Context: an optimization exercise on an open-source flow, tuned for small area. The choices shown serve that exercise and are no tape-out recipe. Only simulation tests tie the RTL to the original design; equivalence was not proved. The series may have gaps, and a smaller design here may also do less where the tests do not look. The clock port is modelled as an ideal driver; clocking choices that lean on that would not hold on a real chip. Power figures rest on the tool's default switching activity, not on a simulated workload.

==> run_1/port_nets.png <==
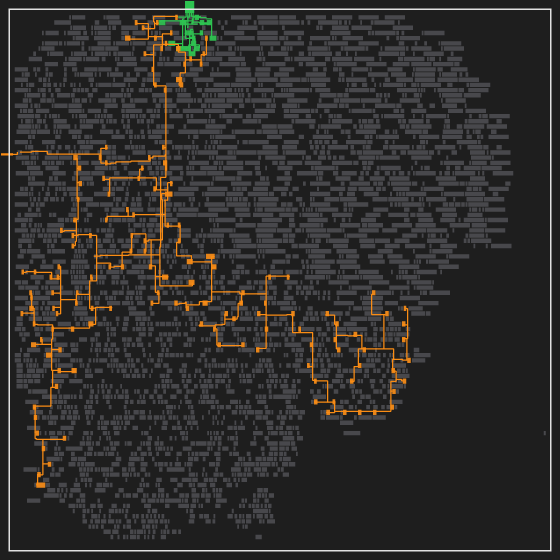
==> run_1/gate_families.png <==
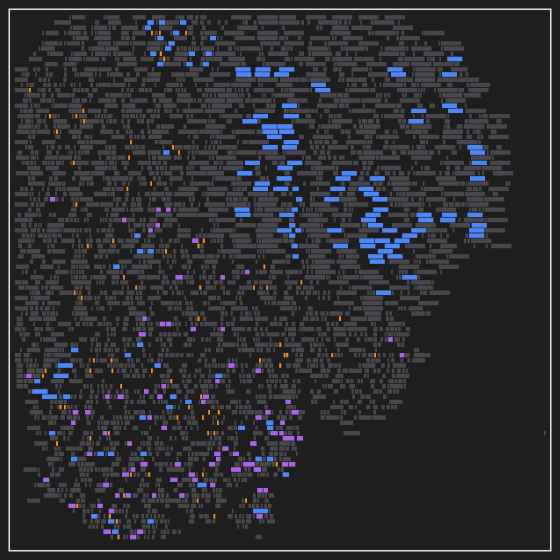
==> run_1/final_all.png <==
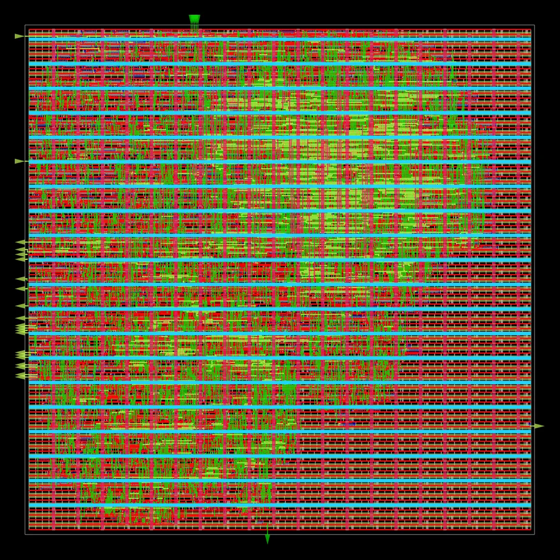
<file path="flow/run.sh">
#!/bin/bash
# synth_recipe.tcl (not shown) runs the flow's synth.tcl, then flattens the netlist and writes it again
# the make line also repeats each setting of config.mk as NAME=value (left out here)
make -C /OpenROAD-flow-scripts/flow DESIGN_CONFIG=/design/flow/config.mk WORK_HOME=/design/flow/orfs CLKGATE_MAP_FILE= SYNTH_SCRIPT=/design/flow/synth_recipe.tcl finish
</file>
<file path="flow/config.mk">
export PLATFORM = sky130hd
export DESIGN_NAME = simon
export DESIGN_NICKNAME = simon
export VERILOG_FILES = /design/flow/design.v
export SDC_FILE = /design/flow/constraint.sdc
export NUM_CORES = 4
export LEC_CHECK = 0
export CAP_MARGIN = 20
export CORE_MARGIN = 2
export CORE_UTILIZATION = 40
export PLACE_DENSITY = 0.6
export SLEW_MARGIN = 20
</file>
<file path="flow/constraint.sdc">
create_clock -name core_clock -period 12.0 [get_ports {clk}]
set_input_delay 2.4000 -clock core_clock [delete_from_list [all_inputs] [get_ports {clk}]]
set_output_delay 2.4000 -clock core_clock [all_outputs]
set_load 0.01 [all_outputs]
</file>
<file path="flow/design.v">
`timescale 1ns / 1ps
module debounce(input [4:0] pb, input clk, input reset, output [4:0] pb_out);
    wire slow_clk_en;
    wire [4:0] Q1, Q2, Q2_bar, Q0;
    clock_enable u1(clk, reset, slow_clk_en);
    my_dff_en d0(clk, reset, slow_clk_en, pb[0], Q0[0]);
    my_dff_en d1(clk, reset, slow_clk_en, pb[1], Q0[1]);
    my_dff_en d2(clk, reset, slow_clk_en, pb[2], Q0[2]);
    my_dff_en d3(clk, reset, slow_clk_en, pb[3], Q0[3]);
    my_dff_en d12(clk, reset, slow_clk_en, pb[4], Q0[4]);
    my_dff_en d4(clk, reset, slow_clk_en, Q0[0], Q1[0]);
    my_dff_en d5(clk, reset, slow_clk_en, Q0[1], Q1[1]);
    my_dff_en d6(clk, reset, slow_clk_en, Q0[2], Q1[2]);
    my_dff_en d7(clk, reset, slow_clk_en, Q0[3], Q1[3]);
    my_dff_en d13(clk, reset, slow_clk_en, Q0[4], Q1[4]);
    my_dff_en d8(clk, reset, slow_clk_en, Q1[0], Q2[0]);
    my_dff_en d9(clk, reset, slow_clk_en, Q1[1], Q2[1]);
    my_dff_en d10(clk, reset, slow_clk_en,Q1[2], Q2[2]);
    my_dff_en d11(clk, reset, slow_clk_en,Q1[3], Q2[3]);
    my_dff_en d14(clk, reset, slow_clk_en,Q1[4], Q2[4]);
    assign Q2_bar = ~Q2;
    assign pb_out = Q1 & Q2_bar;
endmodule
module clock_enable(input Clk_100M, input reset, output slow_clk_en);
    localparam DB_PERIOD = 4;
    reg [26:0]counter;
    always @(posedge Clk_100M)
    begin
       if (reset)
          counter <= 0;
       else
          counter <= (counter>=DB_PERIOD-1)?0:counter+1;
    end
    assign slow_clk_en = (counter == DB_PERIOD-1)?1'b1:1'b0;
endmodule
module my_dff_en(input DFF_CLOCK, input reset, input clock_enable, input D, output reg Q);
    always @ (posedge DFF_CLOCK) begin
        if (reset)
           Q <= 1'b0;
        else if(clock_enable==1) 
           Q <= D;
    end
endmodule
`timescale 1ns / 1ps
module simon(
    input clk,
    input reset,
    input [4:0] buttons,
    output reg[3:0] led,
    output reg[5:0] state_led,
    output reg [6:0] out, 
    output reg [3:0] anod
    );
    integer i;
    integer j;
    reg [31:0] row_control;
    reg [31:0] counter;
    reg slow_clk;
    reg [3:0] matrix[31:0];
    reg [3:0] gamer_matrix[31:0];
    reg [31:0]user_index;
    wire [4:0]r_buttons;
    reg [31:0] random_counter;
    reg [1:0] rnd;
    reg [13:0] whichRow;
    reg isGameFinished;
    reg [31:0] inputControl;
    reg isPressed;
    reg buttons_any_q;
    reg r_buttons_any_q;
    reg [9:0] refresh_counter;
    reg [3:0] led_bcd;
    reg [13:0] checked_row;
    reg [3:0] a_bcd;
    reg [3:0] b_bcd;
    reg [3:0] c_bcd;
    reg [3:0] d_bcd;
    localparam b_down = 5'b01000, b_up = 5'b00001, b_left = 5'b00010, b_right = 5'b00100, b_start = 5'b10000;
    localparam ld6_down = 4'b0001, ld9_up = 4'b1000, ld8_left = 4'b0100, ld7_right = 4'b0010, reset_led = 4'b0000;
    localparam RANDOM_ON_STATE = 4'b0001;
    localparam RANDOM_OFF_STATE = 4'b0010;
    localparam INPUT_STATE = 4'b0011;
    localparam CHECK_STATE = 4'b0100;
    localparam LED_STATE = 4'b0110;
    localparam GAME_OVER_STATE = 4'b0101;
    localparam MATRIX_OFF_STATE = 4'b0111;
    localparam LED_OFF_STATE = 4'b1000;
    localparam SLOW_HALF = 16;
    localparam MAX_ROWS = 32;
    reg [3:0] STATE;
    reg [3:0] STATE_NEXT;
    debounce db(buttons,clk,reset,r_buttons);
    wire buttons_rise   = (|buttons) & ~buttons_any_q;
    wire r_buttons_rise = (|r_buttons) & ~r_buttons_any_q;
    wire slow_tick      = (counter == SLOW_HALF) && !slow_clk;
    wire [3:0] cur_state = (STATE == 0) ? STATE_NEXT : STATE;
    reg [3:0] new_row;
    always @(*) begin
        case(rnd)
            0: new_row = ld9_up;
            1: new_row = ld8_left;
            2: new_row = ld7_right;
            default: new_row = ld6_down;
        endcase
    end
    always @(*) begin
        isGameFinished = 0;
        for(i=0; i<32; i=i+1) begin
            if(matrix[i] != gamer_matrix[i])
                isGameFinished = 1;
        end
        checked_row = isGameFinished ? 14'd0 : whichRow;
    end
    wire [3:0] shown_row = matrix[row_control[4:0]];
    wire [31:0] next_row_control = row_control + 1;
    wire repeat_row = (row_control < 30) && (matrix[next_row_control[4:0]] == shown_row);
    wire [31:0] next_input_control = inputControl + 1;
    always @(posedge clk) begin
        if (reset) begin
            buttons_any_q <= 0;
            rnd <= 0;
        end
        else begin
            buttons_any_q <= |buttons;
            if (buttons_rise)
                rnd <= random_counter%4;
        end
    end
    always @(posedge clk) begin
        if (reset)
            isPressed <= 0;
        else if(buttons == b_start)
            isPressed <= 1;
        else
            isPressed <= 0;
    end
    always @(posedge clk) begin
        if (reset) begin
            r_buttons_any_q <= 0;
            STATE_NEXT <= 0;
            user_index <= 0;
            for(j=0; j<32; j=j+1)
                gamer_matrix[j] <= 0;
        end
        else begin
            r_buttons_any_q <= |r_buttons;
            if (r_buttons_rise) begin
                if(buttons == b_start && STATE == 0) begin
                    STATE_NEXT <= RANDOM_ON_STATE;
                end
                if(STATE == GAME_OVER_STATE && buttons == b_start) begin
                    user_index <= 0;
                    STATE_NEXT <= RANDOM_ON_STATE;
                    for(j=0; j<32; j=j+1) begin
                         gamer_matrix[j] <= 0;
                    end        
                end
                if(STATE == INPUT_STATE) begin
                    case(buttons)
                        b_down :  gamer_matrix[user_index[4:0]] <= ld6_down;
                        b_up :    gamer_matrix[user_index[4:0]] <= ld9_up;
                        b_left :  gamer_matrix[user_index[4:0]] <= ld8_left;
                        b_right : gamer_matrix[user_index[4:0]] <= ld7_right;
                        default : ;
                    endcase
                    if(user_index + 1 >= whichRow)
                        user_index <= 0;
                    else
                        user_index <= user_index + 1;
                end
            end
        end
    end
    always @(posedge clk) begin
        if (reset) begin
            STATE <= 0;
            state_led <= 0;
            led <= reset_led;
            whichRow <= 0;
            row_control <= 0;
            inputControl <= 0;
            a_bcd <= 0;
            b_bcd <= 0;
            c_bcd <= 0;
            d_bcd <= 0;
            for(i=0; i<32; i=i+1)
                matrix[i] <= 0;
        end
        else if (slow_tick) begin
            STATE <= cur_state;
            case(cur_state)
                RANDOM_ON_STATE :
                begin
                    state_led <= 6'b000001;
                    matrix[whichRow[4:0]] <= new_row;
                    led <= new_row;
                    whichRow <= whichRow + 1;
                    STATE <= RANDOM_OFF_STATE;
                end
                RANDOM_OFF_STATE :
                begin
                    state_led <= 6'b000010;
                    led <= reset_led;
                    STATE <= INPUT_STATE;
                end
                INPUT_STATE :
                begin                    
                    state_led <= 6'b000100;
                    if(next_input_control >= 2*whichRow) begin
                        STATE <= CHECK_STATE;
                        inputControl <= 0;
                    end
                    else
                        inputControl <= next_input_control;
                end
                CHECK_STATE :
                begin
                    state_led <= 6'b001000; 
                    if(isGameFinished == 1 || whichRow >= MAX_ROWS)
                        STATE <= GAME_OVER_STATE;
                    else
                        STATE <= LED_STATE; 
                    whichRow <= checked_row;
                    a_bcd <= checked_row % 10;
                    b_bcd <= (checked_row/10)%10;
                    c_bcd <= (checked_row/100) % 10;
                    d_bcd <= (checked_row/1000)%10;
                end
                GAME_OVER_STATE :
                begin
                    state_led <= 6'b010000;
                    whichRow <= 0;
                    for(i=0; i<32; i=i+1)
                        matrix[i] <= 0;  
                    if(isPressed)
                        STATE <= 0;     
                end
                LED_STATE :
                begin                   
                    led <= shown_row;
                    if(repeat_row) begin
                        STATE <= MATRIX_OFF_STATE;
                    end
                    else if(next_row_control >= whichRow) begin
                        row_control <= 0;
                        STATE <= LED_OFF_STATE;
                    end
                    else
                        row_control <= next_row_control;
                end
                MATRIX_OFF_STATE :
                begin                        
                    led <= reset_led;                        
                    row_control <= next_row_control;                        
                    STATE <= LED_STATE;                        
                end
                LED_OFF_STATE :
                begin                       
                    led <= reset_led;                        
                    STATE <= RANDOM_ON_STATE;                        
                end 
                default : ;
           endcase
        end
    end    
    always @(posedge clk) begin
        if (reset) begin
            random_counter <= 0;
            counter <= 0;
            slow_clk <= 0;
        end
        else begin
            random_counter <= random_counter + 1; 
            if(counter == SLOW_HALF) begin
                counter <= 1;
                slow_clk <= ~slow_clk;
            end
            else
                counter <= counter + 1;
        end
    end
    always @(*) begin
        case(refresh_counter[9:8])
        2'b00: begin
            anod = 4'b1110; 
            led_bcd = a_bcd;
        end
        2'b01: begin
            anod = 4'b1101; 
            led_bcd = b_bcd;
        end
        2'b10: begin
            anod = 4'b1011; 
            led_bcd = c_bcd;
        end
        default: begin
            anod = 4'b0111; 
            led_bcd = d_bcd;
        end
        endcase
    end
    always @(*) begin
        case(led_bcd)
            4'b0000: out = 7'b0000001;  
            4'b0001: out = 7'b1001111;  
            4'b0010: out = 7'b0010010;  
            4'b0011: out = 7'b0000110;  
            4'b0100: out = 7'b1001100;  
            4'b0101: out = 7'b0100100;  
            4'b0110: out = 7'b0100000;  
            4'b0111: out = 7'b0001111;  
            4'b1000: out = 7'b0000000;  
            4'b1001: out = 7'b0000100;  
            default: out = 7'b0000001;  
        endcase
    end
    always @(posedge clk) begin 
        if (reset)
            refresh_counter <= 0;
        else
            refresh_counter <= refresh_counter + 1;
    end 
endmodule
</file>
==> out/metrics.yaml, run 1 <==
p_per_area_nw_per_um2: 110
hold_buffers: 0
routed_wirelength_um: 97200
worstReg2RegEnd: "b_bcd[3]$_SDFFE_PP0P_"
syn_inst: 3407
synth.most_common_cell: "nor2_1"
post_cts_buffers: 0
cp.depth: 32
yosysSeqAreaShare: 0.400
dr.pass1.iters: 6
cpLargestDelayFamily: "simple AND/OR/NAND/NOR gates"
ys.flop_type: "edfxtp_1"
place_inst: 4330
grt.total_usage: 0.239
r2r_start: "matrix[4][3]$_SDFFCE_PN0P_"
crit_fanout: 41
finalMaxSlewViolations: 0
synthMuxAreaShare: 0.0797
syn-cell-area_um2: 31100
final-setup-viol-count: 0
synthAdderAreaFrac: 0.0301
final_antenna_net_count: 0
vdd_drop_max_mv: 0.120
synthXorXnorAreaFrac: 0.0793
max_cap_viol_count: 0
outcome: "timing/DRC/antenna clean"
avgViaCountPerCell: 5.96
clock_power_share: 0.474
arrival_ps: 11890
worstSetupPathType: "reg -> reg"
grt_max_degree: 62
drc: 0
crit_buf_inv: 1
dp_hpwl_um: 68300
finish.utilization: 0.441
synth_top_area_cell: "edfxtp_1"
diodes: 0
globalRouteOverflowTotal: 0
fin_crit_sh: 0.944
yosysTopAreaCellShare: 0.248
min_path_cells: 2
async_flop_share: 0
post_dp_cell_area_um2: 32200
layout-drive-gt1-share: 0.0926
worst_slew_pin_slew_ps: 1210
vias: 26400
combPwrFrac: 0.034
synth_area_leaders: "edfxtp_1, dfxtp_1, mux4_2"
tritoncts: "done"
h-tree-depth: 2
setup_tns_ps: 0
hold_violations: 0
synth_top_family_by_area: "simple AND/OR/NAND/NOR gates"
crit_end: "b_bcd[3]$_SDFFE_PP0P_"
min_to: "c_bcd[3]$_SDFFE_PP0P_"
synth-compound-area-share: 0.148
cts_root_buffer: "clkbuf_16"
yosys.area_share.simple: 0.224
max_freq_mhz: 88.3
synth_common_cells: "nor2_1, nand2_1, edfxtp_1, dfxtp_1, o21ai_0"
grt_pass1_wl_um: 148000
final_cell_mix: "nor2_1, nand2_1, edfxtp_1"
die_w_um: 283
leakage_nw: 11.7
place_ws_ps: 864
postSynthRegisterBits: 493
end_kind: "flip-flop"
rsz0062_at_grt: "no"
fin_ws_ps: 670
crit_path_start_kind: "flip-flop"
crit_start: "matrix[4][3]$_SDFFCE_PN0P_"
cp_data_required_time_ps: 12560
slew_headroom: 0.193
port-buffer-count: 26
globalplace.congestion: 1.05
hold_class: "reg -> reg"
die_y_um: 283
cts_inserted_buffers: 55
layout.nets: 3427
cts.sinks: 493
pwr-share-seq: 0.493
min_from: "c_bcd[3]$_SDFFE_PP0P_"
sw_frac_of_total: 0.230
rr_worst_depth: 32
crit_path_frequent_cell: "a211oi_2"
finalPower_mw: 3.75
synth_edf_count: 256
slowest_delay_ps: 800
fin_skew_ps: 27.5
post_cts_resized: 0
clk_pin_slew_ps: 80
area_delta_synth_final_pct: 9.75
insertion_delay_ps: 640
coreArea_um2: 77200
switching_power_mw: 0.864
yosys.cell_types.count: 128
whs_ps: 449
syn_area_per_cell_um2: 9.12
ys_warn_count: 3
initial_core_util: 0.402
wire_per_inst_um: 21.9
clockBufferDepth: 3
crit_path_top_delay_cell: "nor4_2"
fin_crit_ps: 11330
r2r_slack_ps: 670
antenna_found_initial: 1
final_common_cell: "nor2_1"
power.internal_mw: 2.89
grt_pass1_vias: 24400
drt-initial-drc-count: 3234
Back to the opening pictures, port_nets.png:
green -> buttons  # direction input, end cells 19, buffers 5, wire 191 um
orange -> reset  # direction input, end cells 147, buffers 3, wire 1,730 um

Back to the opening pictures, gate_families.png:
purple -> AND-OR and OR-AND gates  # cells 80, most used a21o_1
orange -> inverters  # cells 77, most used inv_1
blue -> multiplexers  # cells 140, most used mux4_2

Back to the opening pictures, final_all.png:
Cell Count, Final, Fillers Out: 4,430
die area: 79,900 um2
Ports: 28
std cell rows: 102
design area: 34,100 um2

run 1: cell type report:
type | count | area, um2
inverter | 77 | 289
fill | 7515 | 43100
sequential | 493 | 12400
clock buffer | 69 | 1530
timing repair buffer | 72 | 603
multi-input combinational | 2648 | 17600
clock inverter | 31 | 352
tap | 1040 | 1300
run 1: flip-flops by register name (all words and copies together) (netlist names), 14 cells and up, named ones only:
register	count
counter	32
gamer_matrix	128
user_index	32
matrix	128
row_control	32
inputControl	32
whichRow	14
db.u1.counter	27
run 1: metal layers:
metal / vias up / track usage / wire [um]
met3: 209 / 0.0492 / 9300
met1: 12600 / 0.334 / 41300
li1: 12300 / - / -
met4: 0 / 0.0849 / 3570
met5: - / 0 / 0
met2: 1271 / 0.368 / 43000
run 1: power groups by stage:
| stage | clock (mW) | combinational [mW] | sequential [mW] |
|---|---|---|---|
| 3_3_place_gp | 0 | 0.122 | 1.88 |
| 2_1_floorplan | 0 | 0.0746 | 1.87 |
| 3_5_place_dp | 0 | 0.121 | 1.88 |
| 5_1_grt | 1.86 | 0.132 | 1.85 |
| 4_1_cts | 1.80 | 0.122 | 1.85 |
| 6_report | 1.78 | 0.127 | 1.85 |
--- run 2 (changed files replaced; the others as in run 1) ---
==> flow/design.v <==
`timescale 1ns / 1ps
module debounce(
    input [4:0] pb,
    input clk,
    input reset,
    input en,
    output any_out
    );
    reg [4:0] q0;
    reg r1;
    reg r2;
    always @(posedge clk) begin
        if (reset) begin
            q0 <= 0;
            r1 <= 0;
            r2 <= 0;
        end
        else if (en) begin
            q0 <= pb;
            r1 <= |(pb & ~q0);
            r2 <= r1;
        end
    end
    assign any_out = r2;
endmodule
`timescale 1ns / 1ps
module simon(
    input clk,
    input reset,
    input [4:0] buttons,
    output reg[3:0] led,
    output reg[5:0] state_led,
    output reg [6:0] out,
    output reg [3:0] anod
    );
    localparam [3:0] S_IDLE0  = 4'd0,    
                     S_IDLE1  = 4'd1,    
                     S_IDLEGO = 4'd2,    
                     S_RON    = 4'd3,    
                     S_ROFF   = 4'd4,    
                     S_IN1    = 4'd5,    
                     S_INE    = 4'd6,    
                     S_INO    = 4'd7,    
                     S_CHK    = 4'd8,    
                     S_GO1    = 4'd9,    
                     S_GO     = 4'd10,   
                     S_LED    = 4'd11,   
                     S_LEDON  = 4'd12,   
                     S_MOFF   = 4'd13,   
                     S_LOFF   = 4'd14;   
    reg [3:0] S;
    reg [4:0] j;
    reg [4:0] hi;
    always @(posedge clk) begin
        if (reset) begin
            j <= 5'd15;
            hi <= 0;
        end
        else begin
            j <= j + 1'b1;
            if (j == 5'd14)
                hi <= hi + 1'b1;
        end
    end
    wire tick = (j == 5'd31);
    wire db_en = (j[1:0] == 2'd2);
    wire [1:0] rnd_src = {j[1] ^ j[0], ~j[0]};
    wire r_any;
    debounce db(buttons, clk, reset, db_en, r_any);
    reg r_any_q;
    reg buttons_any_q;
    reg isPressed;
    reg [1:0] rnd;
    always @(posedge clk) begin
        r_any_q <= r_any;
        buttons_any_q <= |buttons;
        isPressed <= (buttons == 5'b10000);
        if (reset)
            rnd <= 0;
        else if ((|buttons) & ~buttons_any_q)
            rnd <= rnd_src;
    end
    wire r_rise = r_any & ~r_any_q;
    wire is_start = (buttons == 5'b10000);
    wire dir_ok = (buttons == 5'b00001) | (buttons == 5'b00010) |
                  (buttons == 5'b00100) | (buttons == 5'b01000);
    wire [1:0] benc = {buttons[2] | buttons[3], buttons[1] | buttons[3]};
    reg [5:0] wr;       
    reg [4:0] rc;       
    reg [4:0] ui;       
    reg [1:0] color;    
    reg [1:0] cur;      
    reg eq;             
    reg [3:0] sa;       
    reg [1:0] sb;       
    reg pend;
    reg [1:0] wbuf;
    reg clr_p;
    reg mm;
    reg [63:0] mr;
    reg [95:0] gr;
    wire inS = (S == S_IN1) | (S == S_INE) | (S == S_INO);
    wire goS = (S == S_GO1) | (S == S_GO);
    wire ledS = (S == S_LED) | (S == S_LEDON);
    wire req = r_rise & inS;
    wire wreq = req & dir_ok;
    wire pass = (j[2:0] == ui[2:0]);
    wire exec = (pend | wreq) & pass;
    wire [1:0] wcol = pend ? wbuf : benc;
    wire upd = (req & ~dir_ok) | exec;
    wire [5:0] ui1 = ui + 1'b1;
    wire goclr = r_rise & goS & is_start;
    wire clrwin = clr_p & (S == S_ROFF);
    wire [1:0] mhead = mr[1:0];
    wire mwe = (S == S_ROFF) & (j == wr[4:0]);
    wire [1:0] min = mwe ? color : mhead;
    wire [11:0] gin;
    genvar gb;
    generate
        for (gb = 0; gb < 4; gb = gb + 1) begin : lane
            wire we = exec & (ui[4:3] == gb);
            assign gin[gb*3 +: 3] = we ? {1'b1, wcol} : {gr[gb*24+2] & ~clrwin, gr[gb*24 +: 2]};
        end
    endgenerate
    wire [2:0] gsel = gin[j[4:3]*3 +: 3];
    wire mv = ({1'b0, j} < wr);
    wire mis = gsel[2] ? (~mv | (gsel[1:0] != mhead)) : mv;
    wire fin = mm | mis;
    wire [5:0] wr_ones = wr % 6'd10;
    wire [5:0] wr_tens = wr / 6'd10;
    wire [5:0] rc1 = rc + 1'b1;
    wire last = (rc1 >= wr);
    always @(posedge clk) begin
        mr <= {min, mr[63:2]};
        gr <= {gin[11:9], gr[95:75], gin[8:6], gr[71:51], gin[5:3], gr[47:27], gin[2:0], gr[23:3]};
        mm <= (S == S_CHK) & fin;
        if (j == rc) begin
            cur <= mr[1:0];
            eq <= (mr[3:2] == mr[1:0]);
        end
        wbuf <= wcol;
    end
    always @(posedge clk) begin
        if (reset) begin
            pend <= 0;
            ui <= 0;
            clr_p <= 1;
        end
        else begin
            pend <= (pend | wreq) & ~pass;
            if (goclr)
                ui <= 0;
            else if (upd)
                ui <= (ui1 >= wr) ? 5'd0 : ui1[4:0];
            if (goclr)
                clr_p <= 1;
            else if (tick && S == S_ROFF)
                clr_p <= 0;
        end
    end
    always @(posedge clk) begin
        if (reset) begin
            S <= S_IDLE0;
            wr <= 0;
            rc <= 0;
            sa <= 0;
            sb <= 0;
        end
        else begin
            if (tick) begin
                case (S)
                    S_IDLE1, S_IDLEGO, S_RON: begin
                        color <= rnd;
                        S <= S_ROFF;
                    end
                    S_ROFF: begin
                        wr <= wr + 1'b1;
                        S <= S_IN1;
                    end
                    S_IN1, S_INE: S <= S_INO;
                    S_INO: begin
                        if (last) begin
                            rc <= 0;
                            S <= S_CHK;
                        end
                        else begin
                            rc <= rc1[4:0];
                            S <= S_INE;
                        end
                    end
                    S_CHK: begin
                        if (fin || wr[5])
                            S <= S_GO1;
                        else
                            S <= S_LED;
                        if (fin) begin
                            wr <= 0;
                            sa <= 0;
                            sb <= 0;
                        end
                        else begin
                            sa <= wr_ones[3:0];
                            sb <= wr_tens[1:0];
                        end
                    end
                    S_GO1, S_GO: begin
                        wr <= 0;
                        S <= isPressed ? S_IDLEGO : S_GO;
                    end
                    S_LED, S_LEDON: begin
                        color <= cur;
                        if (last) begin
                            rc <= 0;
                            S <= S_LOFF;
                        end
                        else if (eq)
                            S <= S_MOFF;
                        else begin
                            rc <= rc1[4:0];
                            S <= S_LEDON;
                        end
                    end
                    S_MOFF: begin
                        rc <= rc1[4:0];
                        S <= S_LED;
                    end
                    S_LOFF: S <= S_RON;
                    default: ;
                endcase
            end
            if (S == S_IDLE0 && r_rise && is_start)
                S <= S_IDLE1;
        end
    end
    wire led_on = (S == S_ROFF) | (S == S_LEDON) | (S == S_MOFF) | (S == S_LOFF);
    always @(*) begin
        led = {led_on & (color == 2'd0), led_on & (color == 2'd1),
               led_on & (color == 2'd2), led_on & (color == 2'd3)};
        state_led = {1'b0,
                     (S == S_IDLEGO) | (S == S_GO),
                     (S == S_GO1) | (S == S_LED) | (S == S_LEDON) | (S == S_MOFF) | (S == S_LOFF) | (S == S_RON),
                     (S == S_INE) | (S == S_INO) | (S == S_CHK),
                     (S == S_IN1),
                     (S == S_ROFF)};
    end
    reg [3:0] led_bcd;
    always @(*) begin
        case (hi[4:3])
            2'b00: begin anod = 4'b1110; led_bcd = sa; end
            2'b01: begin anod = 4'b1101; led_bcd = {2'b00, sb}; end
            2'b10: begin anod = 4'b1011; led_bcd = 4'd0; end
            default: begin anod = 4'b0111; led_bcd = 4'd0; end
        endcase
    end
    always @(*) begin
        case (led_bcd)
            4'd0: out = 7'b0000001;
            4'd1: out = 7'b1001111;
            4'd2: out = 7'b0010010;
            4'd3: out = 7'b0000110;
            4'd4: out = 7'b1001100;
            4'd5: out = 7'b0100100;
            4'd6: out = 7'b0100000;
            4'd7: out = 7'b0001111;
            4'd8: out = 7'b0000000;
            4'd9: out = 7'b0000100;
            default: out = 7'b0000001;
        endcase
    end
endmodule
==> run_2/port_nets.png <==
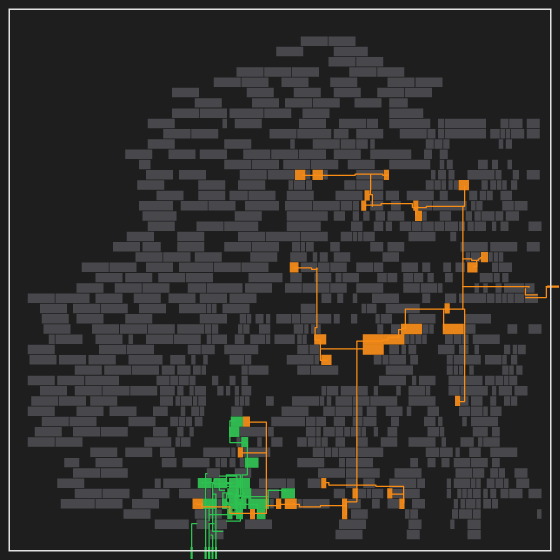
green -> buttons  # direction input, end cells 20, buffers 5, wire 225 um
orange -> reset  # direction input, end cells 33, buffers 2, wire 411 um
I/O Buffers: 26

==> run_2/met2.png <==
Bar = 50 um. Cells faint in the background.
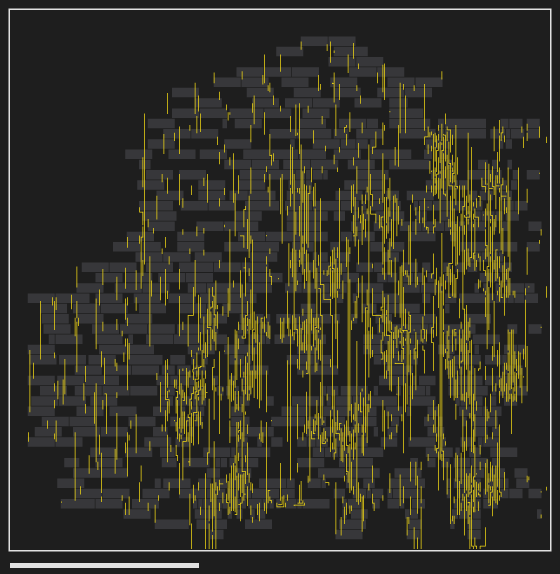
main direction = vertical
nets with wire on the layer = 655
share of all routed wire = 45%
longest straight run = 55.8 um

==> run 2 against run 1 <==
Utilization is 3.2 points higher. Total power down 60%. Critical path depth down 22. Non-clock buffer count fell by 43. Fmax grew 120%. Flip-flop and latch count is 275 lower. Worst setup slack better by 6100 ps. First-iteration DRC count fell by 90%. Final area shrank 74%. Global-route usage shrank 9.4 points. Cell count shrank 77%. Register-to-register slack improved by 7400 ps.
==> out/metrics.yaml, run 2 <==
synth.most_common_cell: "dfxtp_1"
largestPowerGroup: "registers"
dp_hpwl_um: 9960
clk_pin_slew_ps: 60
grt_pass1_wl_um: 24200
min_to: "gr[6]$_DFF_P_"
drc: 0
dr_wl_met3_um: 670
routed_wirelength_um: 14800
die_w_um: 143
wl_met2_um: 6590
layout-drive-gt1-share: 0.0943
r2r_start: "S[0]$_SDFFE_PP0P_"
end_kind: "flip-flop"
insertion_delay_ps: 500
yosys.cell_types.count: 70
outcome: "timing/DRC/antenna clean"
diodes: 0
nonClkBufAreaFrac: 0.0317
p_per_area_nw_per_um2: 167
grt.total_usage: 0.146
p_seq_mw: 0.749
syn_area_per_cell_um2: 10.7
grt_use_met2: 0.231
final_antenna_net_count: 0
setup_tns_ps: 0
vias: 5143
yosysTopAreaCellShare: 0.553
crit_end: "sa[1]$_SDFFE_PP0P_"
wire_per_inst_um: 14.6
fin_crit_sh: 0.439
max_cap_viol_count: 0
leakage_nw: 3.44
globalplace.congestion: 0.833
hold_violations: 0
layout.nets: 778
synth_common_cells: "dfxtp_1, nor2_1, nand2_1, ha_1, a21oi_1"
cts_root_buffer: "clkbuf_16"
vdd_drop_max_mv: 0.129
cpLargestDelayFamily: "compound AO/OA/AOI/OAI gates"
post_cts_resized: 0
powerComb_mw: 0.0617
synth_area_leaders: "dfxtp_1, ha_1, nor2_1"
tritoncts: "done"
final_cell_mix: "dfxtp_1, nor2_1, nand2_1"
min_path_cells: 0
hold_class: "reg -> reg"
dr.pass1.iters: 5
synth_top_area_cell: "dfxtp_1"
nonClockBufferCount: 29
synth_edf_count: 5
power.internal_mw: 1.16
clock_power_share: 0.456
slowest_delay_ps: 550
finish.utilization: 0.473
grtUsageMet1: 0.196
h-tree-depth: 1
seqCellArea_um2: 4410
io_pins: 28
ys_warn_count: 2
switching_power_mw: 0.330
postSynthRegisterBits: 218
grt_pass1_vias: 4901
use_met3: 0.0285
syn_inst: 719
drt-initial-drc-count: 329
grt_max_degree: 34
rsz0062_at_grt: "no"
p_clk_mw: 0.680
crit_path_top_delay_cell: "clkdlybuf4s50_1"
cp.depth: 10
seq_cell_count: 218
initial_core_util: 0.410
n_clock_buffer: 29
inverters: 25
min_from: "gr[9]$_DFF_P_"
rr_worst_depth: 9
met1_length_um: 7050
crit_path_start_kind: "input port"
multi_input_comb_cells: 442
r2r_slack_ps: 8110
coreArea_um2: 18800
worstSetupPathType: "in -> reg"
avgViaCountPerCell: 5.08
cts_inserted_buffers: 22
globalRouteOverflowTotal: 0
clock_cell_area_share: 0.0830
largest_registers: "gr x96, mr x64, wr x6"
top_layer: "met4"
final_common_cell: "dfxtp_1"
antenna_found_initial: 0
crit_buf_inv: 1
worst_slew_pin_slew_ps: 809
largest-register: "gr"
tap_cells: 260
seq_area_frac: 0.496
post_cts_buffers: 0
async_flop_share: 0
largest_register_ffs: 96
==> run_2/final_all.png <==
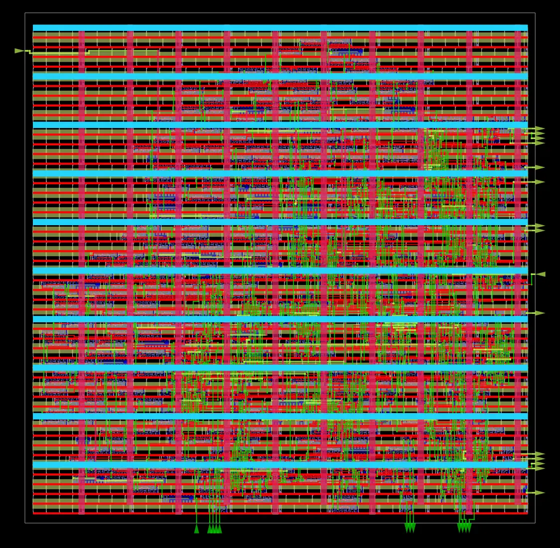
die area: 20,400 um2
Die Span Y: 143 um
std cell rows: 50

==> run_2/gate_families.png <==
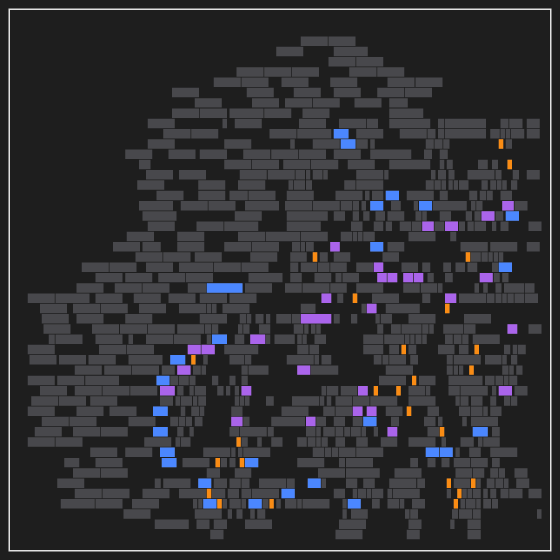
blue -> multiplexers  # cells 27, most used mux2i_1
purple -> AND-OR and OR-AND gates  # cells 30, most used a21o_1
orange -> inverters  # cells 25, most used inv_1

==> run 2: cell types whose count changed after synthesis, moves of 53 or more <==
cell	change
a21oi_1	-132
and2_1	-56
clkbuf_1	-142
edfxtp_1	-251
mux4_2	-85
nand2_1	-215
nand3_1	-100
nand4_1	-53
nor2_1	-431
nor3_1	-133
nor4_1	-64
o21ai_0	-173
xnor2_1	-85
xor2_1	-161
==> run 2: cell families (layout without fill, tap and decap cells) <==
logic type / count (synthesis) / after routing / synth area share
flops: 218 / 218 / 0.572
simple gates: 208 / 208 / 0.135
fa+ha+maj: 33 / 33 / 0.0535
mux: 27 / 27 / 0.0386
xor+xnor: 27 / 27 / 0.0306
buf+inv: 59 / 93 / 0.0332
other cells: 1 / 1 / 0.000486
compound gates: 146 / 146 / 0.137
==> run 2: metrics by stage <==
stage / cells / power [mW] / hold WS, ps / cell area [um2] / setup WS (ps)
floorplan: 719 / 0.809 / 310 / 7720 / 7070
global placement: 974 / 0.823 / 310 / 8170 / 6330
detailed placement: 974 / 0.826 / 312 / 8170 / 6260
CTS: 1013 / 1.51 / 301 / 8910 / 6760
global route: 1013 / 1.55 / 312 / 8910 / 6620
finish: 1013 / 1.49 / 306 / 8910 / 6730
## Run 3: files that changed since run 2, shown whole
==> flow/design.v <==
`timescale 1ns / 1ps
module debounce(
    input [4:0] pb,
    input clk,
    input reset,
    input en,
    output any_out
    );
    reg [4:0] q0;
    reg r1;
    reg r2;
    always @(posedge clk) begin
        if (reset) begin
            q0 <= 0;
            r1 <= 0;
            r2 <= 0;
        end
        else if (en) begin
            q0 <= pb;
            r1 <= |(pb & ~q0);
            r2 <= r1;
        end
    end
    assign any_out = r2;
endmodule
`timescale 1ns / 1ps
module simon(
    input clk,
    input reset,
    input [4:0] buttons,
    output reg[3:0] led,
    output reg[5:0] state_led,
    output reg [6:0] out,
    output reg [3:0] anod
    );
    localparam [3:0] S_IDLE0  = 4'd0,    
                     S_IDLE1  = 4'd1,    
                     S_IDLEGO = 4'd2,    
                     S_ROFF   = 4'd4,    
                     S_IN1    = 4'd5,    
                     S_INE    = 4'd6,    
                     S_INO    = 4'd7,    
                     S_CHK    = 4'd8,    
                     S_GO1    = 4'd9,    
                     S_GO     = 4'd10,   
                     S_LEDD   = 4'd11,   
                     S_LEDS   = 4'd12;   
    reg [3:0] S;
    reg [4:0] j;
    reg [4:0] hi;
    always @(posedge clk) begin
        if (reset) begin
            j <= 5'd15;
            hi <= 0;
        end
        else begin
            j <= j + 1'b1;
            if (j == 5'd14)
                hi <= hi + 1'b1;
        end
    end
    wire tick = (j == 5'd31);
    wire db_en = (j[1:0] == 2'd2);
    wire [1:0] rnd_src = {j[1] ^ j[0], ~j[0]};
    wire r_any;
    debounce db(buttons, clk, reset, db_en, r_any);
    reg r_any_q;
    reg buttons_any_q;
    reg isPressed;
    reg [1:0] rnd;
    always @(posedge clk) begin
        r_any_q <= r_any;
        buttons_any_q <= |buttons;
        isPressed <= (buttons == 5'b10000);
        if (reset)
            rnd <= 0;
        else if ((|buttons) & ~buttons_any_q)
            rnd <= rnd_src;
    end
    wire r_rise = r_any & ~r_any_q;
    wire is_start = (buttons == 5'b10000);
    wire dir_ok = (buttons == 5'b00001) | (buttons == 5'b00010) |
                  (buttons == 5'b00100) | (buttons == 5'b01000);
    wire [1:0] benc = {buttons[2] | buttons[3], buttons[1] | buttons[3]};
    reg [4:0] W;        
    reg f32;            
    reg [4:0] P;        
    reg [4:0] ui;       
    reg [1:0] color;    
    reg [1:0] cur;      
    reg pend;
    reg [1:0] wbuf;
    reg clr_p;
    reg mm;
    reg vf;
    reg [63:0] mr;
    reg [95:0] gr;
    wire inS = (S == S_IN1) | (S == S_INE) | (S == S_INO);
    wire goS = (S == S_GO1) | (S == S_GO);
    wire req = r_rise & inS;
    wire wreq = req & dir_ok;
    wire pass = (j[2:0] == ui[2:0]);
    wire exec = (pend | wreq) & pass;
    wire [1:0] wcol = pend ? wbuf : benc;
    wire upd = (req & ~dir_ok) | exec;
    wire goclr = r_rise & goS & is_start;
    wire clrwin = clr_p & (S == S_ROFF);
    wire [1:0] wpt = ui[4:3] - j[4:3];    
    wire eqW = (j == W);
    wire [1:0] mhead = mr[1:0];
    wire mwe = (S == S_ROFF) & eqW;
    wire [1:0] min = mwe ? color : mhead;
    wire [2:0] g_tail = (exec && wpt == 2'd0) ? {1'b1, wcol} : {gr[2] & ~clrwin, gr[1:0]};
    wire [2:0] g_8  = (exec && wpt == 2'd1) ? {1'b1, wcol} : gr[26:24];
    wire [2:0] g_16 = (exec && wpt == 2'd2) ? {1'b1, wcol} : gr[50:48];
    wire [2:0] g_24 = (exec && wpt == 2'd3) ? {1'b1, wcol} : gr[74:72];
    wire mis = g_tail[2] ? (~vf | (g_tail[1:0] != mhead)) : vf;
    wire fin = mm | mis;
    wire last = (P == W);
    wire [4:0] P1 = P + 1'b1;
    always @(posedge clk) begin
        mr <= {min, mr[63:2]};
        gr <= {g_tail, gr[95:75], g_24, gr[71:51], g_16, gr[47:27], g_8, gr[23:3]};
        mm <= (S == S_CHK) & fin;
        vf <= tick | (vf & ~eqW);
        if (j == P)
            cur <= mr[1:0];
        wbuf <= wcol;
    end
    always @(posedge clk) begin
        if (reset) begin
            pend <= 0;
            ui <= 0;
            clr_p <= 1;
        end
        else begin
            pend <= (pend | wreq) & ~pass;
            if (goclr)
                ui <= 0;
            else if (upd)
                ui <= (ui >= W) ? 5'd0 : ui + 1'b1;
            if (goclr)
                clr_p <= 1;
            else if (tick && S == S_ROFF)
                clr_p <= 0;
        end
    end
    always @(posedge clk) begin
        if (reset) begin
            S <= S_IDLE0;
            W <= 0;
            P <= 0;
            f32 <= 0;
        end
        else begin
            if (tick) begin
                case (S)
                    S_IDLE1, S_IDLEGO: begin
                        color <= rnd;
                        S <= S_ROFF;
                    end
                    S_ROFF: S <= S_IN1;
                    S_IN1, S_INE: S <= S_INO;
                    S_INO: begin
                        if (last) begin
                            P <= 0;
                            S <= S_CHK;
                        end
                        else begin
                            P <= P1;
                            S <= S_INE;
                        end
                    end
                    S_CHK: begin
                        if (fin) begin
                            W <= 0;
                            f32 <= 0;
                            S <= S_GO1;
                        end
                        else begin
                            W <= W + 1'b1;
                            f32 <= (W == 5'd31);
                            S <= (W == 5'd31) ? S_GO1 : S_LEDD;
                        end
                    end
                    S_GO1, S_GO: S <= isPressed ? S_IDLEGO : S_GO;
                    S_LEDD: begin
                        if (last) begin
                            color <= rnd;
                            P <= 0;
                            S <= S_ROFF;
                        end
                        else begin
                            color <= cur;
                            P <= P1;
                            S <= S_LEDS;
                        end
                    end
                    S_LEDS: begin
                        if (last || cur == color)
                            S <= S_LEDD;
                        else begin
                            color <= cur;
                            P <= P1;
                        end
                    end
                    default: ;
                endcase
            end
            if (S == S_IDLE0 && r_rise && is_start)
                S <= S_IDLE1;
        end
    end
    wire led_on = (S == S_ROFF) | (S == S_LEDS);
    always @(*) begin
        led = {led_on & (color == 2'd0), led_on & (color == 2'd1),
               led_on & (color == 2'd2), led_on & (color == 2'd3)};
        state_led = {1'b0,
                     (S == S_IDLEGO) | (S == S_GO),
                     (S == S_GO1) | (S == S_LEDD) | (S == S_LEDS),
                     (S == S_INE) | (S == S_INO) | (S == S_CHK),
                     (S == S_IN1),
                     (S == S_ROFF)};
    end
    wire [4:0] w_ones = W % 5'd10;
    wire [4:0] w_tens = W / 5'd10;
    reg [3:0] led_bcd;
    always @(*) begin
        case (hi[4:3])
            2'b00: begin anod = 4'b1110; led_bcd = f32 ? 4'd2 : w_ones[3:0]; end
            2'b01: begin anod = 4'b1101; led_bcd = f32 ? 4'd3 : {2'b00, w_tens[1:0]}; end
            2'b10: begin anod = 4'b1011; led_bcd = 4'd0; end
            default: begin anod = 4'b0111; led_bcd = 4'd0; end
        endcase
    end
    always @(*) begin
        case (led_bcd)
            4'd0: out = 7'b0000001;
            4'd1: out = 7'b1001111;
            4'd2: out = 7'b0010010;
            4'd3: out = 7'b0000110;
            4'd4: out = 7'b1001100;
            4'd5: out = 7'b0100100;
            4'd6: out = 7'b0100000;
            4'd7: out = 7'b0001111;
            4'd8: out = 7'b0000000;
            4'd9: out = 7'b0000100;
            default: out = 7'b0000001;
        endcase
    end
endmodule
==> flow/config.mk <==
export PLATFORM = sky130hd
export DESIGN_NAME = simon
export DESIGN_NICKNAME = simon
export VERILOG_FILES = /design/flow/design.v
export SDC_FILE = /design/flow/constraint.sdc
export NUM_CORES = 4
export LEC_CHECK = 0
export CAP_MARGIN = 20
export CORE_MARGIN = 2
export CORE_UTILIZATION = 40
export CTS_BUF_LIST = sky130_fd_sc_hd__clkbuf_4
export PLACE_DENSITY = 0.6
export SLEW_MARGIN = 20
==> run_3/met2.png <==
Bar = 50 um. Cells faint in the background.
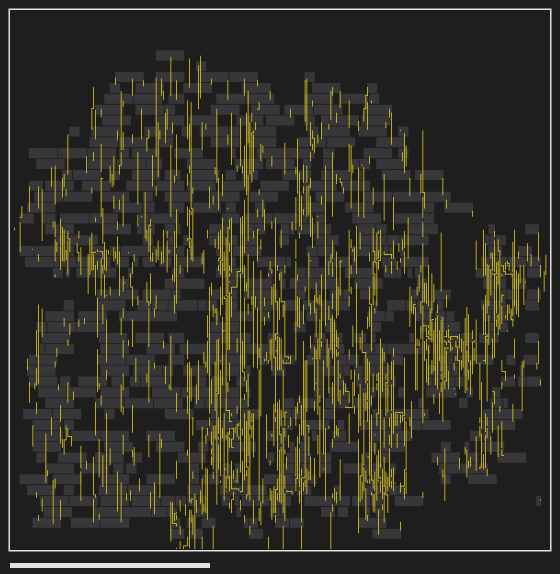
main direction = vertical
wire length on this layer = 5,570 um
longest straight run = 49.6 um

==> run_3/port_nets.png <==
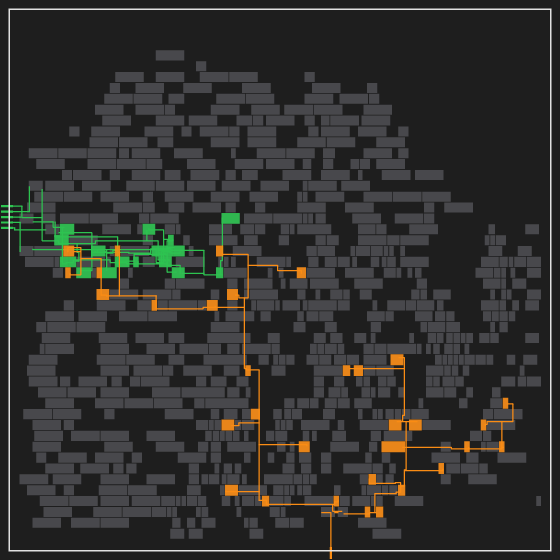
orange -> reset  # direction input, end cells 33, buffers 2, wire 381 um
green -> buttons  # direction input, end cells 18, buffers 5, wire 363 um

==> run 3 against run 2 <==
Critical path type is now reg -> out. Largest cell class unchanged. Combinational power is 9.9% lower. Routed wire length is 15% lower. First-iteration DRC count is 49% lower. Total power fell by 12%. Global-route usage is 0.45 points lower. Critical endpoint is now out[2].
==> out/metrics.yaml, run 3 <==
async_flop_share: 0
antenna_found_initial: 1
max_cap_viol_count: 0
post_dp_cell_area_um2: 7300
synth.most_common_cell: "dfxtp_1"
synthMuxAreaShare: 0.0384
final-setup-viol-count: 0
yosys.cell_types.count: 62
largest_register_ffs: 96
yosysTopAreaCellShare: 0.606
vias: 4394
fin_cells: 911
finalMaxSlewViolations: 0
crit_path_start_kind: "flip-flop"
layout-drive-gt1-share: 0.139
grt_pass1_vias: 4363
finalPower_mw: 1.31
r2r_start: "S[0]$_SDFFE_PP0P_"
coreArea_um2: 16700
final_antenna_net_count: 0
final_common_cell: "dfxtp_1"
clockBufferDepth: 3
crit_fanout: 18
insertion_delay_ps: 650
drc: 0
die-area_um2: 18300
grt_pass1_wl_um: 20700
grt_max_degree: 34
port-buffer-count: 26
ys.flop_type: "dfxtp_1"
min_to: "gr[14]$_DFF_P_"
layout.nets: 695
io_pins: 28
fin_crit_sh: 0.593
final_cell_mix: "dfxtp_1, clkbuf_4, nor2_1"
min_path_cells: 0
wire_per_inst_um: 13.7
crit_path_frequent_cell: "a21oi_1"
globalplace.congestion: 0.846
slew_headroom: 0.513
syn-cell-area_um2: 6880
tritoncts: "done"
yosysSeqAreaShare: 0.623
hold_buffers: 0
grt.total_usage: 0.141
rr_worst_depth: 8
outcome: "timing/DRC/antenna clean"
synth_top_family_by_area: "simple AND/OR/NAND/NOR gates"
num_rows: 47
rsz0062_at_grt: "no"
cts.sinks: 212
setup_tns_ps: 0
initial_core_util: 0.412
fin_skew_ps: 49.0
slowest_delay_ps: 680
hold_violations: 0
crit_end: "out[2]"
arrival_ps: 4710
synth_edf_count: 4
area_delta_synth_final_pct: 14.6
r2r_slack_ps: 8660
synth_common_cells: "dfxtp_1, nor2_1, nand2_1, a21oi_1, ha_1"
crit_start: "W[2]$_SDFFE_PP0P_"
ys_warn_count: 2
post_cts_buffers: 0
fin_ws_ps: 4890
dp_hpwl_um: 8000
crit_buf_inv: 2
worst_slew_pin_slew_ps: 723
post_cts_resized: 0
synth_area_leaders: "dfxtp_1, ha_1, nor2_1"
min_from: "gr[17]$_DFF_P_"
end_kind: "output pin"
h-tree-depth: 2
postSynthRegisterBits: 212
vdd_drop_max_mv: 0.109
avgViaCountPerCell: 4.82
largest-register: "gr"
synth_top_area_cell: "dfxtp_1"
leakage_nw: 3.13
die_w_um: 135
globalRouteOverflowTotal: 0
worstSetupPathType: "reg -> out"
place_inst: 832
drt-initial-drc-count: 167
largest_registers: "gr x96, mr x64"
synth-compound-area-share: 0.0901
synthAdderAreaFrac: 0.0400
p_per_area_nw_per_um2: 166
fillCellCount: 1556
fin_crit_ps: 7110
place_ws_ps: 5680
hold_class: "reg -> reg"
max_freq_mhz: 141
cpLargestDelayFamily: "compound AO/OA/AOI/OAI gates"
cp_data_required_time_ps: 9600
dr.pass1.iters: 5
syn_inst: 614
cts_inserted_buffers: 52
==> run_3/final_all.png <==
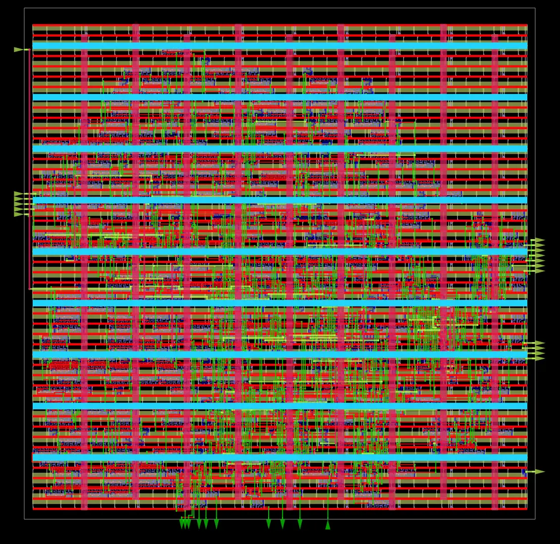
fin util: 0.472
Routed WL: 12,500 um
design area: 7880 um2
Die Span Y: 135 um

==> run_3/gate_families.png <==
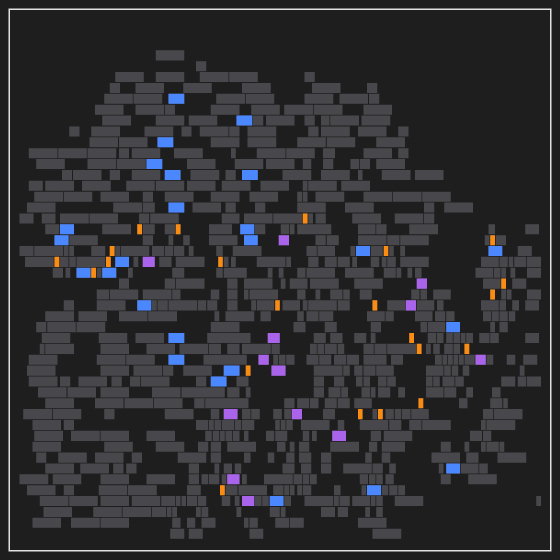
orange -> inverters  # cells 22, most used inv_1
purple -> AND-OR and OR-AND gates  # cells 13, most used a21o_1
blue -> multiplexers  # cells 25, most used mux2i_1

==> run 3: changes by cell type after synthesis, moves of 7 or more <==
cell,before,now
a21o_1,13,5
o21ai_0,28,15
nor2_1,62,48
nor3_1,8,15
nand2_1,52,35
ha_1,33,22
nand3_1,17,10
==> run 3: area by class of cell <==
class / count / area, um2 / area share
sequential: 212 / 4280 / 0.544
multi-input combinational: 351 / 2390 / 0.304
clock buffer: 70 / 526 / 0.0667
tap: 220 / 275 / 0.0349
timing repair buffer: 27 / 268 / 0.0340
inverter: 22 / 82.6 / 0.0105
clock inverter: 7 / 48.8 / 0.00619
antenna: 2 / 5.00 / 0.000635
==> run 3: report_power, final <==
part           total [mW]  internal [mW]  switching [mW]
clock network       0.527          0.268           0.259
logic              0.0556         0.0244          0.0312
registers           0.726          0.714          0.0117
==> run 3: layer usage <==
| layer | wire [um] | vias up | track usage |
|---|---|---|---|
| met5 | 0 | - | 0 |
| met4 | 273 | 0 | 0.0729 |
| met3 | 623 | 29 | 0.0394 |
| met2 | 5570 | 114 | 0.218 |
| met1 | 6030 | 2029 | 0.182 |
| li1 | - | 2222 | - |
## Run 4: what changed since run 3
--- a/flow/config.mk
+++ b/flow/config.mk
@@ -8,6 +8,5 @@
 export CAP_MARGIN = 20
 export CORE_MARGIN = 2
 export CORE_UTILIZATION = 40
-export CTS_BUF_LIST = sky130_fd_sc_hd__clkbuf_4
 export PLACE_DENSITY = 0.6
 export SLEW_MARGIN = 20
==> run_4/port_nets.png <==
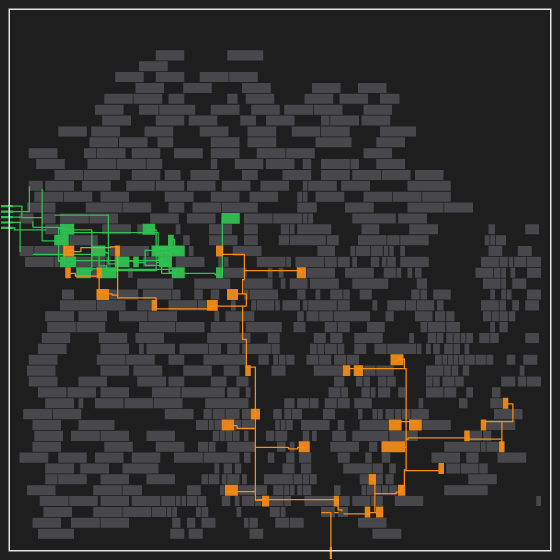
green -> buttons  # direction input, end cells 18, buffers 5, wire 365 um
orange -> reset  # direction input, end cells 33, buffers 2, wire 375 um

==> run_4/final_all.png <==
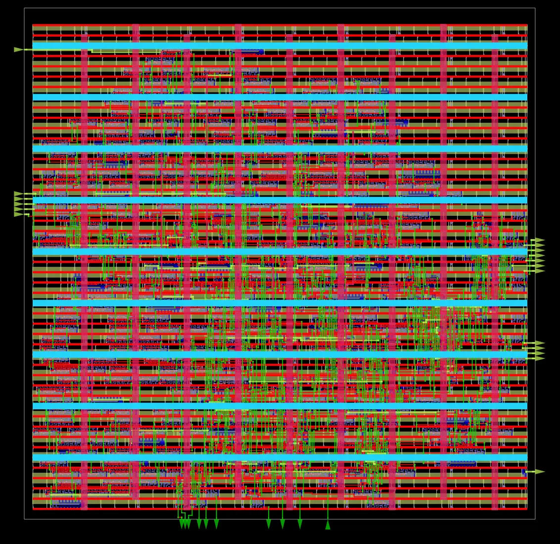
die area: 18,300 um2
Routed WL: 12,100 um

==> run 4 against run 3 <==
Still clean. Clock skew fell by 23 ps. Area after synthesis did not move. Die area did not move. Sequential share of layout area fell by 1.3 points. Fmax rose by 2.1%. Critical path depth did not move. Worst hold slack improved by 4.5 ps.
==> out/metrics.yaml, run 4 <==
wire_per_inst_um: 13.8
finalPower_mw: 1.48
largest-register: "gr"
setup_tns_ps: 0
grt_pass1_vias: 4162
switching_power_mw: 0.324
syn-cell-area_um2: 6880
p_clk_mw: 0.695
synth_area_leaders: "dfxtp_1, ha_1, nor2_1"
final-setup-viol-count: 0
stdcell_area_um2: 8080
top_usage_layer: "met2"
crit_buf_inv: 2
finalMaxSlewViolations: 0
port-buffer-count: 26
cts_inserted_buffers: 22
die_y_um: 135
yosys.cell_types.count: 62
crit_path_top_delay_cell: "dfxtp_1"
avgViaCountPerCell: 4.86
p_per_area_nw_per_um2: 183
ys_warn_count: 2
combPwrFrac: 0.038
cts_root_buffer: "clkbuf_16"
grt.total_usage: 0.137
antenna_found_initial: 0
rsz0062_at_grt: "no"
pwr-share-seq: 0.492
post_cts_resized: 0
wl_met2_um: 5230
grt_use_met2: 0.218
dr_wl_met3_um: 578
drt-initial-drc-count: 198
ys.flop_type: "dfxtp_1"
vias: 4242
area_delta_synth_final_pct: 17.5
io_pins: 28
clockBufferDepth: 3
coreArea_um2: 16700
arrival_ps: 4560
use_met3: 0.0300
clk_pin_slew_ps: 60
power.internal_mw: 1.15
post_dp_cell_area_um2: 7300
insertion_delay_ps: 510
met1_length_um: 5890
final_cell_mix: "dfxtp_1, nor2_1, nand2_1"
powerComb_mw: 0.0554
place_ws_ps: 5680
slew_headroom: 0.506
initial_core_util: 0.412
max_freq_mhz: 144
place_inst: 832
vdd_drop_max_mv: 0.123
hold_class: "reg -> reg"
crit_path_frequent_cell: "a21oi_1"
fillCellCount: 1514
grt_max_degree: 34
hold_violations: 0
clock_power_share: 0.471
synth_top_area_cell: "dfxtp_1"
layout-drive-gt1-share: 0.0936
num_rows: 47
seqCellArea_um2: 4280
dr.pass1.iters: 5
crit_path_start_kind: "flip-flop"
crit_fanout: 18
tritoncts: "done"
fin_crit_sh: 0.580
p_seq_mw: 0.725
drc: 0
post_cts_buffers: 0
outcome: "timing/DRC/antenna clean"
syn_area_per_cell_um2: 11.2
multi_input_area_um2: 2390
top_layer: "met4"
globalRouteOverflowTotal: 0
synth.most_common_cell: "dfxtp_1"
synth_edf_count: 4
worstSetupPathType: "reg -> out"
end_kind: "output pin"
cts.sinks: 212
largestPowerGroup: "registers"
diodes: 0
largest_registers: "gr x96, mr x64"
cp_data_required_time_ps: 9600
yosysSeqAreaShare: 0.623
yosysTopAreaCellShare: 0.606
max_cap_viol_count: 0
postSynthRegisterBits: 212
sw_frac_of_total: 0.219
largest_register_ffs: 96
slowest_delay_ps: 660
hold_buffers: 0
==> run_4/met2.png <==
Bar = 50 um. Cells faint in the background.
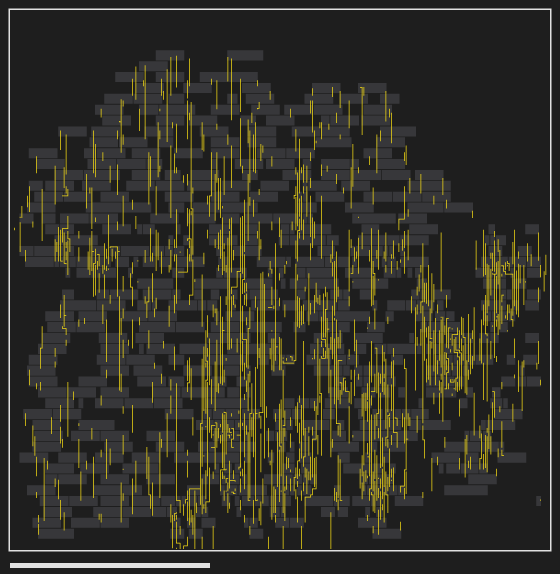
main direction = vertical
wire length on this layer = 5,230 um

==> run_4/gate_families.png <==
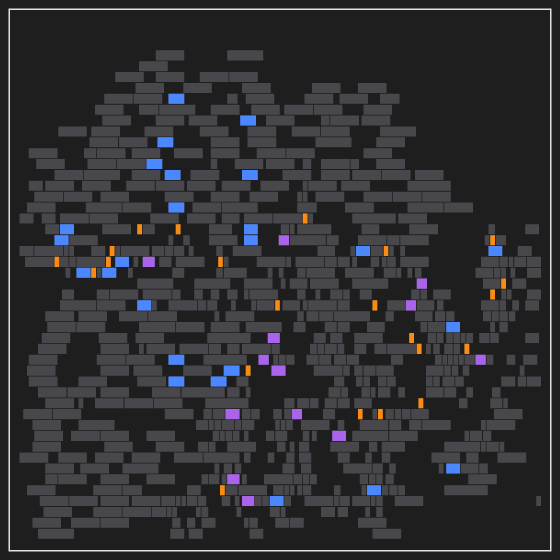
orange -> inverters  # cells 22, most used inv_1
purple -> AND-OR and OR-AND gates  # cells 13, most used a21o_1
blue -> multiplexers  # cells 25, most used mux2i_1
most common cell after layout, fill and taps aside: dfxtp_1
Cell Count, Final, Fillers Out: 872
multi-input combinational area share: 0.296

[run 4: cell counts after synthesis]
Identical to the previous run, type by type.
[run 4: cell type report]
class | instances | area share
clock buffer | 28 | 0.0759
clock inverter | 12 | 0.0200
inverter | 22 | 0.0102
multi-input combinational | 351 | 0.296
sequential | 212 | 0.530
tap | 220 | 0.0341
timing repair buffer | 27 | 0.0332
[run 4: worst paths after layout]
check / start / end / slack, ps / depth (start not counted)
setup / recovery: W[2]$_SDFFE_PP0P_ / out[2] / 5040 / 15
hold / removal: gr[15]$_DFF_P_ / gr[12]$_DFF_P_ / 310 / 0
setup reg to reg: S[0]$_SDFFE_PP0P_ / f32$_SDFFE_PP0P_ / 8690 / 8
hold reg to reg: gr[15]$_DFF_P_ / gr[12]$_DFF_P_ / 310 / 0
[run 4: cell families (layout without fill, tap and decap cells)]
family | after synthesis | after routing | synth area share
xor gates and xnor gates | 38 | 38 | 0.0484
buffers and inverters | 51 | 89 | 0.0289
DFF | 212 | 212 | 0.623
and+or+nand+nor | 174 | 174 | 0.130
AOI/OAI and AO/OA | 91 | 91 | 0.0901
other | 1 | 1 | 0.000545
adders and majority gates | 22 | 22 | 0.0400
muxes | 25 | 25 | 0.0384
## Run 5: what changed since run 4
--- a/flow/design.v
+++ b/flow/design.v
@@ -90,11 +90,13 @@
     reg [1:0] cur;      
     reg pend;
     reg [1:0] wbuf;
-    reg clr_p;
     reg mm;
     reg vf;
+    reg v0;             
+    reg [1:0] g0c;      
+    reg x1;             
     reg [63:0] mr;
-    reg [95:0] gr;
+    reg [31:0] br;
     wire inS = (S == S_IN1) | (S == S_INE) | (S == S_INO);
     wire goS = (S == S_GO1) | (S == S_GO);
     wire req = r_rise & inS;
@@ -104,24 +106,35 @@
     wire [1:0] wcol = pend ? wbuf : benc;
     wire upd = (req & ~dir_ok) | exec;
     wire goclr = r_rise & goS & is_start;
-    wire clrwin = clr_p & (S == S_ROFF);
     wire [1:0] wpt = ui[4:3] - j[4:3];    
     wire eqW = (j == W);
     wire [1:0] mhead = mr[1:0];
     wire mwe = (S == S_ROFF) & eqW;
     wire [1:0] min = mwe ? color : mhead;
-    wire [2:0] g_tail = (exec && wpt == 2'd0) ? {1'b1, wcol} : {gr[2] & ~clrwin, gr[1:0]};
-    wire [2:0] g_8  = (exec && wpt == 2'd1) ? {1'b1, wcol} : gr[26:24];
-    wire [2:0] g_16 = (exec && wpt == 2'd2) ? {1'b1, wcol} : gr[50:48];
-    wire [2:0] g_24 = (exec && wpt == 2'd3) ? {1'b1, wcol} : gr[74:72];
-    wire mis = g_tail[2] ? (~vf | (g_tail[1:0] != mhead)) : vf;
-    wire fin = mm | mis;
+    reg [1:0] m_at;
+    always @(*) begin
+        case (wpt)
+            2'd0: m_at = mr[1:0];
+            2'd1: m_at = mr[17:16];
+            2'd2: m_at = mr[33:32];
+            default: m_at = mr[49:48];
+        endcase
+    end
+    wire wdiff = (wcol != m_at);
+    wire w0 = (W == 5'd0);
+    wire b_new = ~w0 | ~v0 | (g0c != color);
+    wire b_tail = (exec && wpt == 2'd0) ? wdiff : (mwe ? b_new : br[0]);
+    wire b_8  = (exec && wpt == 2'd1) ? wdiff : br[8];
+    wire b_16 = (exec && wpt == 2'd2) ? wdiff : br[16];
+    wire b_24 = (exec && wpt == 2'd3) ? wdiff : br[24];
+    wire mis = vf & b_tail;
+    wire fin = mm | mis | (w0 & x1);
     wire last = (P == W);
     wire [4:0] P1 = P + 1'b1;
     always @(posedge clk) begin
         mr <= {min, mr[63:2]};
-        gr <= {g_tail, gr[95:75], g_24, gr[71:51], g_16, gr[47:27], g_8, gr[23:3]};
-        mm <= (S == S_CHK) & fin;
+        br <= {b_tail, br[31:25], b_24, br[23:17], b_16, br[15:9], b_8, br[7:1]};
+        mm <= (S == S_CHK) & (mm | mis);
         vf <= tick | (vf & ~eqW);
         if (j == P)
             cur <= mr[1:0];
@@ -131,7 +144,8 @@
         if (reset) begin
             pend <= 0;
             ui <= 0;
-            clr_p <= 1;
+            v0 <= 0;
+            x1 <= 0;
         end
         else begin
             pend <= (pend | wreq) & ~pass;
@@ -139,11 +153,19 @@
                 ui <= 0;
             else if (upd)
                 ui <= (ui >= W) ? 5'd0 : ui + 1'b1;
-            if (goclr)
-                clr_p <= 1;
-            else if (tick && S == S_ROFF)
-                clr_p <= 0;
-        end
+            if (goclr) begin
+                v0 <= 0;
+                x1 <= 0;
+            end
+            else if (exec) begin
+                if (ui == 5'd0)
+                    v0 <= 1;
+                else
+                    x1 <= 1;
+            end
+        end
+        if (exec && ui == 5'd0)
+            g0c <= wcol;
     end
     always @(posedge clk) begin
         if (reset) begin
==> run_5/gate_families.png <==
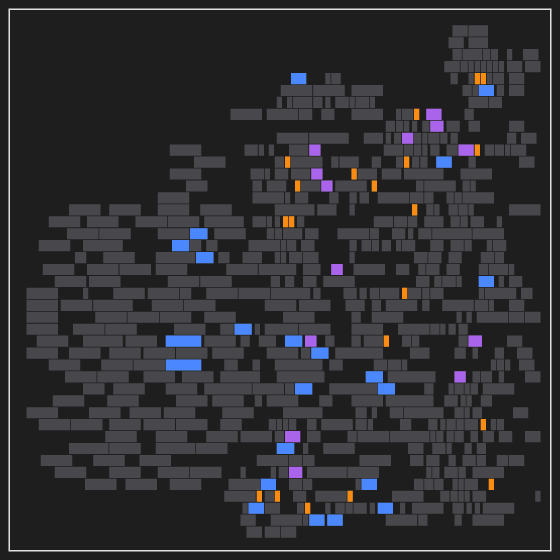
orange -> inverters  # cells 20, most used inv_1
purple -> AND-OR and OR-AND gates  # cells 13, most used a21o_1
blue -> multiplexers  # cells 22

==> run_5/met2.png <==
Bar = 20 um. Cells faint in the background.
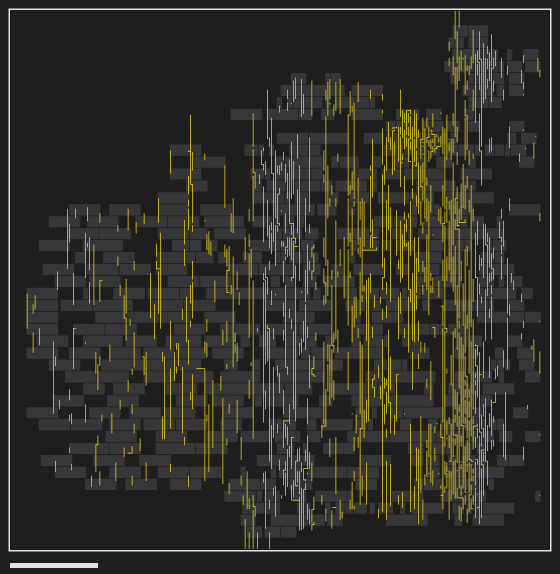
main direction = vertical
share of all routed wire = 45%

==> run 5 against run 4 <==
Critical path type unchanged. Combinational power grew 23%. First-iteration DRC count grew 22%. Total power shrank 25%. Utilization shrank 0.85 points. Largest power group unchanged. Largest cell class unchanged. Critical endpoint unchanged. Final area shrank 18%. Worst setup slack gained 430 ps.
==> out/metrics.yaml, run 5 <==
combPwrFrac: 0.061
tritoncts: "done"
post_cts_buffers: 0
synth_common_cells: "dfxtp_1, nor2_1, nand2_1, xor2_1"
slew_headroom: 0.553
cts_root_buffer: "clkbuf_16"
synth.most_common_cell: "dfxtp_1"
clock_power_share: 0.462
yosysTopAreaCellShare: 0.512
final-setup-viol-count: 0
grt_pass1_vias: 3606
final_cell_mix: "dfxtp_1, nor2_1, nand2_1"
multi_input_comb_cells: 342
coreArea_um2: 13900
min_from: "mr[22]$_DFF_P_"
cp_data_required_time_ps: 9600
yosys.cell_types.count: 62
setup_tns_ps: 0
final_common_cell: "dfxtp_1"
ys.flop_type: "dfxtp_1"
seq_cell_count: 151
synth_top_area_cell: "dfxtp_1"
multi_input_area_share: 0.359
worstSetupPathType: "reg -> out"
sw_frac_of_total: 0.231
syn-cell-area_um2: 5670
crit_start: "W[4]$_SDFFE_PP0P_"
place_ws_ps: 5920
rr_worst_depth: 9
switching_power_mw: 0.256
r2r_slack_ps: 9180
drt-initial-drc-count: 242
powerComb_mw: 0.0679
place_inst: 720
seqCellArea_um2: 3080
hold_buffers: 0
fin_crit_ps: 6530
hold_violations: 0
yosysSeqAreaShare: 0.544
globalRouteOverflowTotal: 0
worstReg2RegEnd: "W[2]$_SDFFE_PP0P_"
antenna_found_initial: 0
layout.nets: 589
max_freq_mhz: 153
leakage_nw: 2.56
r2r_start: "ui[3]$_SDFFE_PP0P_"
routed_wirelength_um: 10400
p_per_area_nw_per_um2: 168
n_clock_buffer: 21
syn_inst: 543
crit_buf_inv: 3
insertion_delay_ps: 420
pwr-share-seq: 0.476
area_delta_synth_final_pct: 16.3
fillCellCount: 1286
num_rows: 43
nonClkBufAreaFrac: 0.0406
synth_area_leaders: "dfxtp_1, ha_1, xor2_1"
power.internal_mw: 0.851
post_cts_resized: 0
layout-drive-gt1-share: 0.101
largest_cell_class: "flip-flops and latches"
fin_crit_sh: 0.545
syn_area_per_cell_um2: 10.4
inverters: 20
crit_end: "out[2]"
clock_cell_area_share: 0.0878
port-buffer-count: 26
nonClockBufferCount: 27
initial_core_util: 0.409
slowest_delay_ps: 590
grt_max_degree: 34
post_dp_cell_area_um2: 6020
wire_per_inst_um: 13.8
stdcell_area_um2: 6600
io_pins: 28
finalPower_mw: 1.11
outcome: "timing/DRC/antenna clean"
largestPowerGroup: "registers"
async_flop_share: 0
grt.total_usage: 0.149
whs_ps: 324
postSynthRegisterBits: 151
min_to: "mr[20]$_DFF_P_"
crit_path_frequent_cell: "a21oi_1"
hold_class: "reg -> reg"
largest_register_ffs: 64
fin_skew_ps: 9.81
cts_inserted_buffers: 17
arrival_ps: 4130
cts.sinks: 151
drc: 0
multi_input_area_um2: 2360
worst_slew_pin_slew_ps: 670
fin_ws_ps: 5470
ys_warn_count: 2
crit_path_start_kind: "flip-flop"
globalplace.congestion: 0.789
clk_pin_slew_ps: 60
crit_path_top_delay_cell: "dfxtp_1"
max_cap_viol_count: 0
cp.depth: 15
vdd_drop_max_mv: 0.106
end_kind: "output pin"
diodes: 0
largest_registers: "mr x64, br x32"
largest-register: "mr"
avgViaCountPerCell: 4.97
crit_fanout: 13
grt_pass1_wl_um: 17400
h-tree-depth: 4
tap_cells: 180
min_path_cells: 0
vias: 3735
p_clk_mw: 0.512
rsz0062_at_grt: "no"
finalMaxSlewViolations: 0
cpLargestDelayFamily: "compound AO/OA/AOI/OAI gates"
final_antenna_net_count: 0
p_seq_mw: 0.527
dr.pass1.iters: 6
==> run_5/port_nets.png <==
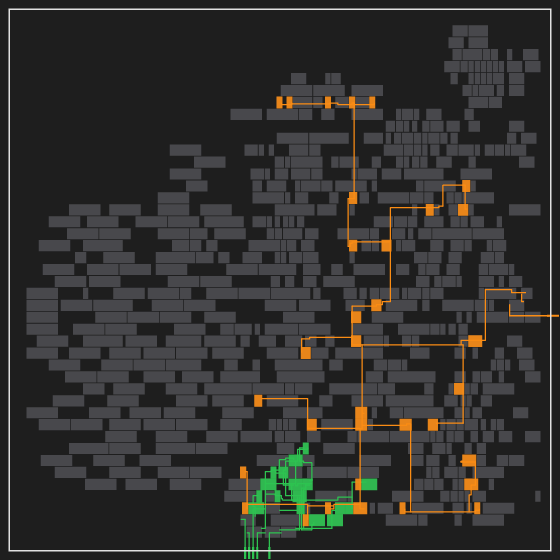
orange -> reset  # direction input, end cells 33, buffers 2, wire 418 um
green -> buttons  # direction input, end cells 17, buffers 5, wire 217 um

==> run_5/final_all.png <==
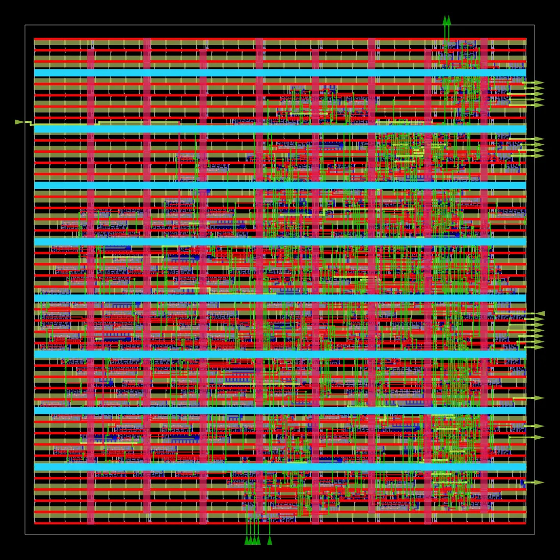
fin util: 0.475
die area: 15,100 um2
die width: 123 um
Cell Count, Final, Fillers Out: 752

## run 5: cell count changes after synthesis, sizes merged, moves of 3 or more
cell    before  now
a31oi        5    8
o32ai        3    0
xor2        20   25
a21oi       26   19
nor2b       13    9
nand4        9   13
nand2b       8   13
or2          9    5
o21ai       19   16
mux2i       14   10
a221oi       1    4
dfxtp      208  145
## run 5: logic make-up (layout without fill, tap and decap cells)
logic type	count (synthesis)	after routing	synth area share
DFF	151	151	0.544
xor gates and xnor gates	42	42	0.0675
buffers and inverters	50	79	0.0393
and+or+nand+nor	175	175	0.160
muxes	22	22	0.0455
other	1	1	0.000661
AOI/OAI and AO/OA	79	79	0.0927
adders and majority gates	23	23	0.0508
## run 5: routing by layer
| metal | global-route usage | vias up | part of all wire |
|---|---|---|---|
| met3 | 0.0434 | 16 | 0.037 |
| met1 | 0.191 | 1733 | 0.50 |
| met4 | 0.0703 | 0 | 0.017 |
| met5 | 0 | - | 0 |
| li1 | - | 1896 | - |
| met2 | 0.233 | 90 | 0.45 |
## Run 6: what changed since run 5
==> flow/flow/run.sh (new file) <==
#!/bin/bash
# Standard ORFS layout (standard.sh), with two changes:
#  - ports are buffered with the smallest buffer (buf_1) instead of the default choice;
#  - clock tree: clkbuf_8 buffers, no dummy loads.
# make's output goes to standard.log; each ORFS step logs under orfs/logs/.
set -euo pipefail
export BUFFER_PORTS_ARGS="-buffer_cell sky130_fd_sc_hd__buf_1"
export CTS_ARGS="-sink_clustering_enable -repair_clock_nets -dont_use_dummy_load -buf_list sky130_fd_sc_hd__clkbuf_8 -sink_clustering_size 30 -sink_clustering_max_diameter 100"
bash standard.sh > standard.log 2>&1
==> flow/standard.sh (new file) <==
#!/bin/bash
# synth_recipe.tcl (not shown) runs the flow's synth.tcl, then flattens the netlist and writes it again
# the make line also repeats each setting of config.mk as NAME=value (left out here)
make -C /OpenROAD-flow-scripts/flow DESIGN_CONFIG=/design/flow/config.mk WORK_HOME=/design/flow/orfs CLKGATE_MAP_FILE= SYNTH_SCRIPT=/design/flow/synth_recipe.tcl "${@:-finish}"
--- a/flow/config.mk
+++ b/flow/config.mk
@@ -5,6 +5,7 @@
 export SDC_FILE = /design/flow/constraint.sdc
 export NUM_CORES = 4
 export LEC_CHECK = 0
+export ABC_AREA = 1
 export CAP_MARGIN = 20
 export CORE_MARGIN = 2
 export CORE_UTILIZATION = 40
removed: flow/run.sh
==> run_6/port_nets.png <==
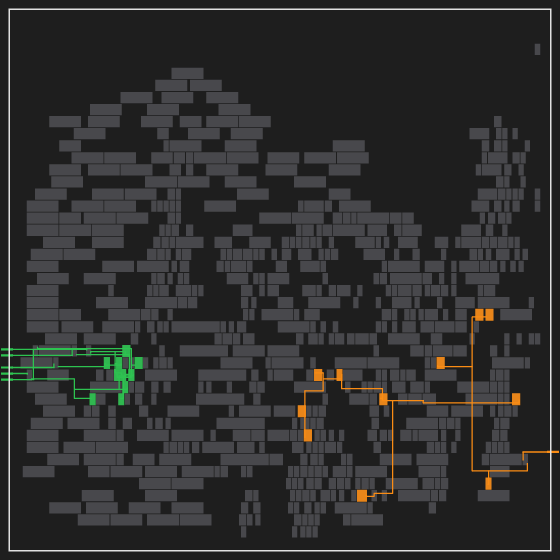
green -> buttons  # direction input, end cells 10, buffers 5, wire 182 um
orange -> reset  # direction input, end cells 11, buffers 1, wire 171 um

==> run_6/met2.png <==
Bar = 20 um. Cells faint in the background.
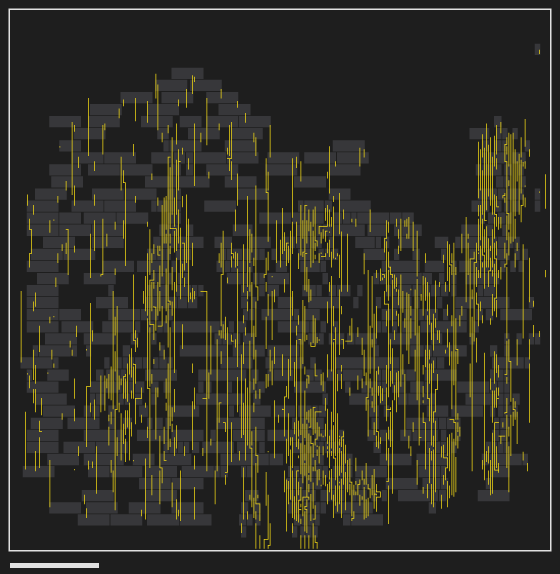
share of all routed wire = 46%
main direction = vertical
Vias: 4,007
grt met2 use: 0.255
Routed WL: 10,800 um

==> run 6 against run 5 <==
Die area down 2.2%. Synthesized cell count grew 14%. First-iteration DRC count is 9.1% lower. Worst setup slack improved by 820 ps. Via count grew 7.3%. Still clean on timing, DRC and antenna.
==> out/metrics.yaml, run 6 <==
outcome: "timing/DRC/antenna clean"
crit_path_start_kind: "flip-flop"
cts_root_buffer: "clkbuf_8"
die-area_um2: 14800
synth_top_family_by_area: "simple AND/OR/NAND/NOR gates"
final_cell_mix: "dfxtp_1, nand2_1, inv_1"
setup_tns_ps: 0
r2r_start: "j[0]$_SDFF_PP1_"
hold_class: "reg -> reg"
largest-register: "mr"
initial_core_util: 0.404
die_y_um: 122
drt-initial-drc-count: 220
hold_violations: 0
postSynthRegisterBits: 151
synthXorXnorAreaFrac: 0.0253
arrival_ps: 3320
min_from: "br[6]$_DFF_P_"
antenna_found_initial: 0
diodes: 0
largest_registers: "mr x64, br x32"
post_dp_cell_area_um2: 5820
globalRouteOverflowTotal: 0
ys.flop_type: "dfxtp_1"
synthAdderAreaFrac: 0.0519
fin_ws_ps: 6280
drc: 0
largest_register_ffs: 64
finalMaxSlewViolations: 0
post_cts_buffers: 0
crit_end: "out[3]"
rsz0062_at_grt: "no"
switching_power_mw: 0.196
fin_crit_ps: 5720
cts.sinks: 151
yosys.area_share.simple: 0.194
place_inst: 815
final-setup-viol-count: 0
crit_start: "W[4]$_SDFFE_PP0P_"
area_delta_synth_final_pct: 9.19
final_common_cell: "dfxtp_1"
stdcell_area_um2: 6050
tritoncts: "done"
syn_inst: 617
power.internal_mw: 0.655
wire_per_inst_um: 13.0
grt_max_degree: 20
worstSetupPathType: "reg -> out"
ys_warn_count: 2
synth-compound-area-share: 0.102
grt_pass1_wl_um: 18500
coreArea_um2: 13700
insertion_delay_ps: 450
worstReg2RegEnd: "hi[4]$_SDFFE_PP0N_"
h-tree-depth: 4
yosys.cell_types.count: 46
num_rows: 43
grt_pass1_vias: 3969
synth_top_area_cell: "dfxtp_1"
fin_skew_ps: 28.8
clock_power_share: 0.325
hold_buffers: 0
final_antenna_net_count: 0
dr.pass1.iters: 5
syn_area_per_cell_um2: 8.99
worst_slew_pin_slew_ps: 748
max_cap_viol_count: 0
clockBufferDepth: 2
leakage_nw: 2.54
max_freq_mhz: 175
pwr-share-seq: 0.612
avgViaCountPerCell: 4.82
clk_pin_slew_ps: 80
globalplace.congestion: 0.916
rr_worst_depth: 9
yosysSeqAreaShare: 0.556
end_kind: "output pin"
grt.total_usage: 0.162
layout-drive-gt1-share: 0.0721
min_path_cells: 0
cp_data_required_time_ps: 9600
synth_common_cells: "dfxtp_1, nand2_1, inv_1, nor2_1, a21oi_1"
dp_hpwl_um: 7940
layout.nets: 684
place_ws_ps: 6750
post_cts_resized: 0
async_flop_share: 0
p_per_area_nw_per_um2: 141
io_pins: 28
yosysTopAreaCellShare: 0.524
slew_headroom: 0.497
cts_inserted_buffers: 17
synth_edf_count: 6
vdd_drop_max_mv: 0.118
fin_crit_sh: 0.477
sw_frac_of_total: 0.230
crit_fanout: 7
==> run_6/gate_families.png <==
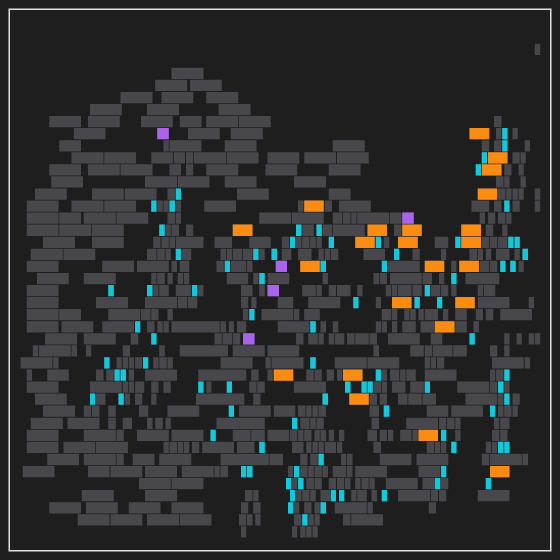
orange -> adder and majority cells  # cells 23, most used ha_1
cyan -> inverters  # cells 85, most used inv_1
purple -> AND-OR and OR-AND gates  # cells 5, most used o21a_1, where center

==> run_6/final_all.png <==
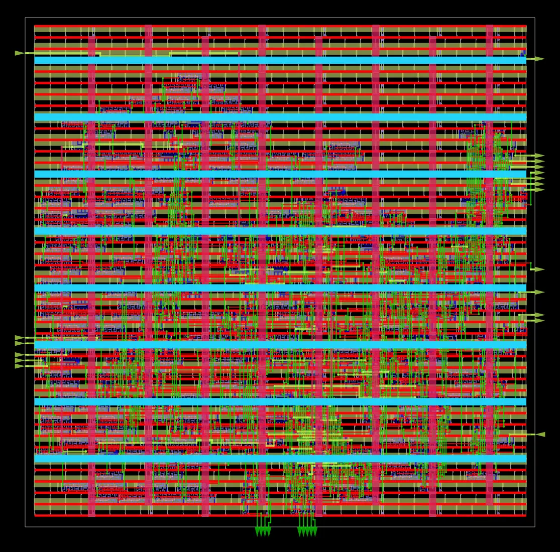
Cell Count, Final, Fillers Out: 832
fin util: 0.441

==> run 6: layer usage <==
layer	routed length, um	part of all wire	vias to the layer above	global-route usage
met5	0	0	-	0
met4	204	0.019	0	0.0761
met3	472	0.044	14	0.0421
met2	4940	0.46	93	0.255
met1	5200	0.48	1841	0.207
li1	-	-	2059	-
==> run 6: power by group through the flow <==
stage	sequential [mW]	clock, mW	combinational (mW)
after CTS	0.521	0.288	0.0531
after detailed placement	0.532	0	0.0529
after global placement	0.532	0	0.0515
after global routing	0.522	0.307	0.0608
after floorplan	0.528	0	0.0442
final	0.521	0.277	0.0531
==> run 6: area by class of cell <==
cell class                      count  area, um2
Clock buffer                       17        234
Timing Repair Buffer               26       97.6
Multi-Input combinational cell    373       2090
Sequential cell                   151       3080
Fill cell                        1370       7670
Inverter                           85        319
Tap cell                          180        225
==> run 6: critical path, cell delays in order, from the launching register on <==
cell     delay, ps
dfxtp_1        520
inv_2           80
nor2_1         140
nand2_1        100
o21ai_2        120
inv_1           90
ha_1           220
o31ai_4        270
a21oi_1        100
o31ai_1        330
nand2_1        160
inv_1          110
ha_1           180
o21ai_0        150
a21oi_1        150
buf_1          160
## Run 7: what changed since run 6
==> flow/flow/run.sh (replaced) <==
#!/bin/bash
# The standard layout (standard.sh) with these changes:
#  - synthesis: synth_recipe.tcl unchanged except for the ABC script used to map the
#    combinational logic (flow/area.abc, area-oriented); registers are mapped as before;
#  - ports are buffered with the smallest buffer (buf_1);
#  - clock tree: clkbuf_8 buffers, no dummy loads.
# make's output goes to standard.log; each ORFS step logs under orfs/logs/.
set -euo pipefail
W=$(pwd)
sed "s#SYNTH_SCRIPT=[^ ]*#SYNTH_SCRIPT=$W/flow/synth_wrap.tcl#" standard.sh > my_standard.sh
export MY_ABC_SCRIPT=$W/flow/area.abc
export FLOW_SYNTH_TCL=$W/synth_recipe.tcl
export BUFFER_PORTS_ARGS="-buffer_cell sky130_fd_sc_hd__buf_1"
export CTS_ARGS="-sink_clustering_enable -repair_clock_nets -dont_use_dummy_load -buf_list sky130_fd_sc_hd__clkbuf_8 -sink_clustering_size 30 -sink_clustering_max_diameter 100"
bash my_standard.sh > standard.log 2>&1
==> flow/flow/area.abc (new file) <==
strash
&get -n
&deepsyn -T 30
&put
dch -f
amap
==> flow/flow/synth_wrap.tcl (new file) <==
# synth_recipe.tcl (the standard flow's synthesis) with the ABC script for the combinational logic
# replaced by MY_ABC_SCRIPT; everything else, registers included, is unchanged.
# Re-run of the standard flow's synthesis with another ABC script for the combinational logic.
proc abc {args} {
  set new {}
  set skip 0
  foreach a $args {
    if {$skip} { set skip 0; lappend new $::env(MY_ABC_SCRIPT); continue }
    if {$a eq "-script"} { set skip 1 }
    lappend new $a
  }
  yosys abc {*}$new
}
source $::env(FLOW_SYNTH_TCL)
==> run_7/gate_families.png <==
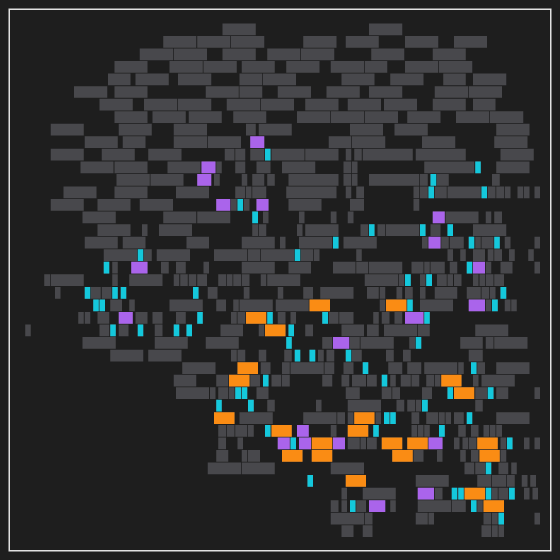
orange -> adder and majority cells  # cells 23, most used ha_1
cyan -> inverters  # cells 70, most used clkinv_1
purple -> AND-OR and OR-AND gates  # cells 20, most used o21a_1
Cell Count, Final, Fillers Out: 727
multi-input combinational area share: 0.311

==> run_7/final_all.png <==
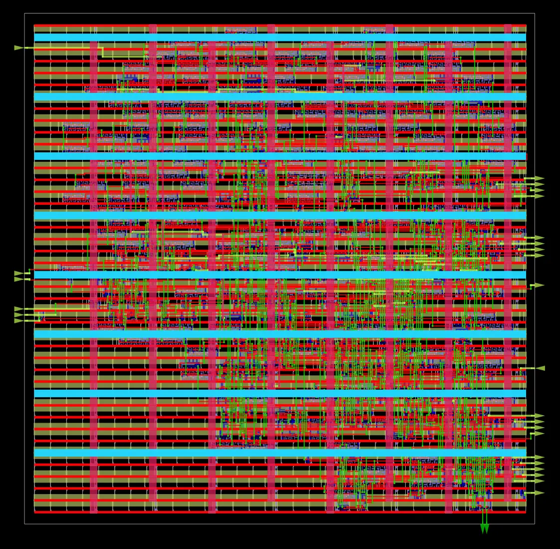
fin util: 0.450
die area: 13,700 um2
Routed WL: 9850 um
design area: 5660 um2

==> run 7 against run 6 <==
Still clean. Non-clock buffer count grew 1. Worst hold slack worse by 8.1 ps. Die area is 7.5% lower. Area after synthesis shrank 7.8%. Flip-flop and latch count is the same. Global-route usage down 0.26 points. Routed wire length fell by 8.9%. Utilization increased by 0.91 points. Largest cell class unchanged. Largest power group unchanged.
==> out/metrics.yaml, run 7 <==
final_cell_mix: "dfxtp_1, clkinv_1, nor2_1"
cp_data_required_time_ps: 9600
drc: 0
fin_crit_ps: 6240
grt.total_usage: 0.159
place_ws_ps: 6210
diodes: 0
dr.pass1.iters: 5
area_delta_synth_final_pct: 10.7
syn-cell-area_um2: 5110
die_y_um: 117
tritoncts: "done"
fillCellCount: 1209
avgViaCountPerCell: 4.95
dp_hpwl_um: 7300
coreArea_um2: 12600
whs_ps: 301
post_dp_cell_area_um2: 5430
die_w_um: 117
globalRouteOverflowTotal: 0
switching_power_mw: 0.187
place_inst: 710
setup_tns_ps: 0
cts_inserted_buffers: 17
yosysSeqAreaShare: 0.603
synth.most_common_cell: "dfxtp_1"
rsz0062_at_grt: "no"
ys.flop_type: "dfxtp_1"
powerComb_mw: 0.0480
combPwrFrac: 0.057
outcome: "timing/DRC/antenna clean"
num_rows: 41
largest_register_ffs: 64
grt_pass1_vias: 3442
pwr-share-seq: 0.615
post_cts_buffers: 0
crit_path_start_kind: "flip-flop"
syn_area_per_cell_um2: 9.99
insertion_delay_ps: 440
leakage_nw: 2.09
crit_end: "out[3]"
synth_area_leaders: "dfxtp_1, ha_1, clkinv_1"
postSynthRegisterBits: 151
fin_skew_ps: 30.8
min_from: "mr[40]$_DFF_P_"
top_layer: "met4"
worst_slew_pin_slew_ps: 715
final-setup-viol-count: 0
hold_violations: 0
max_cap_viol_count: 0
p_seq_mw: 0.517
yosys.cell_types.count: 41
ys_warn_count: 2
fin_ws_ps: 5760
clock_power_share: 0.327
synth_common_cells: "dfxtp_1, clkinv_1, nor2_1, nand2_1, o21ai_0"
rr_worst_depth: 18
synth_top_area_cell: "dfxtp_1"
syn_inst: 512
hold_class: "reg -> reg"
async_flop_share: 0
antenna_found_initial: 0
wire_per_inst_um: 13.6
arrival_ps: 3840
r2r_start: "ui[3]$_SDFFE_PP0P_"
layout.nets: 587
min_to: "mr[38]$_DFF_P_"
vdd_drop_max_mv: 0.0730
p_clk_mw: 0.275
clockBufferDepth: 2
largest-register: "mr"
drt-initial-drc-count: 238
hold_buffers: 0
synth_edf_count: 6
post_cts_resized: 0
max_freq_mhz: 160
fin_crit_sh: 0.520
end_kind: "output pin"
min_path_cells: 0
initial_core_util: 0.407
dr_wl_met3_um: 411
io_pins: 28
port-buffer-count: 26
wl_met2_um: 4110
crit_fanout: 8
slew_headroom: 0.518
cts.sinks: 151
final_antenna_net_count: 0
cts_root_buffer: "clkbuf_8"
h-tree-depth: 4
finalPower_mw: 0.840
grt_pass1_wl_um: 16400
final_common_cell: "dfxtp_1"
r2r_slack_ps: 7860
crit_start: "W[3]$_SDFFE_PP0P_"
sw_frac_of_total: 0.222
yosysTopAreaCellShare: 0.568
largestPowerGroup: "registers"
worstSetupPathType: "reg -> out"
clk_pin_slew_ps: 90
globalplace.congestion: 0.827
worstReg2RegEnd: "W[0]$_SDFFE_PP0P_"
power.internal_mw: 0.653
finalMaxSlewViolations: 0
p_per_area_nw_per_um2: 148
grt_max_degree: 17
largest_registers: "mr x64, br x32"
met1_length_um: 5180
layout-drive-gt1-share: 0.0324
==> run_7/port_nets.png <==
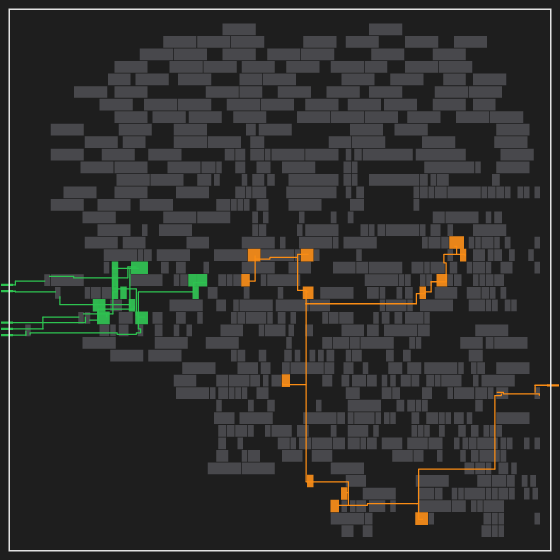
green -> buttons  # direction input, end cells 13, buffers 5, wire 202 um
orange -> reset  # direction input, end cells 13, buffers 2, wire 217 um

==> run_7/met2.png <==
Bar = 20 um. Cells faint in the background.
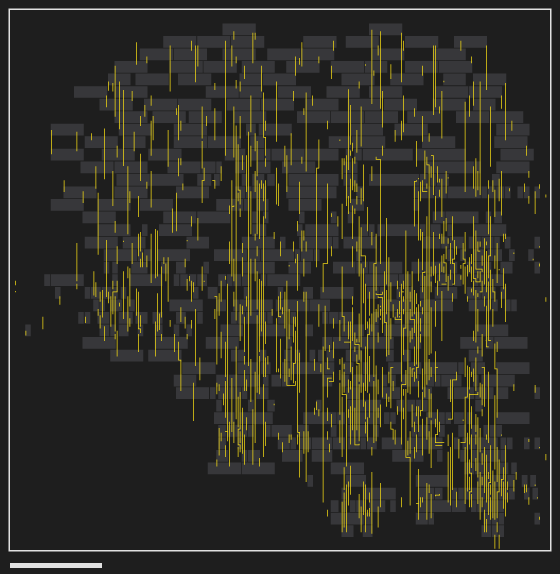
share of all routed wire = 42%
main direction = vertical
longest straight run = 50.7 um
Vias: 3,596
grt met2 use: 0.229

[run 7: changes by cell type in the layout (fill, tap and decap cells not counted), sizes merged, moves of 12 or more]
cell    change
nand2      -82
nor2       +16
nand3      -21
inv        -85
clkinv     +70
a21oi      -22
o22ai      +12
o21ai      -14
[run 7: cells by family after synthesis]
logic type,share of synthesized area
buf+inv,0.0529
flops,0.603
compound gates,0.161
simple gates,0.126
other cells,0.000734
fa+ha+maj,0.0563
[run 7: per-layer routing]
layer  vias up  track usage
met1      1630        0.215
met5         -            0
met2        67        0.229
li1       1885            -
met3        14       0.0551
met4         0       0.0737
[run 7: area by class of cell]
type / count / area, um2 / share of cell area
timing repair buffer: 27 / 105 / 0.0186
tap: 172 / 215 / 0.0380
inverter: 70 / 263 / 0.0464
sequential: 151 / 3080 / 0.545
clock buffer: 17 / 234 / 0.0413
multi-input combinational: 290 / 1760 / 0.311
[run 7: critical path, cell delays in order, from the launching register on]
cell	delay, ps
dfxtp_1	450
clkinv_1	270
nor3_1	320
nor2_1	130
ha_1	200
nor4_1	360
nor2_1	70
o21ai_0	170
nor2_1	90
o32ai_1	480
clkinv_1	240
ha_1	320
o21ai_0	160
buf_1	170
## Run 8: what changed since run 7
--- a/flow/flow/run.sh
+++ b/flow/flow/run.sh
@@ -1,7 +1,8 @@
 #!/bin/bash
 # The standard layout (standard.sh) with these changes:
-#  - synthesis: synth_recipe.tcl unchanged except for the ABC script used to map the
-#    combinational logic (flow/area.abc, area-oriented); registers are mapped as before;
+#  - synthesis: synth_recipe.tcl, except that the combinational logic (adders and
+#    comparators included) is mapped by ABC with flow/area.abc (area-oriented); registers
+#    are mapped as before;
 #  - ports are buffered with the smallest buffer (buf_1);
 #  - clock tree: clkbuf_8 buffers, no dummy loads.
 # make's output goes to standard.log; each ORFS step logs under orfs/logs/.
==> flow/flow/synth_wrap.tcl (replaced) <==
# synth_recipe.tcl (the standard flow's synthesis) with two changes for the combinational logic:
# adders and comparators are left to ABC instead of being mapped to half/full adder
# cells first, and ABC runs MY_ABC_SCRIPT (area-oriented).  Registers are mapped as
# before (same cells, same names).
proc abc {args} {
  set new {}
  set skip 0
  foreach a $args {
    if {$skip} { set skip 0; lappend new $::env(MY_ABC_SCRIPT); continue }
    if {$a eq "-script"} { set skip 1 }
    lappend new $a
  }
  yosys abc {*}$new
}
set ::env(ADDER_MAP_FILE) ""
source $::env(FLOW_SYNTH_TCL)
==> run_8/met4.png <==
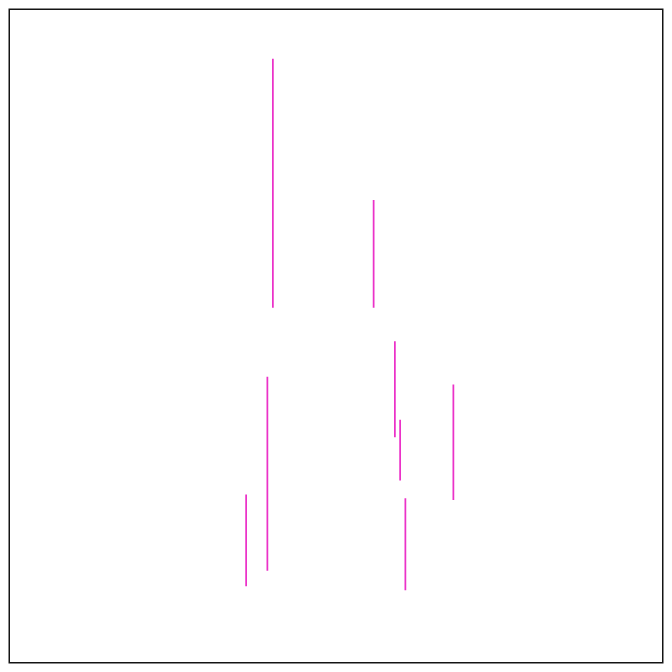
wire length on this layer = 172 um
share of all routed wire = 1.8%

==> run_8/met2.png <==
Bar = 20 um. Cells faint in the background.
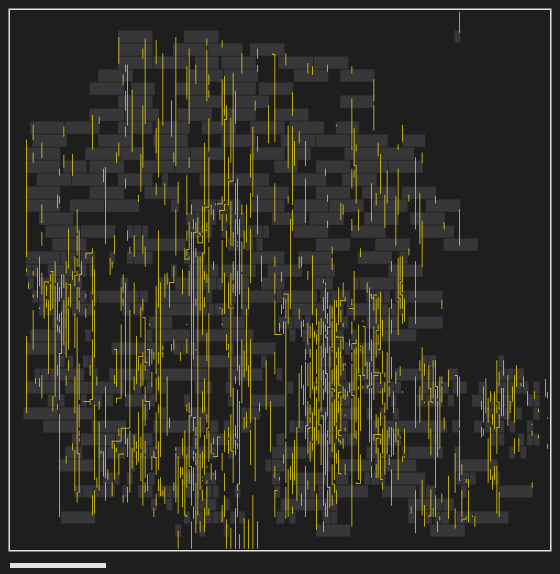
main direction = vertical
share of all routed wire = 44%
longest straight run = 54.1 um
wire length on this layer = 4,200 um
Routed WL: 9610 um
Vias: 3,574

==> run 8 against run 7 <==
Clock skew is 1.1 ps lower. Worst setup slack gained 290 ps. Combinational power shrank 43%. Die area down 6.8%. Via count down 0.61%. Global-route usage up 0.065 points. Sequential share of layout area up 4.2 points. Cell count decreased by 6.5%. Flip-flop and latch count stayed put. Clock power fell by 2%. Register-to-register slack better by 440 ps. Clock-buffer cell count is the same. Largest cell class unchanged.
==> out/metrics.yaml, run 8 <==
outcome: "timing/DRC/antenna clean"
top_layer: "met4"
pwr-share-seq: 0.634
met1_length_um: 4610
globalRouteOverflowTotal: 0
tritoncts: "done"
final_common_cell: "dfxtp_1"
max_cap_viol_count: 0
stdcell_area_um2: 5260
synth.most_common_cell: "dfxtp_1"
insertion_delay_ps: 430
hold_buffers: 0
initial_core_util: 0.413
avgViaCountPerCell: 5.26
coreArea_um2: 11500
largest-register: "mr"
syn-cell-area_um2: 4750
power.internal_mw: 0.642
crit_path_start_kind: "flip-flop"
post_cts_buffers: 0
syn_inst: 495
postSynthRegisterBits: 151
async_flop_share: 0
sw_frac_of_total: 0.208
synth_area_leaders: "dfxtp_1, nor2_1, clkinv_1"
drc: 0
fin_crit_sh: 0.495
use_met3: 0.0509
cts_inserted_buffers: 17
clockBufferDepth: 2
vdd_drop_max_mv: 0.132
whs_ps: 306
synth_top_area_cell: "dfxtp_1"
yosysSeqAreaShare: 0.649
final_cell_mix: "dfxtp_1, nor2_1, clkinv_1"
wl_met2_um: 4200
layout.nets: 546
post_dp_cell_area_um2: 5020
antenna_found_initial: 0
arrival_ps: 3540
post_cts_resized: 0
fillCellCount: 1127
multi_input_area_um2: 1400
place_inst: 663
rsz0062_at_grt: "no"
cts_root_buffer: "clkbuf_8"
crit_buf_inv: 4
grtUsageMet1: 0.220
wire_per_inst_um: 14.1
crit_path_top_delay_cell: "dfxtp_1"
syn_area_per_cell_um2: 9.60
area_delta_synth_final_pct: 10.6
grt_pass1_vias: 3224
port-buffer-count: 26
die_w_um: 113
largest_register_ffs: 64
switching_power_mw: 0.169
fin_skew_ps: 29.6
num_rows: 39
finalPower_mw: 0.811
p_clk_mw: 0.269
crit_chain: "clkinv_1 > nor2_1 > a21oi_1 > o21ai_0 > nor2b_1 > a21oi_1 > nor2_1 > nor2_1 > a21oi_1 > clkinv_1 > nor2_1 > nor2_1 > nor2_1 > a21oi_1 > o22ai_1 > clkinv_1 > or2_0 > buf_1"
ys_warn_count: 2
yosys.cell_types.count: 30
yosysTopAreaCellShare: 0.611
end_kind: "output pin"
final_antenna_net_count: 0
h-tree-depth: 4
fin_crit_ps: 5940
cts.sinks: 151
ys.flop_type: "dfxtp_1"
slew_headroom: 0.494
fin_ws_ps: 6060
cp_data_required_time_ps: 9600
synth_common_cells: "dfxtp_1, nor2_1, clkinv_1, nand2_1"
grt_pass1_wl_um: 15800
worst_slew_pin_slew_ps: 751
hold_class: "reg -> reg"
grt_max_degree: 17
powerComb_mw: 0.0274
worstSetupPathType: "reg -> out"
final-setup-viol-count: 0
largestPowerGroup: "registers"
cpLargestDelayFamily: "simple AND/OR/NAND/NOR gates"
dp_hpwl_um: 7020
p_seq_mw: 0.514
slowest_delay_ps: 450
combPwrFrac: 0.034
synth_edf_count: 6
layout-drive-gt1-share: 0.0317
leakage_nw: 1.88
drt-initial-drc-count: 206
io_pins: 28
clk_pin_slew_ps: 70
seqCellArea_um2: 3080
crit_path_frequent_cell: "nor2_1"
clock_power_share: 0.332
grt.total_usage: 0.160
diodes: 0
globalplace.congestion: 0.892
max_freq_mhz: 168
dr.pass1.iters: 21
dr_wl_met3_um: 626
hold_violations: 0
grt_use_met2: 0.233
p_per_area_nw_per_um2: 154
largest_registers: "mr x64, br x32"
setup_tns_ps: 0
crit_fanout: 6
finalMaxSlewViolations: 0
place_ws_ps: 6490
top_usage_layer: "met2"
==> run_8/port_nets.png <==
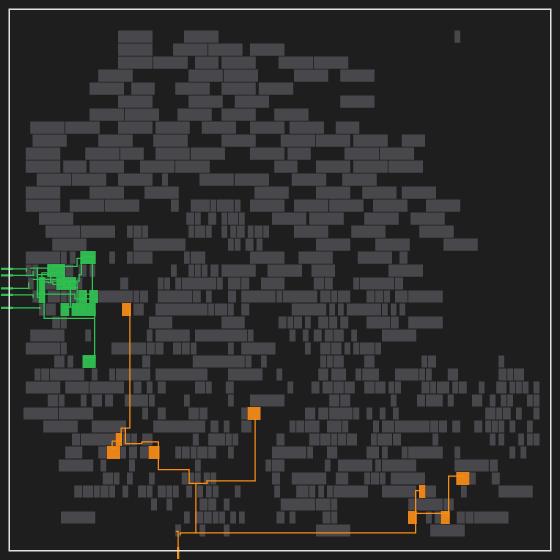
green -> buttons  # direction input, end cells 14, buffers 5, wire 160 um
orange -> reset  # direction input, end cells 9, buffers 1, wire 179 um

==> run_8/final_all.png <==
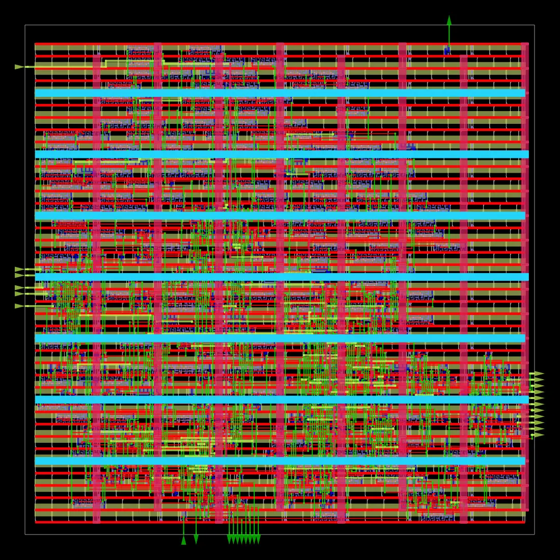
Cell Count, Final, Fillers Out: 680
fin util: 0.456
Die Span Y: 113 um
die area: 12,800 um2

run 8: changes by cell type after synthesis, moves of 4 or more:
cell      previous run  this run
o21a_1               8         2
o21ai_0             24        31
a22oi_1              9         1
nor2b_1              9         3
o22a_1               5         0
o22ai_1             17        27
nand2_1             26        35
a222oi_1             0         4
ha_1                23         0
nor2_1              68        72
a21oi_1             17        31
run 8: kinds of logic (layout without fill, tap and decap cells):
kind of cell	count (synthesis)	after routing	share of synthesized area
DFF	151	151	0.649
other	1	1	0.000789
and+or+nand+nor	147	147	0.130
buffers and inverters	71	113	0.0569
AOI/OAI and AO/OA	125	125	0.163
run 8: layout make-up:
cell class                      instances  area share
Clock buffer                           17      0.0445
Inverter                               70      0.0500
Multi-Input combinational cell        273       0.266
Sequential cell                       151       0.587
Tap cell                              143      0.0340
Timing Repair Buffer                   26      0.0186
run 8: path summary, 6_finish.rpt:
kind                startpoint           endpoint  slack (ps)  cells after the start
min reg2reg     br[26]$_DFF_P_     br[25]$_DFF_P_         310                      0
max          W[4]$_SDFFE_PP0P_             out[2]        6060                     18
max reg2reg    j[4]$_SDFF_PP0_  W[3]$_SDFFE_PP0P_        8300                     13
min             br[26]$_DFF_P_     br[25]$_DFF_P_         310                      0
## Run 9: what changed since run 8
--- a/flow/design.v
+++ b/flow/design.v
@@ -4,7 +4,8 @@
     input clk,
     input reset,
     input en,
-    output any_out
+    output any_out,
+    output [4:0] sample
     );
     reg [4:0] q0;
     reg r1;
@@ -22,6 +23,7 @@
         end
     end
     assign any_out = r2;
+    assign sample = q0;
 endmodule
 `timescale 1ns / 1ps
 module simon(
@@ -63,15 +65,15 @@
     wire db_en = (j[1:0] == 2'd2);
     wire [1:0] rnd_src = {j[1] ^ j[0], ~j[0]};
     wire r_any;
-    debounce db(buttons, clk, reset, db_en, r_any);
+    wire [4:0] sample;
+    debounce db(buttons, clk, reset, db_en, r_any, sample);
+    wire isPressed = (sample == 5'b10000);
     reg r_any_q;
     reg buttons_any_q;
-    reg isPressed;
     reg [1:0] rnd;
     always @(posedge clk) begin
         r_any_q <= r_any;
         buttons_any_q <= |buttons;
-        isPressed <= (buttons == 5'b10000);
         if (reset)
             rnd <= 0;
         else if ((|buttons) & ~buttons_any_q)
@@ -89,7 +91,6 @@
     reg [1:0] color;    
     reg [1:0] cur;      
     reg pend;
-    reg [1:0] wbuf;
     reg mm;
     reg vf;
     reg v0;             
@@ -103,7 +104,7 @@
     wire wreq = req & dir_ok;
     wire pass = (j[2:0] == ui[2:0]);
     wire exec = (pend | wreq) & pass;
-    wire [1:0] wcol = pend ? wbuf : benc;
+    wire [1:0] wcol = pend ? color : benc;
     wire upd = (req & ~dir_ok) | exec;
     wire goclr = r_rise & goS & is_start;
     wire [1:0] wpt = ui[4:3] - j[4:3];    
@@ -138,7 +139,6 @@
         vf <= tick | (vf & ~eqW);
         if (j == P)
             cur <= mr[1:0];
-        wbuf <= wcol;
     end
     always @(posedge clk) begin
         if (reset) begin
@@ -175,6 +175,8 @@
             f32 <= 0;
         end
         else begin
+            if (inS || S == S_CHK)
+                color <= wcol;
             if (tick) begin
                 case (S)
                     S_IDLE1, S_IDLEGO: begin
==> flow/flow/run.sh (replaced) <==
#!/bin/bash
# The standard layout (standard.sh) with these changes:
#  - synthesis: synth_recipe.tcl, except that the combinational logic (adders and
#    comparators included) is mapped by ABC with flow/area.abc (area-oriented); registers
#    are mapped as before;
#  - ports are buffered with the smallest buffer (buf_1);
#  - clock tree: clkbuf_4 buffers, no dummy loads; then (flow/post_cts.tcl) the
#    buffers whose output slew is over 110 ps become clkbuf_8.
# make's output goes to standard.log; each ORFS step logs under orfs/logs/.
set -euo pipefail
W=$(pwd)
sed "s#SYNTH_SCRIPT=[^ ]*#SYNTH_SCRIPT=$W/flow/synth_wrap.tcl#" standard.sh > my_standard.sh
export MY_ABC_SCRIPT=$W/flow/area.abc
export FLOW_SYNTH_TCL=$W/synth_recipe.tcl
export BUFFER_PORTS_ARGS="-buffer_cell sky130_fd_sc_hd__buf_1"
export CTS_ARGS="-sink_clustering_enable -repair_clock_nets -dont_use_dummy_load -buf_list sky130_fd_sc_hd__clkbuf_4"
export FLOW_DIR_OWN=$W/flow
export POST_CTS_TCL=$W/flow/post_cts.tcl
bash my_standard.sh > standard.log 2>&1
==> flow/flow/post_cts.tcl (new file) <==
# Sourced by ORFS's cts.tcl (POST_CTS_TCL) after clock tree synthesis: clock buffers
# whose output slew is over 110 ps are upsized from clkbuf_4 to clkbuf_8, then the
# placement is legalized again.
source $::env(FLOW_DIR_OWN)/upsize_clk.tcl
upsize_clock_buffers 0.110 sky130_fd_sc_hd__clkbuf_4 sky130_fd_sc_hd__clkbuf_8
==> flow/flow/upsize_clk.tcl (new file) <==
# Upsize clock buffers whose output slew (placement estimate) is over CLK_SLEW_LIMIT ns.
proc upsize_clock_buffers {limit from to} {
  set db [ord::get_db]
  set block [ord::get_db_block]
  set tomaster [$db findMaster $to]
  estimate_parasitics -placement
  set swapped {}
  foreach inst [$block getInsts] {
    if {[[$inst getMaster] getName] ne $from} { continue }
    set pin [get_pins [$inst getName]/X]
    set s [get_property $pin slew_max]
    if {$s > $limit} { lappend swapped [list [$inst getName] $s] }
  }
  foreach x $swapped {
    set inst [$block findInst [lindex $x 0]]
    $inst swapMaster $tomaster
  }
  puts "upsize_clock_buffers: [llength $swapped] of $from to $to: $swapped"
  if {[llength $swapped]} { detailed_placement; estimate_parasitics -placement }
}
==> run_9/gate_families.png <==
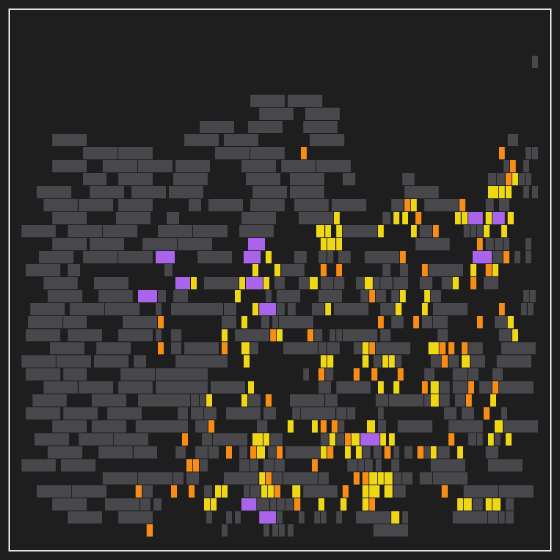
orange -> inverters  # cells 68, most used clkinv_1
purple -> AND-OR and OR-AND gates  # cells 13, most used o221a_1
yellow -> NOR gates  # cells 103, most used nor2_1

==> run_9/met2.png <==
Bar = 20 um. Cells faint in the background.
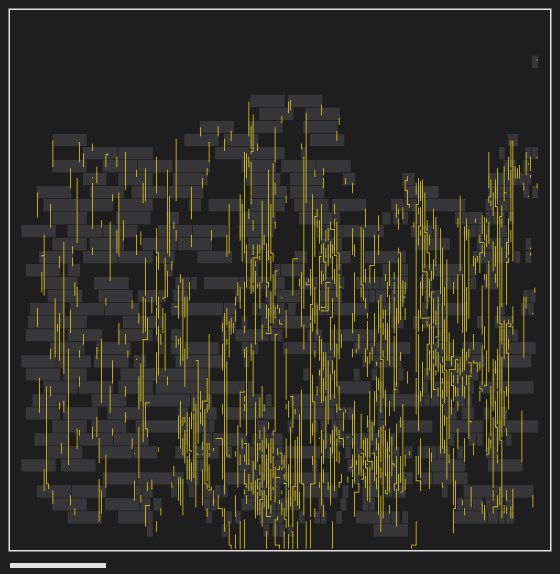
main direction = vertical
share of all routed wire = 45%
grt met2 use: 0.244
Vias: 3,504

==> run 9 against run 8 <==
Area after synthesis shrank 0.26%. Total power shrank 5.2%. Worst hold slack lost 0.74 ps. Non-clock buffer count is the same. Worst setup slack gained 450 ps. Fmax grew 8.1%. Global-route usage is essentially flat. Critical endpoint unchanged. Largest power group unchanged. Highest routed layer unchanged.
==> out/metrics.yaml, run 9 <==
min_path_cells: 0
port-buffer-count: 26
avgViaCountPerCell: 5.19
hold_class: "reg -> reg"
top_usage_layer: "met2"
end_kind: "output pin"
coreArea_um2: 11500
clock_power_share: 0.307
largest_register_ffs: 64
rsz0062_at_grt: "no"
die_w_um: 113
synth_top_area_cell: "dfxtp_1"
yosysTopAreaCellShare: 0.600
num_rows: 39
drc: 0
synth.most_common_cell: "dfxtp_1"
synth_edf_count: 6
final-setup-viol-count: 0
worstReg2RegEnd: "S[1]$_SDFFE_PP0P_"
crit_end: "out[2]"
rr_worst_depth: 13
fin_ws_ps: 6500
cp_data_required_time_ps: 9600
io_pins: 28
largest-register: "mr"
yosys.cell_types.count: 38
arrival_ps: 3100
place_inst: 658
setup_tns_ps: 0
syn_area_per_cell_um2: 9.67
crit_start: "W[4]$_SDFFE_PP0P_"
worstSetupPathType: "reg -> out"
post_dp_cell_area_um2: 5010
cts.sinks: 148
sw_frac_of_total: 0.222
outcome: "timing/DRC/antenna clean"
final_antenna_net_count: 0
max_cap_viol_count: 0
max_freq_mhz: 182
drt-initial-drc-count: 242
globalRouteOverflowTotal: 0
whs_ps: 306
power.internal_mw: 0.598
synthMuxAreaShare: 0
p_per_area_nw_per_um2: 148
antenna_found_initial: 0
yosysSeqAreaShare: 0.638
fin_crit_ps: 5500
diodes: 0
hold_violations: 0
layout-drive-gt1-share: 0.0320
met1_length_um: 4650
synth-compound-area-share: 0.164
insertion_delay_ps: 400
final_common_cell: "dfxtp_1"
crit_path_start_kind: "flip-flop"
ys.flop_type: "dfxtp_1"
layout.nets: 541
leakage_nw: 1.85
syn_inst: 490
grtUsageMet1: 0.215
syn-cell-area_um2: 4740
switching_power_mw: 0.171
stdcell_area_um2: 5180
fillCellCount: 1124
dp_hpwl_um: 6930
pwr-share-seq: 0.655
dr.pass1.iters: 4
clk_pin_slew_ps: 90
top_layer: "met4"
finalPower_mw: 0.769
die_y_um: 113
area_delta_synth_final_pct: 9.29
final_cell_mix: "dfxtp_1, nor2_1, clkinv_1"
==> run_9/final_all.png <==
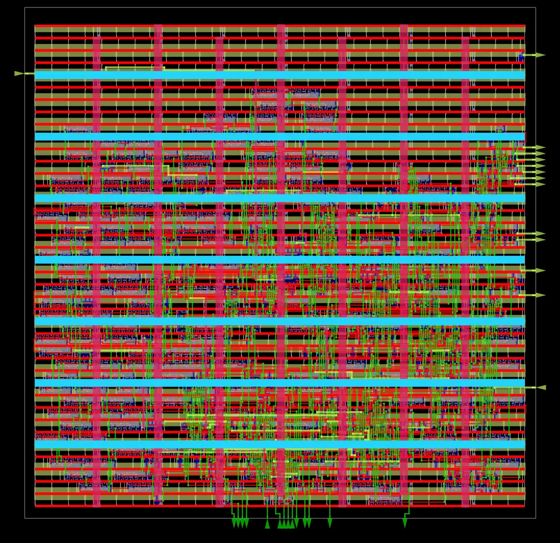
Cell Count, Final, Fillers Out: 675
Routed WL: 9450 um

==> run_9/port_nets.png <==
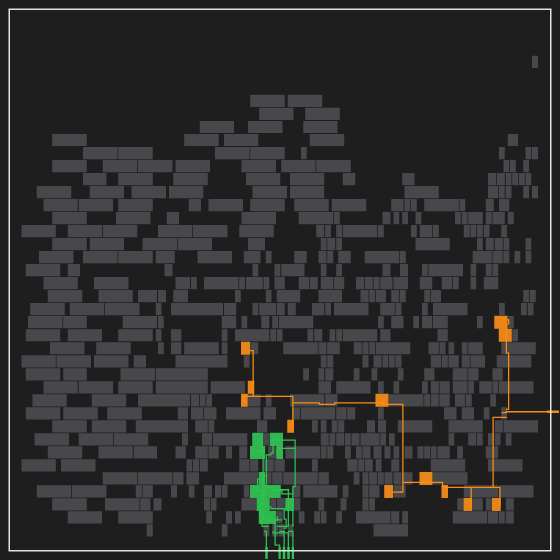
green -> buttons  # direction input, end cells 13, buffers 5, wire 142 um
orange -> reset  # direction input, end cells 12, buffers 1, wire 153 um

## run 9: cell types whose count changed after synthesis, sizes merged, moves of 3 or more
cell,change
nor2,+8
a21oi,-20
nand2,-4
nand3,+3
a222oi,-4
o21ai,-5
o32a,+3
dfxtp,-3
a22oi,+11
## run 9: power groups by stage
| stage | clock (mW) | sequential, mW | combinational (mW) |
|---|---|---|---|
| after global placement | 0 | 0.515 | 0.0280 |
| after global routing | 0.267 | 0.504 | 0.0328 |
| after detailed placement | 0 | 0.515 | 0.0285 |
| after floorplan | 0 | 0.514 | 0.0203 |
| final | 0.236 | 0.504 | 0.0290 |
## run 9: critical path, cell delays in order (launching register included)
cell	delay (ps)
dfxtp_1	430
clkinv_1	290
nor2_1	230
clkinv_1	110
nand2_1	90
nor2_1	40
a21oi_1	120
nor2_1	50
a311oi_1	350
or3_1	210
o21ai_0	110
o21ai_0	220
clkinv_1	120
or2_0	210
buf_1	130
## run 9: final cells by class
cell class | instances | area [um2] | share of cell area
flip-flops and latches | 148 | 3020 | 0.584
multi-input cells | 273 | 1450 | 0.281
repair buffers | 26 | 97.6 | 0.0188
well taps | 143 | 179 | 0.0345
clock buffers | 17 | 171 | 0.0331
inverters | 68 | 255 | 0.0493
## Run 10: what changed since run 9
--- a/flow/design.v
+++ b/flow/design.v
@@ -73,10 +73,8 @@
     reg [1:0] rnd;
     always @(posedge clk) begin
         r_any_q <= r_any;
-        buttons_any_q <= |buttons;
-        if (reset)
-            rnd <= 0;
-        else if ((|buttons) & ~buttons_any_q)
+        buttons_any_q <= ~reset & (|buttons);
+        if ((|buttons) & ~buttons_any_q)
             rnd <= rnd_src;
     end
     wire r_rise = r_any & ~r_any_q;
@@ -91,8 +89,8 @@
     reg [1:0] color;    
     reg [1:0] cur;      
     reg pend;
-    reg mm;
-    reg vf;
+    wire mm = cur[0];   
+    wire vf = cur[1];   
     reg v0;             
     reg [1:0] g0c;      
     reg x1;             
@@ -135,9 +133,11 @@
     always @(posedge clk) begin
         mr <= {min, mr[63:2]};
         br <= {b_tail, br[31:25], b_24, br[23:17], b_16, br[15:9], b_8, br[7:1]};
-        mm <= (S == S_CHK) & (mm | mis);
-        vf <= tick | (vf & ~eqW);
-        if (j == P)
+        if (tick)
+            cur <= 2'b10;
+        else if (S == S_CHK)
+            cur <= {vf & ~eqW, mm | mis};
+        else if (j == P)
             cur <= mr[1:0];
     end
     always @(posedge clk) begin
--- a/flow/flow/run.sh
+++ b/flow/flow/run.sh
@@ -5,7 +5,7 @@
 #    are mapped as before;
 #  - ports are buffered with the smallest buffer (buf_1);
 #  - clock tree: clkbuf_4 buffers, no dummy loads; then (flow/post_cts.tcl) the
-#    buffers whose output slew is over 110 ps become clkbuf_8.
+#    buffers whose output slew is over 125 ps become clkbuf_8.
 # make's output goes to standard.log; each ORFS step logs under orfs/logs/.
 set -euo pipefail
 W=$(pwd)
==> flow/flow/post_cts.tcl (replaced) <==
# Sourced by ORFS's cts.tcl (POST_CTS_TCL) after clock tree synthesis: clock buffers
# whose output slew is over 125 ps are upsized from clkbuf_4 to clkbuf_8, then the
# placement is legalized again.
source $::env(FLOW_DIR_OWN)/upsize_clk.tcl
upsize_clock_buffers 0.125 sky130_fd_sc_hd__clkbuf_4 sky130_fd_sc_hd__clkbuf_8
--- a/flow/config.mk
+++ b/flow/config.mk
@@ -8,6 +8,6 @@
 export ABC_AREA = 1
 export CAP_MARGIN = 20
 export CORE_MARGIN = 2
-export CORE_UTILIZATION = 40
-export PLACE_DENSITY = 0.6
+export CORE_UTILIZATION = 65
+export PLACE_DENSITY = 0.8
 export SLEW_MARGIN = 20
==> run_10/met2.png <==
Bar = 20 um. Cells faint in the background.
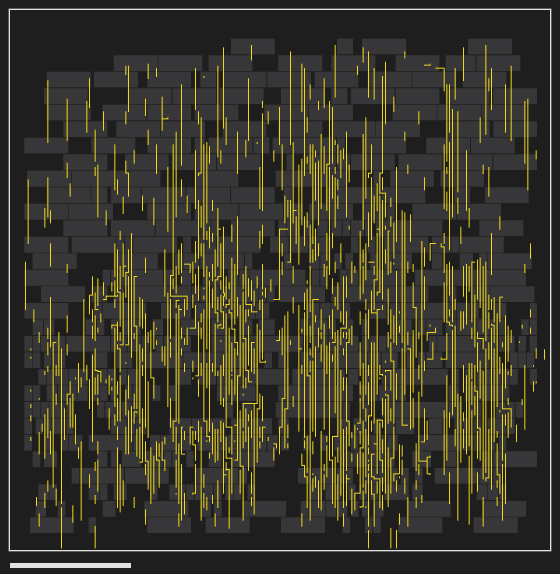
longest straight run = 29.9 um
share of all routed wire = 45%
wire length on this layer = 4,150 um
main direction = vertical

==> run_10/gate_families.png <==
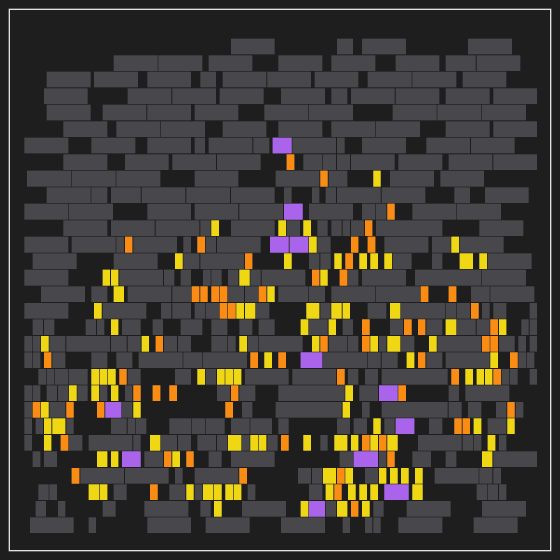
orange -> inverters  # cells 65, most used clkinv_1
purple -> AND-OR and OR-AND gates  # cells 12, most used o22a_1
yellow -> NOR gates  # cells 101, most used nor2_1
multi-input combinational area share: 0.289
Cell Count, Final, Fillers Out: 623

==> run 10 against run 9 <==
Area after synthesis fell by 0.92%. Via count rose by 2.1%. Global-route usage rose by 9.3 points. Synthesized cell count fell by 1.0%. Clock skew fell by 0.66 ps. Register-to-register slack got worse by 320 ps. Flip-flop and latch count fell by 2. Fmax rose by 1.9%. Cell count fell by 7.7%. Combinational power rose by 24%. Largest power group unchanged. Highest routed layer unchanged.
==> out/metrics.yaml, run 10 <==
stdcell_area_um2: 5050
seqCellArea_um2: 2980
final_common_cell: "dfxtp_1"
syn_inst: 485
die_w_um: 89.0
p_seq_mw: 0.500
synth_area_leaders: "dfxtp_1, nor2_1, clkinv_1"
worstSetupPathType: "reg -> out"
layout-drive-gt1-share: 0.0323
rsz0062_at_grt: "no"
post_dp_cell_area_um2: 4910
postSynthRegisterBits: 146
outcome: "timing/DRC/antenna clean"
synthMuxAreaShare: 0
worst_slew_pin_slew_ps: 1030
pwr-share-seq: 0.667
grt_pass1_wl_um: 14800
synth_top_area_cell: "dfxtp_1"
globalRouteOverflowTotal: 0
power.internal_mw: 0.582
synth_top_family_by_area: "compound AO/OA/AOI/OAI gates"
wl_met2_um: 4150
synth_edf_count: 6
syn-cell-area_um2: 4700
cpLargestDelayFamily: "simple AND/OR/NAND/NOR gates"
sw_frac_of_total: 0.224
finalPower_mw: 0.750
grt_max_degree: 17
crit_chain: "clkinv_1 > nor2_1 > o21ai_0 > nor2_1 > nor2_1 > o32ai_1 > clkinv_1 > and3_1 > or2_0 > nor2_1 > buf_1"
grt_pass1_vias: 3163
initial_core_util: 0.680
powerComb_mw: 0.0360
yosys.area_share.simple: 0.137
hold_violations: 0
yosysTopAreaCellShare: 0.597
switching_power_mw: 0.168
yosysSeqAreaShare: 0.635
slew_headroom: 0.293
drt-initial-drc-count: 232
io_pins: 28
syn_area_per_cell_um2: 9.68
crit_path_top_delay_cell: "dfxtp_1"
hold_class: "reg -> reg"
crit_path_start_kind: "flip-flop"
vdd_drop_max_mv: 0.143
antenna_found_initial: 0
synthXorXnorAreaFrac: 0
final-setup-viol-count: 0
cts.sinks: 146
synth_common_cells: "dfxtp_1, nor2_1, clkinv_1, nand2_1, o21ai_0"
yosys.cell_types.count: 38
max_cap_viol_count: 0
synth-compound-area-share: 0.173
ys.flop_type: "dfxtp_1"
place_inst: 606
drc: 0
p_clk_mw: 0.214
globalplace.congestion: 0.941
diodes: 0
fin_crit_ps: 5390
finalMaxSlewViolations: 0
met1_length_um: 4210
setup_tns_ps: 0
synth.most_common_cell: "dfxtp_1"
layout.nets: 536
final_antenna_net_count: 0
end_kind: "output pin"
fin_crit_sh: 0.449
cp_data_required_time_ps: 9600
vias: 3578
crit_fanout: 7
largest_register_ffs: 64
combPwrFrac: 0.048
place_ws_ps: 6800
avgViaCountPerCell: 5.74
ys_warn_count: 2
max_freq_mhz: 185
arrival_ps: 2990
dp_hpwl_um: 6670
top_layer: "met4"
wire_per_inst_um: 14.8
largest_registers: "mr x64, br x32"
async_flop_share: 0
fin_ws_ps: 6610
dr_wl_met3_um: 657
clk_pin_slew_ps: 100
largest-register: "mr"
insertion_delay_ps: 400
area_delta_synth_final_pct: 7.62
synthAdderAreaFrac: 0
die_y_um: 89.0
clock_power_share: 0.285
finish.utilization: 0.732
leakage_nw: 1.81
==> run_10/final_all.png <==
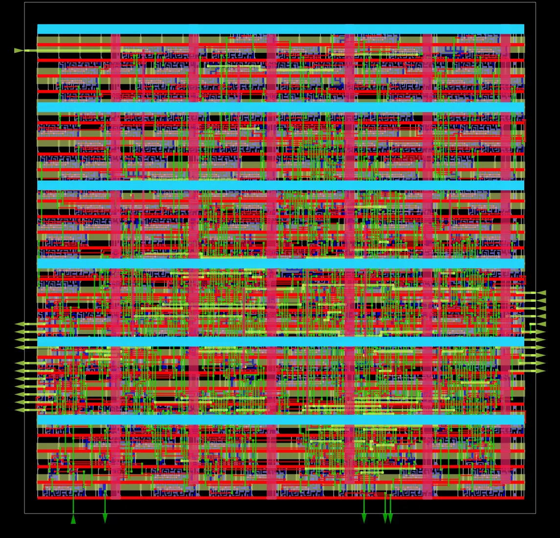
die area: 7920 um2
std cell rows: 30

==> run_10/port_nets.png <==
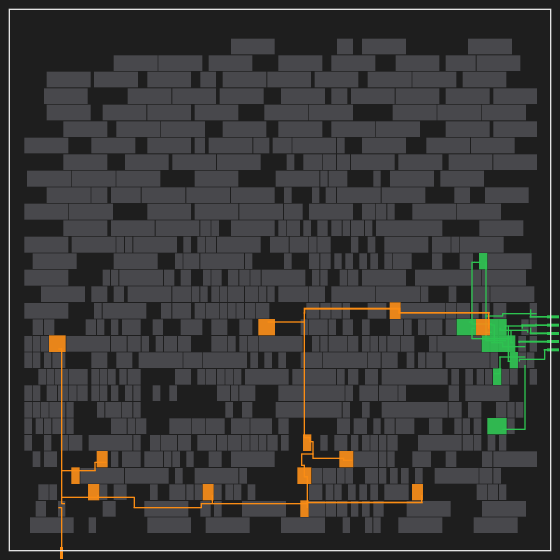
green -> buttons  # direction input, end cells 10, buffers 5, wire 125 um
orange -> reset  # direction input, end cells 13, buffers 1, wire 192 um

## run 10: cells by family after synthesis
family,count (synthesis)
simple gates,151
other cells,1
flops,146
compound gates,121
buf+inv,66
## run 10: worst paths after layout
| kind | slack [ps] | endpoint | cells after the start | startpoint |
|---|---|---|---|---|
| worst max-delay path | 6610 | out[5] | 11 | W[4]$_SDFFE_PP0P_ |
| worst min-delay path | 310 | br[4]$_DFF_P_ | 0 | br[5]$_DFF_P_ |
| worst max register to register | 8080 | W[3]$_SDFFE_PP0P_ | 13 | W[2]$_SDFFE_PP0P_ |
| worst min register to register | 310 | br[4]$_DFF_P_ | 0 | br[5]$_DFF_P_ |
## run 10: final cells by class
cell class | count | share of cell area
clock buffer | 17 | 0.0290
inverter | 65 | 0.0483
multi-input combinational | 273 | 0.289
sequential | 146 | 0.590
tap | 96 | 0.0238
timing repair buffer | 26 | 0.0193
## run 10: routing by layer
layer | global-route usage | up-vias
li1 | - | 1770
met1 | 0.338 | 1644
met2 | 0.396 | 144
met3 | 0.0720 | 20
met4 | 0.0896 | 0
met5 | 0 | -

re-timing with driven ports:
How much do the figures lean on ideal ports? The routed layouts below were timed once more, with nothing changed but the port constraints.
Step 1 (the two cells are an assumption about what drives the block):
set clk [get_ports {clk}]
set_driving_cell -lib_cell sky130_fd_sc_hd__clkbuf_16 $clk
set_driving_cell -lib_cell sky130_fd_sc_hd__buf_2 [delete_from_list [all_inputs] $clk]
Step 2 times the ports against the registers' clock, not the clock port: input delays grow and output delays shrink by t, the midpoint of the rising clock arrivals with the driver on.
Slacks: ideal / step 1 / step 2; pairs: ideal / step 1.
| run | t, ns | setup slack, ns | worst hold slack (ns) |
|---|---|---|---|
| run 1 | 0.683 | 0.670 / 0.670 / 0.670 | 0.449 / 0.449 / 0.449 |
| run 2 | 0.526 | 6.733 / 6.750 / 6.224 | 0.306 / 0.306 / 0.306 |
| run 3 | 0.659 | 4.887 / 4.850 / 5.509 | 0.308 / 0.308 / 0.308 |
| run 4 | 0.542 | 5.035 / 4.993 / 5.535 | 0.313 / 0.313 / 0.313 |
| run 5 | 0.448 | 5.466 / 5.429 / 5.876 | 0.324 / 0.324 / 0.324 |
| run 6 | 0.468 | 6.282 / 6.247 / 6.715 | 0.309 / 0.309 / 0.309 |
| run 7 | 0.456 | 5.762 / 5.727 / 6.182 | 0.301 / 0.301 / 0.301 |
| run 8 | 0.449 | 6.057 / 6.023 / 6.472 | 0.306 / 0.306 / 0.306 |
| run 9 | 0.426 | 6.502 / 6.468 / 6.696 | 0.306 / 0.306 / 0.306 |
| run 10 | 0.421 | 6.606 / 6.575 / 6.758 | 0.309 / 0.309 / 0.309 |
After both steps every run listed still meets setup and hold. For run 2, which loses most, drivers alone change the setup slack by +0.017 ns; drivers and shift together by -0.509 ns.
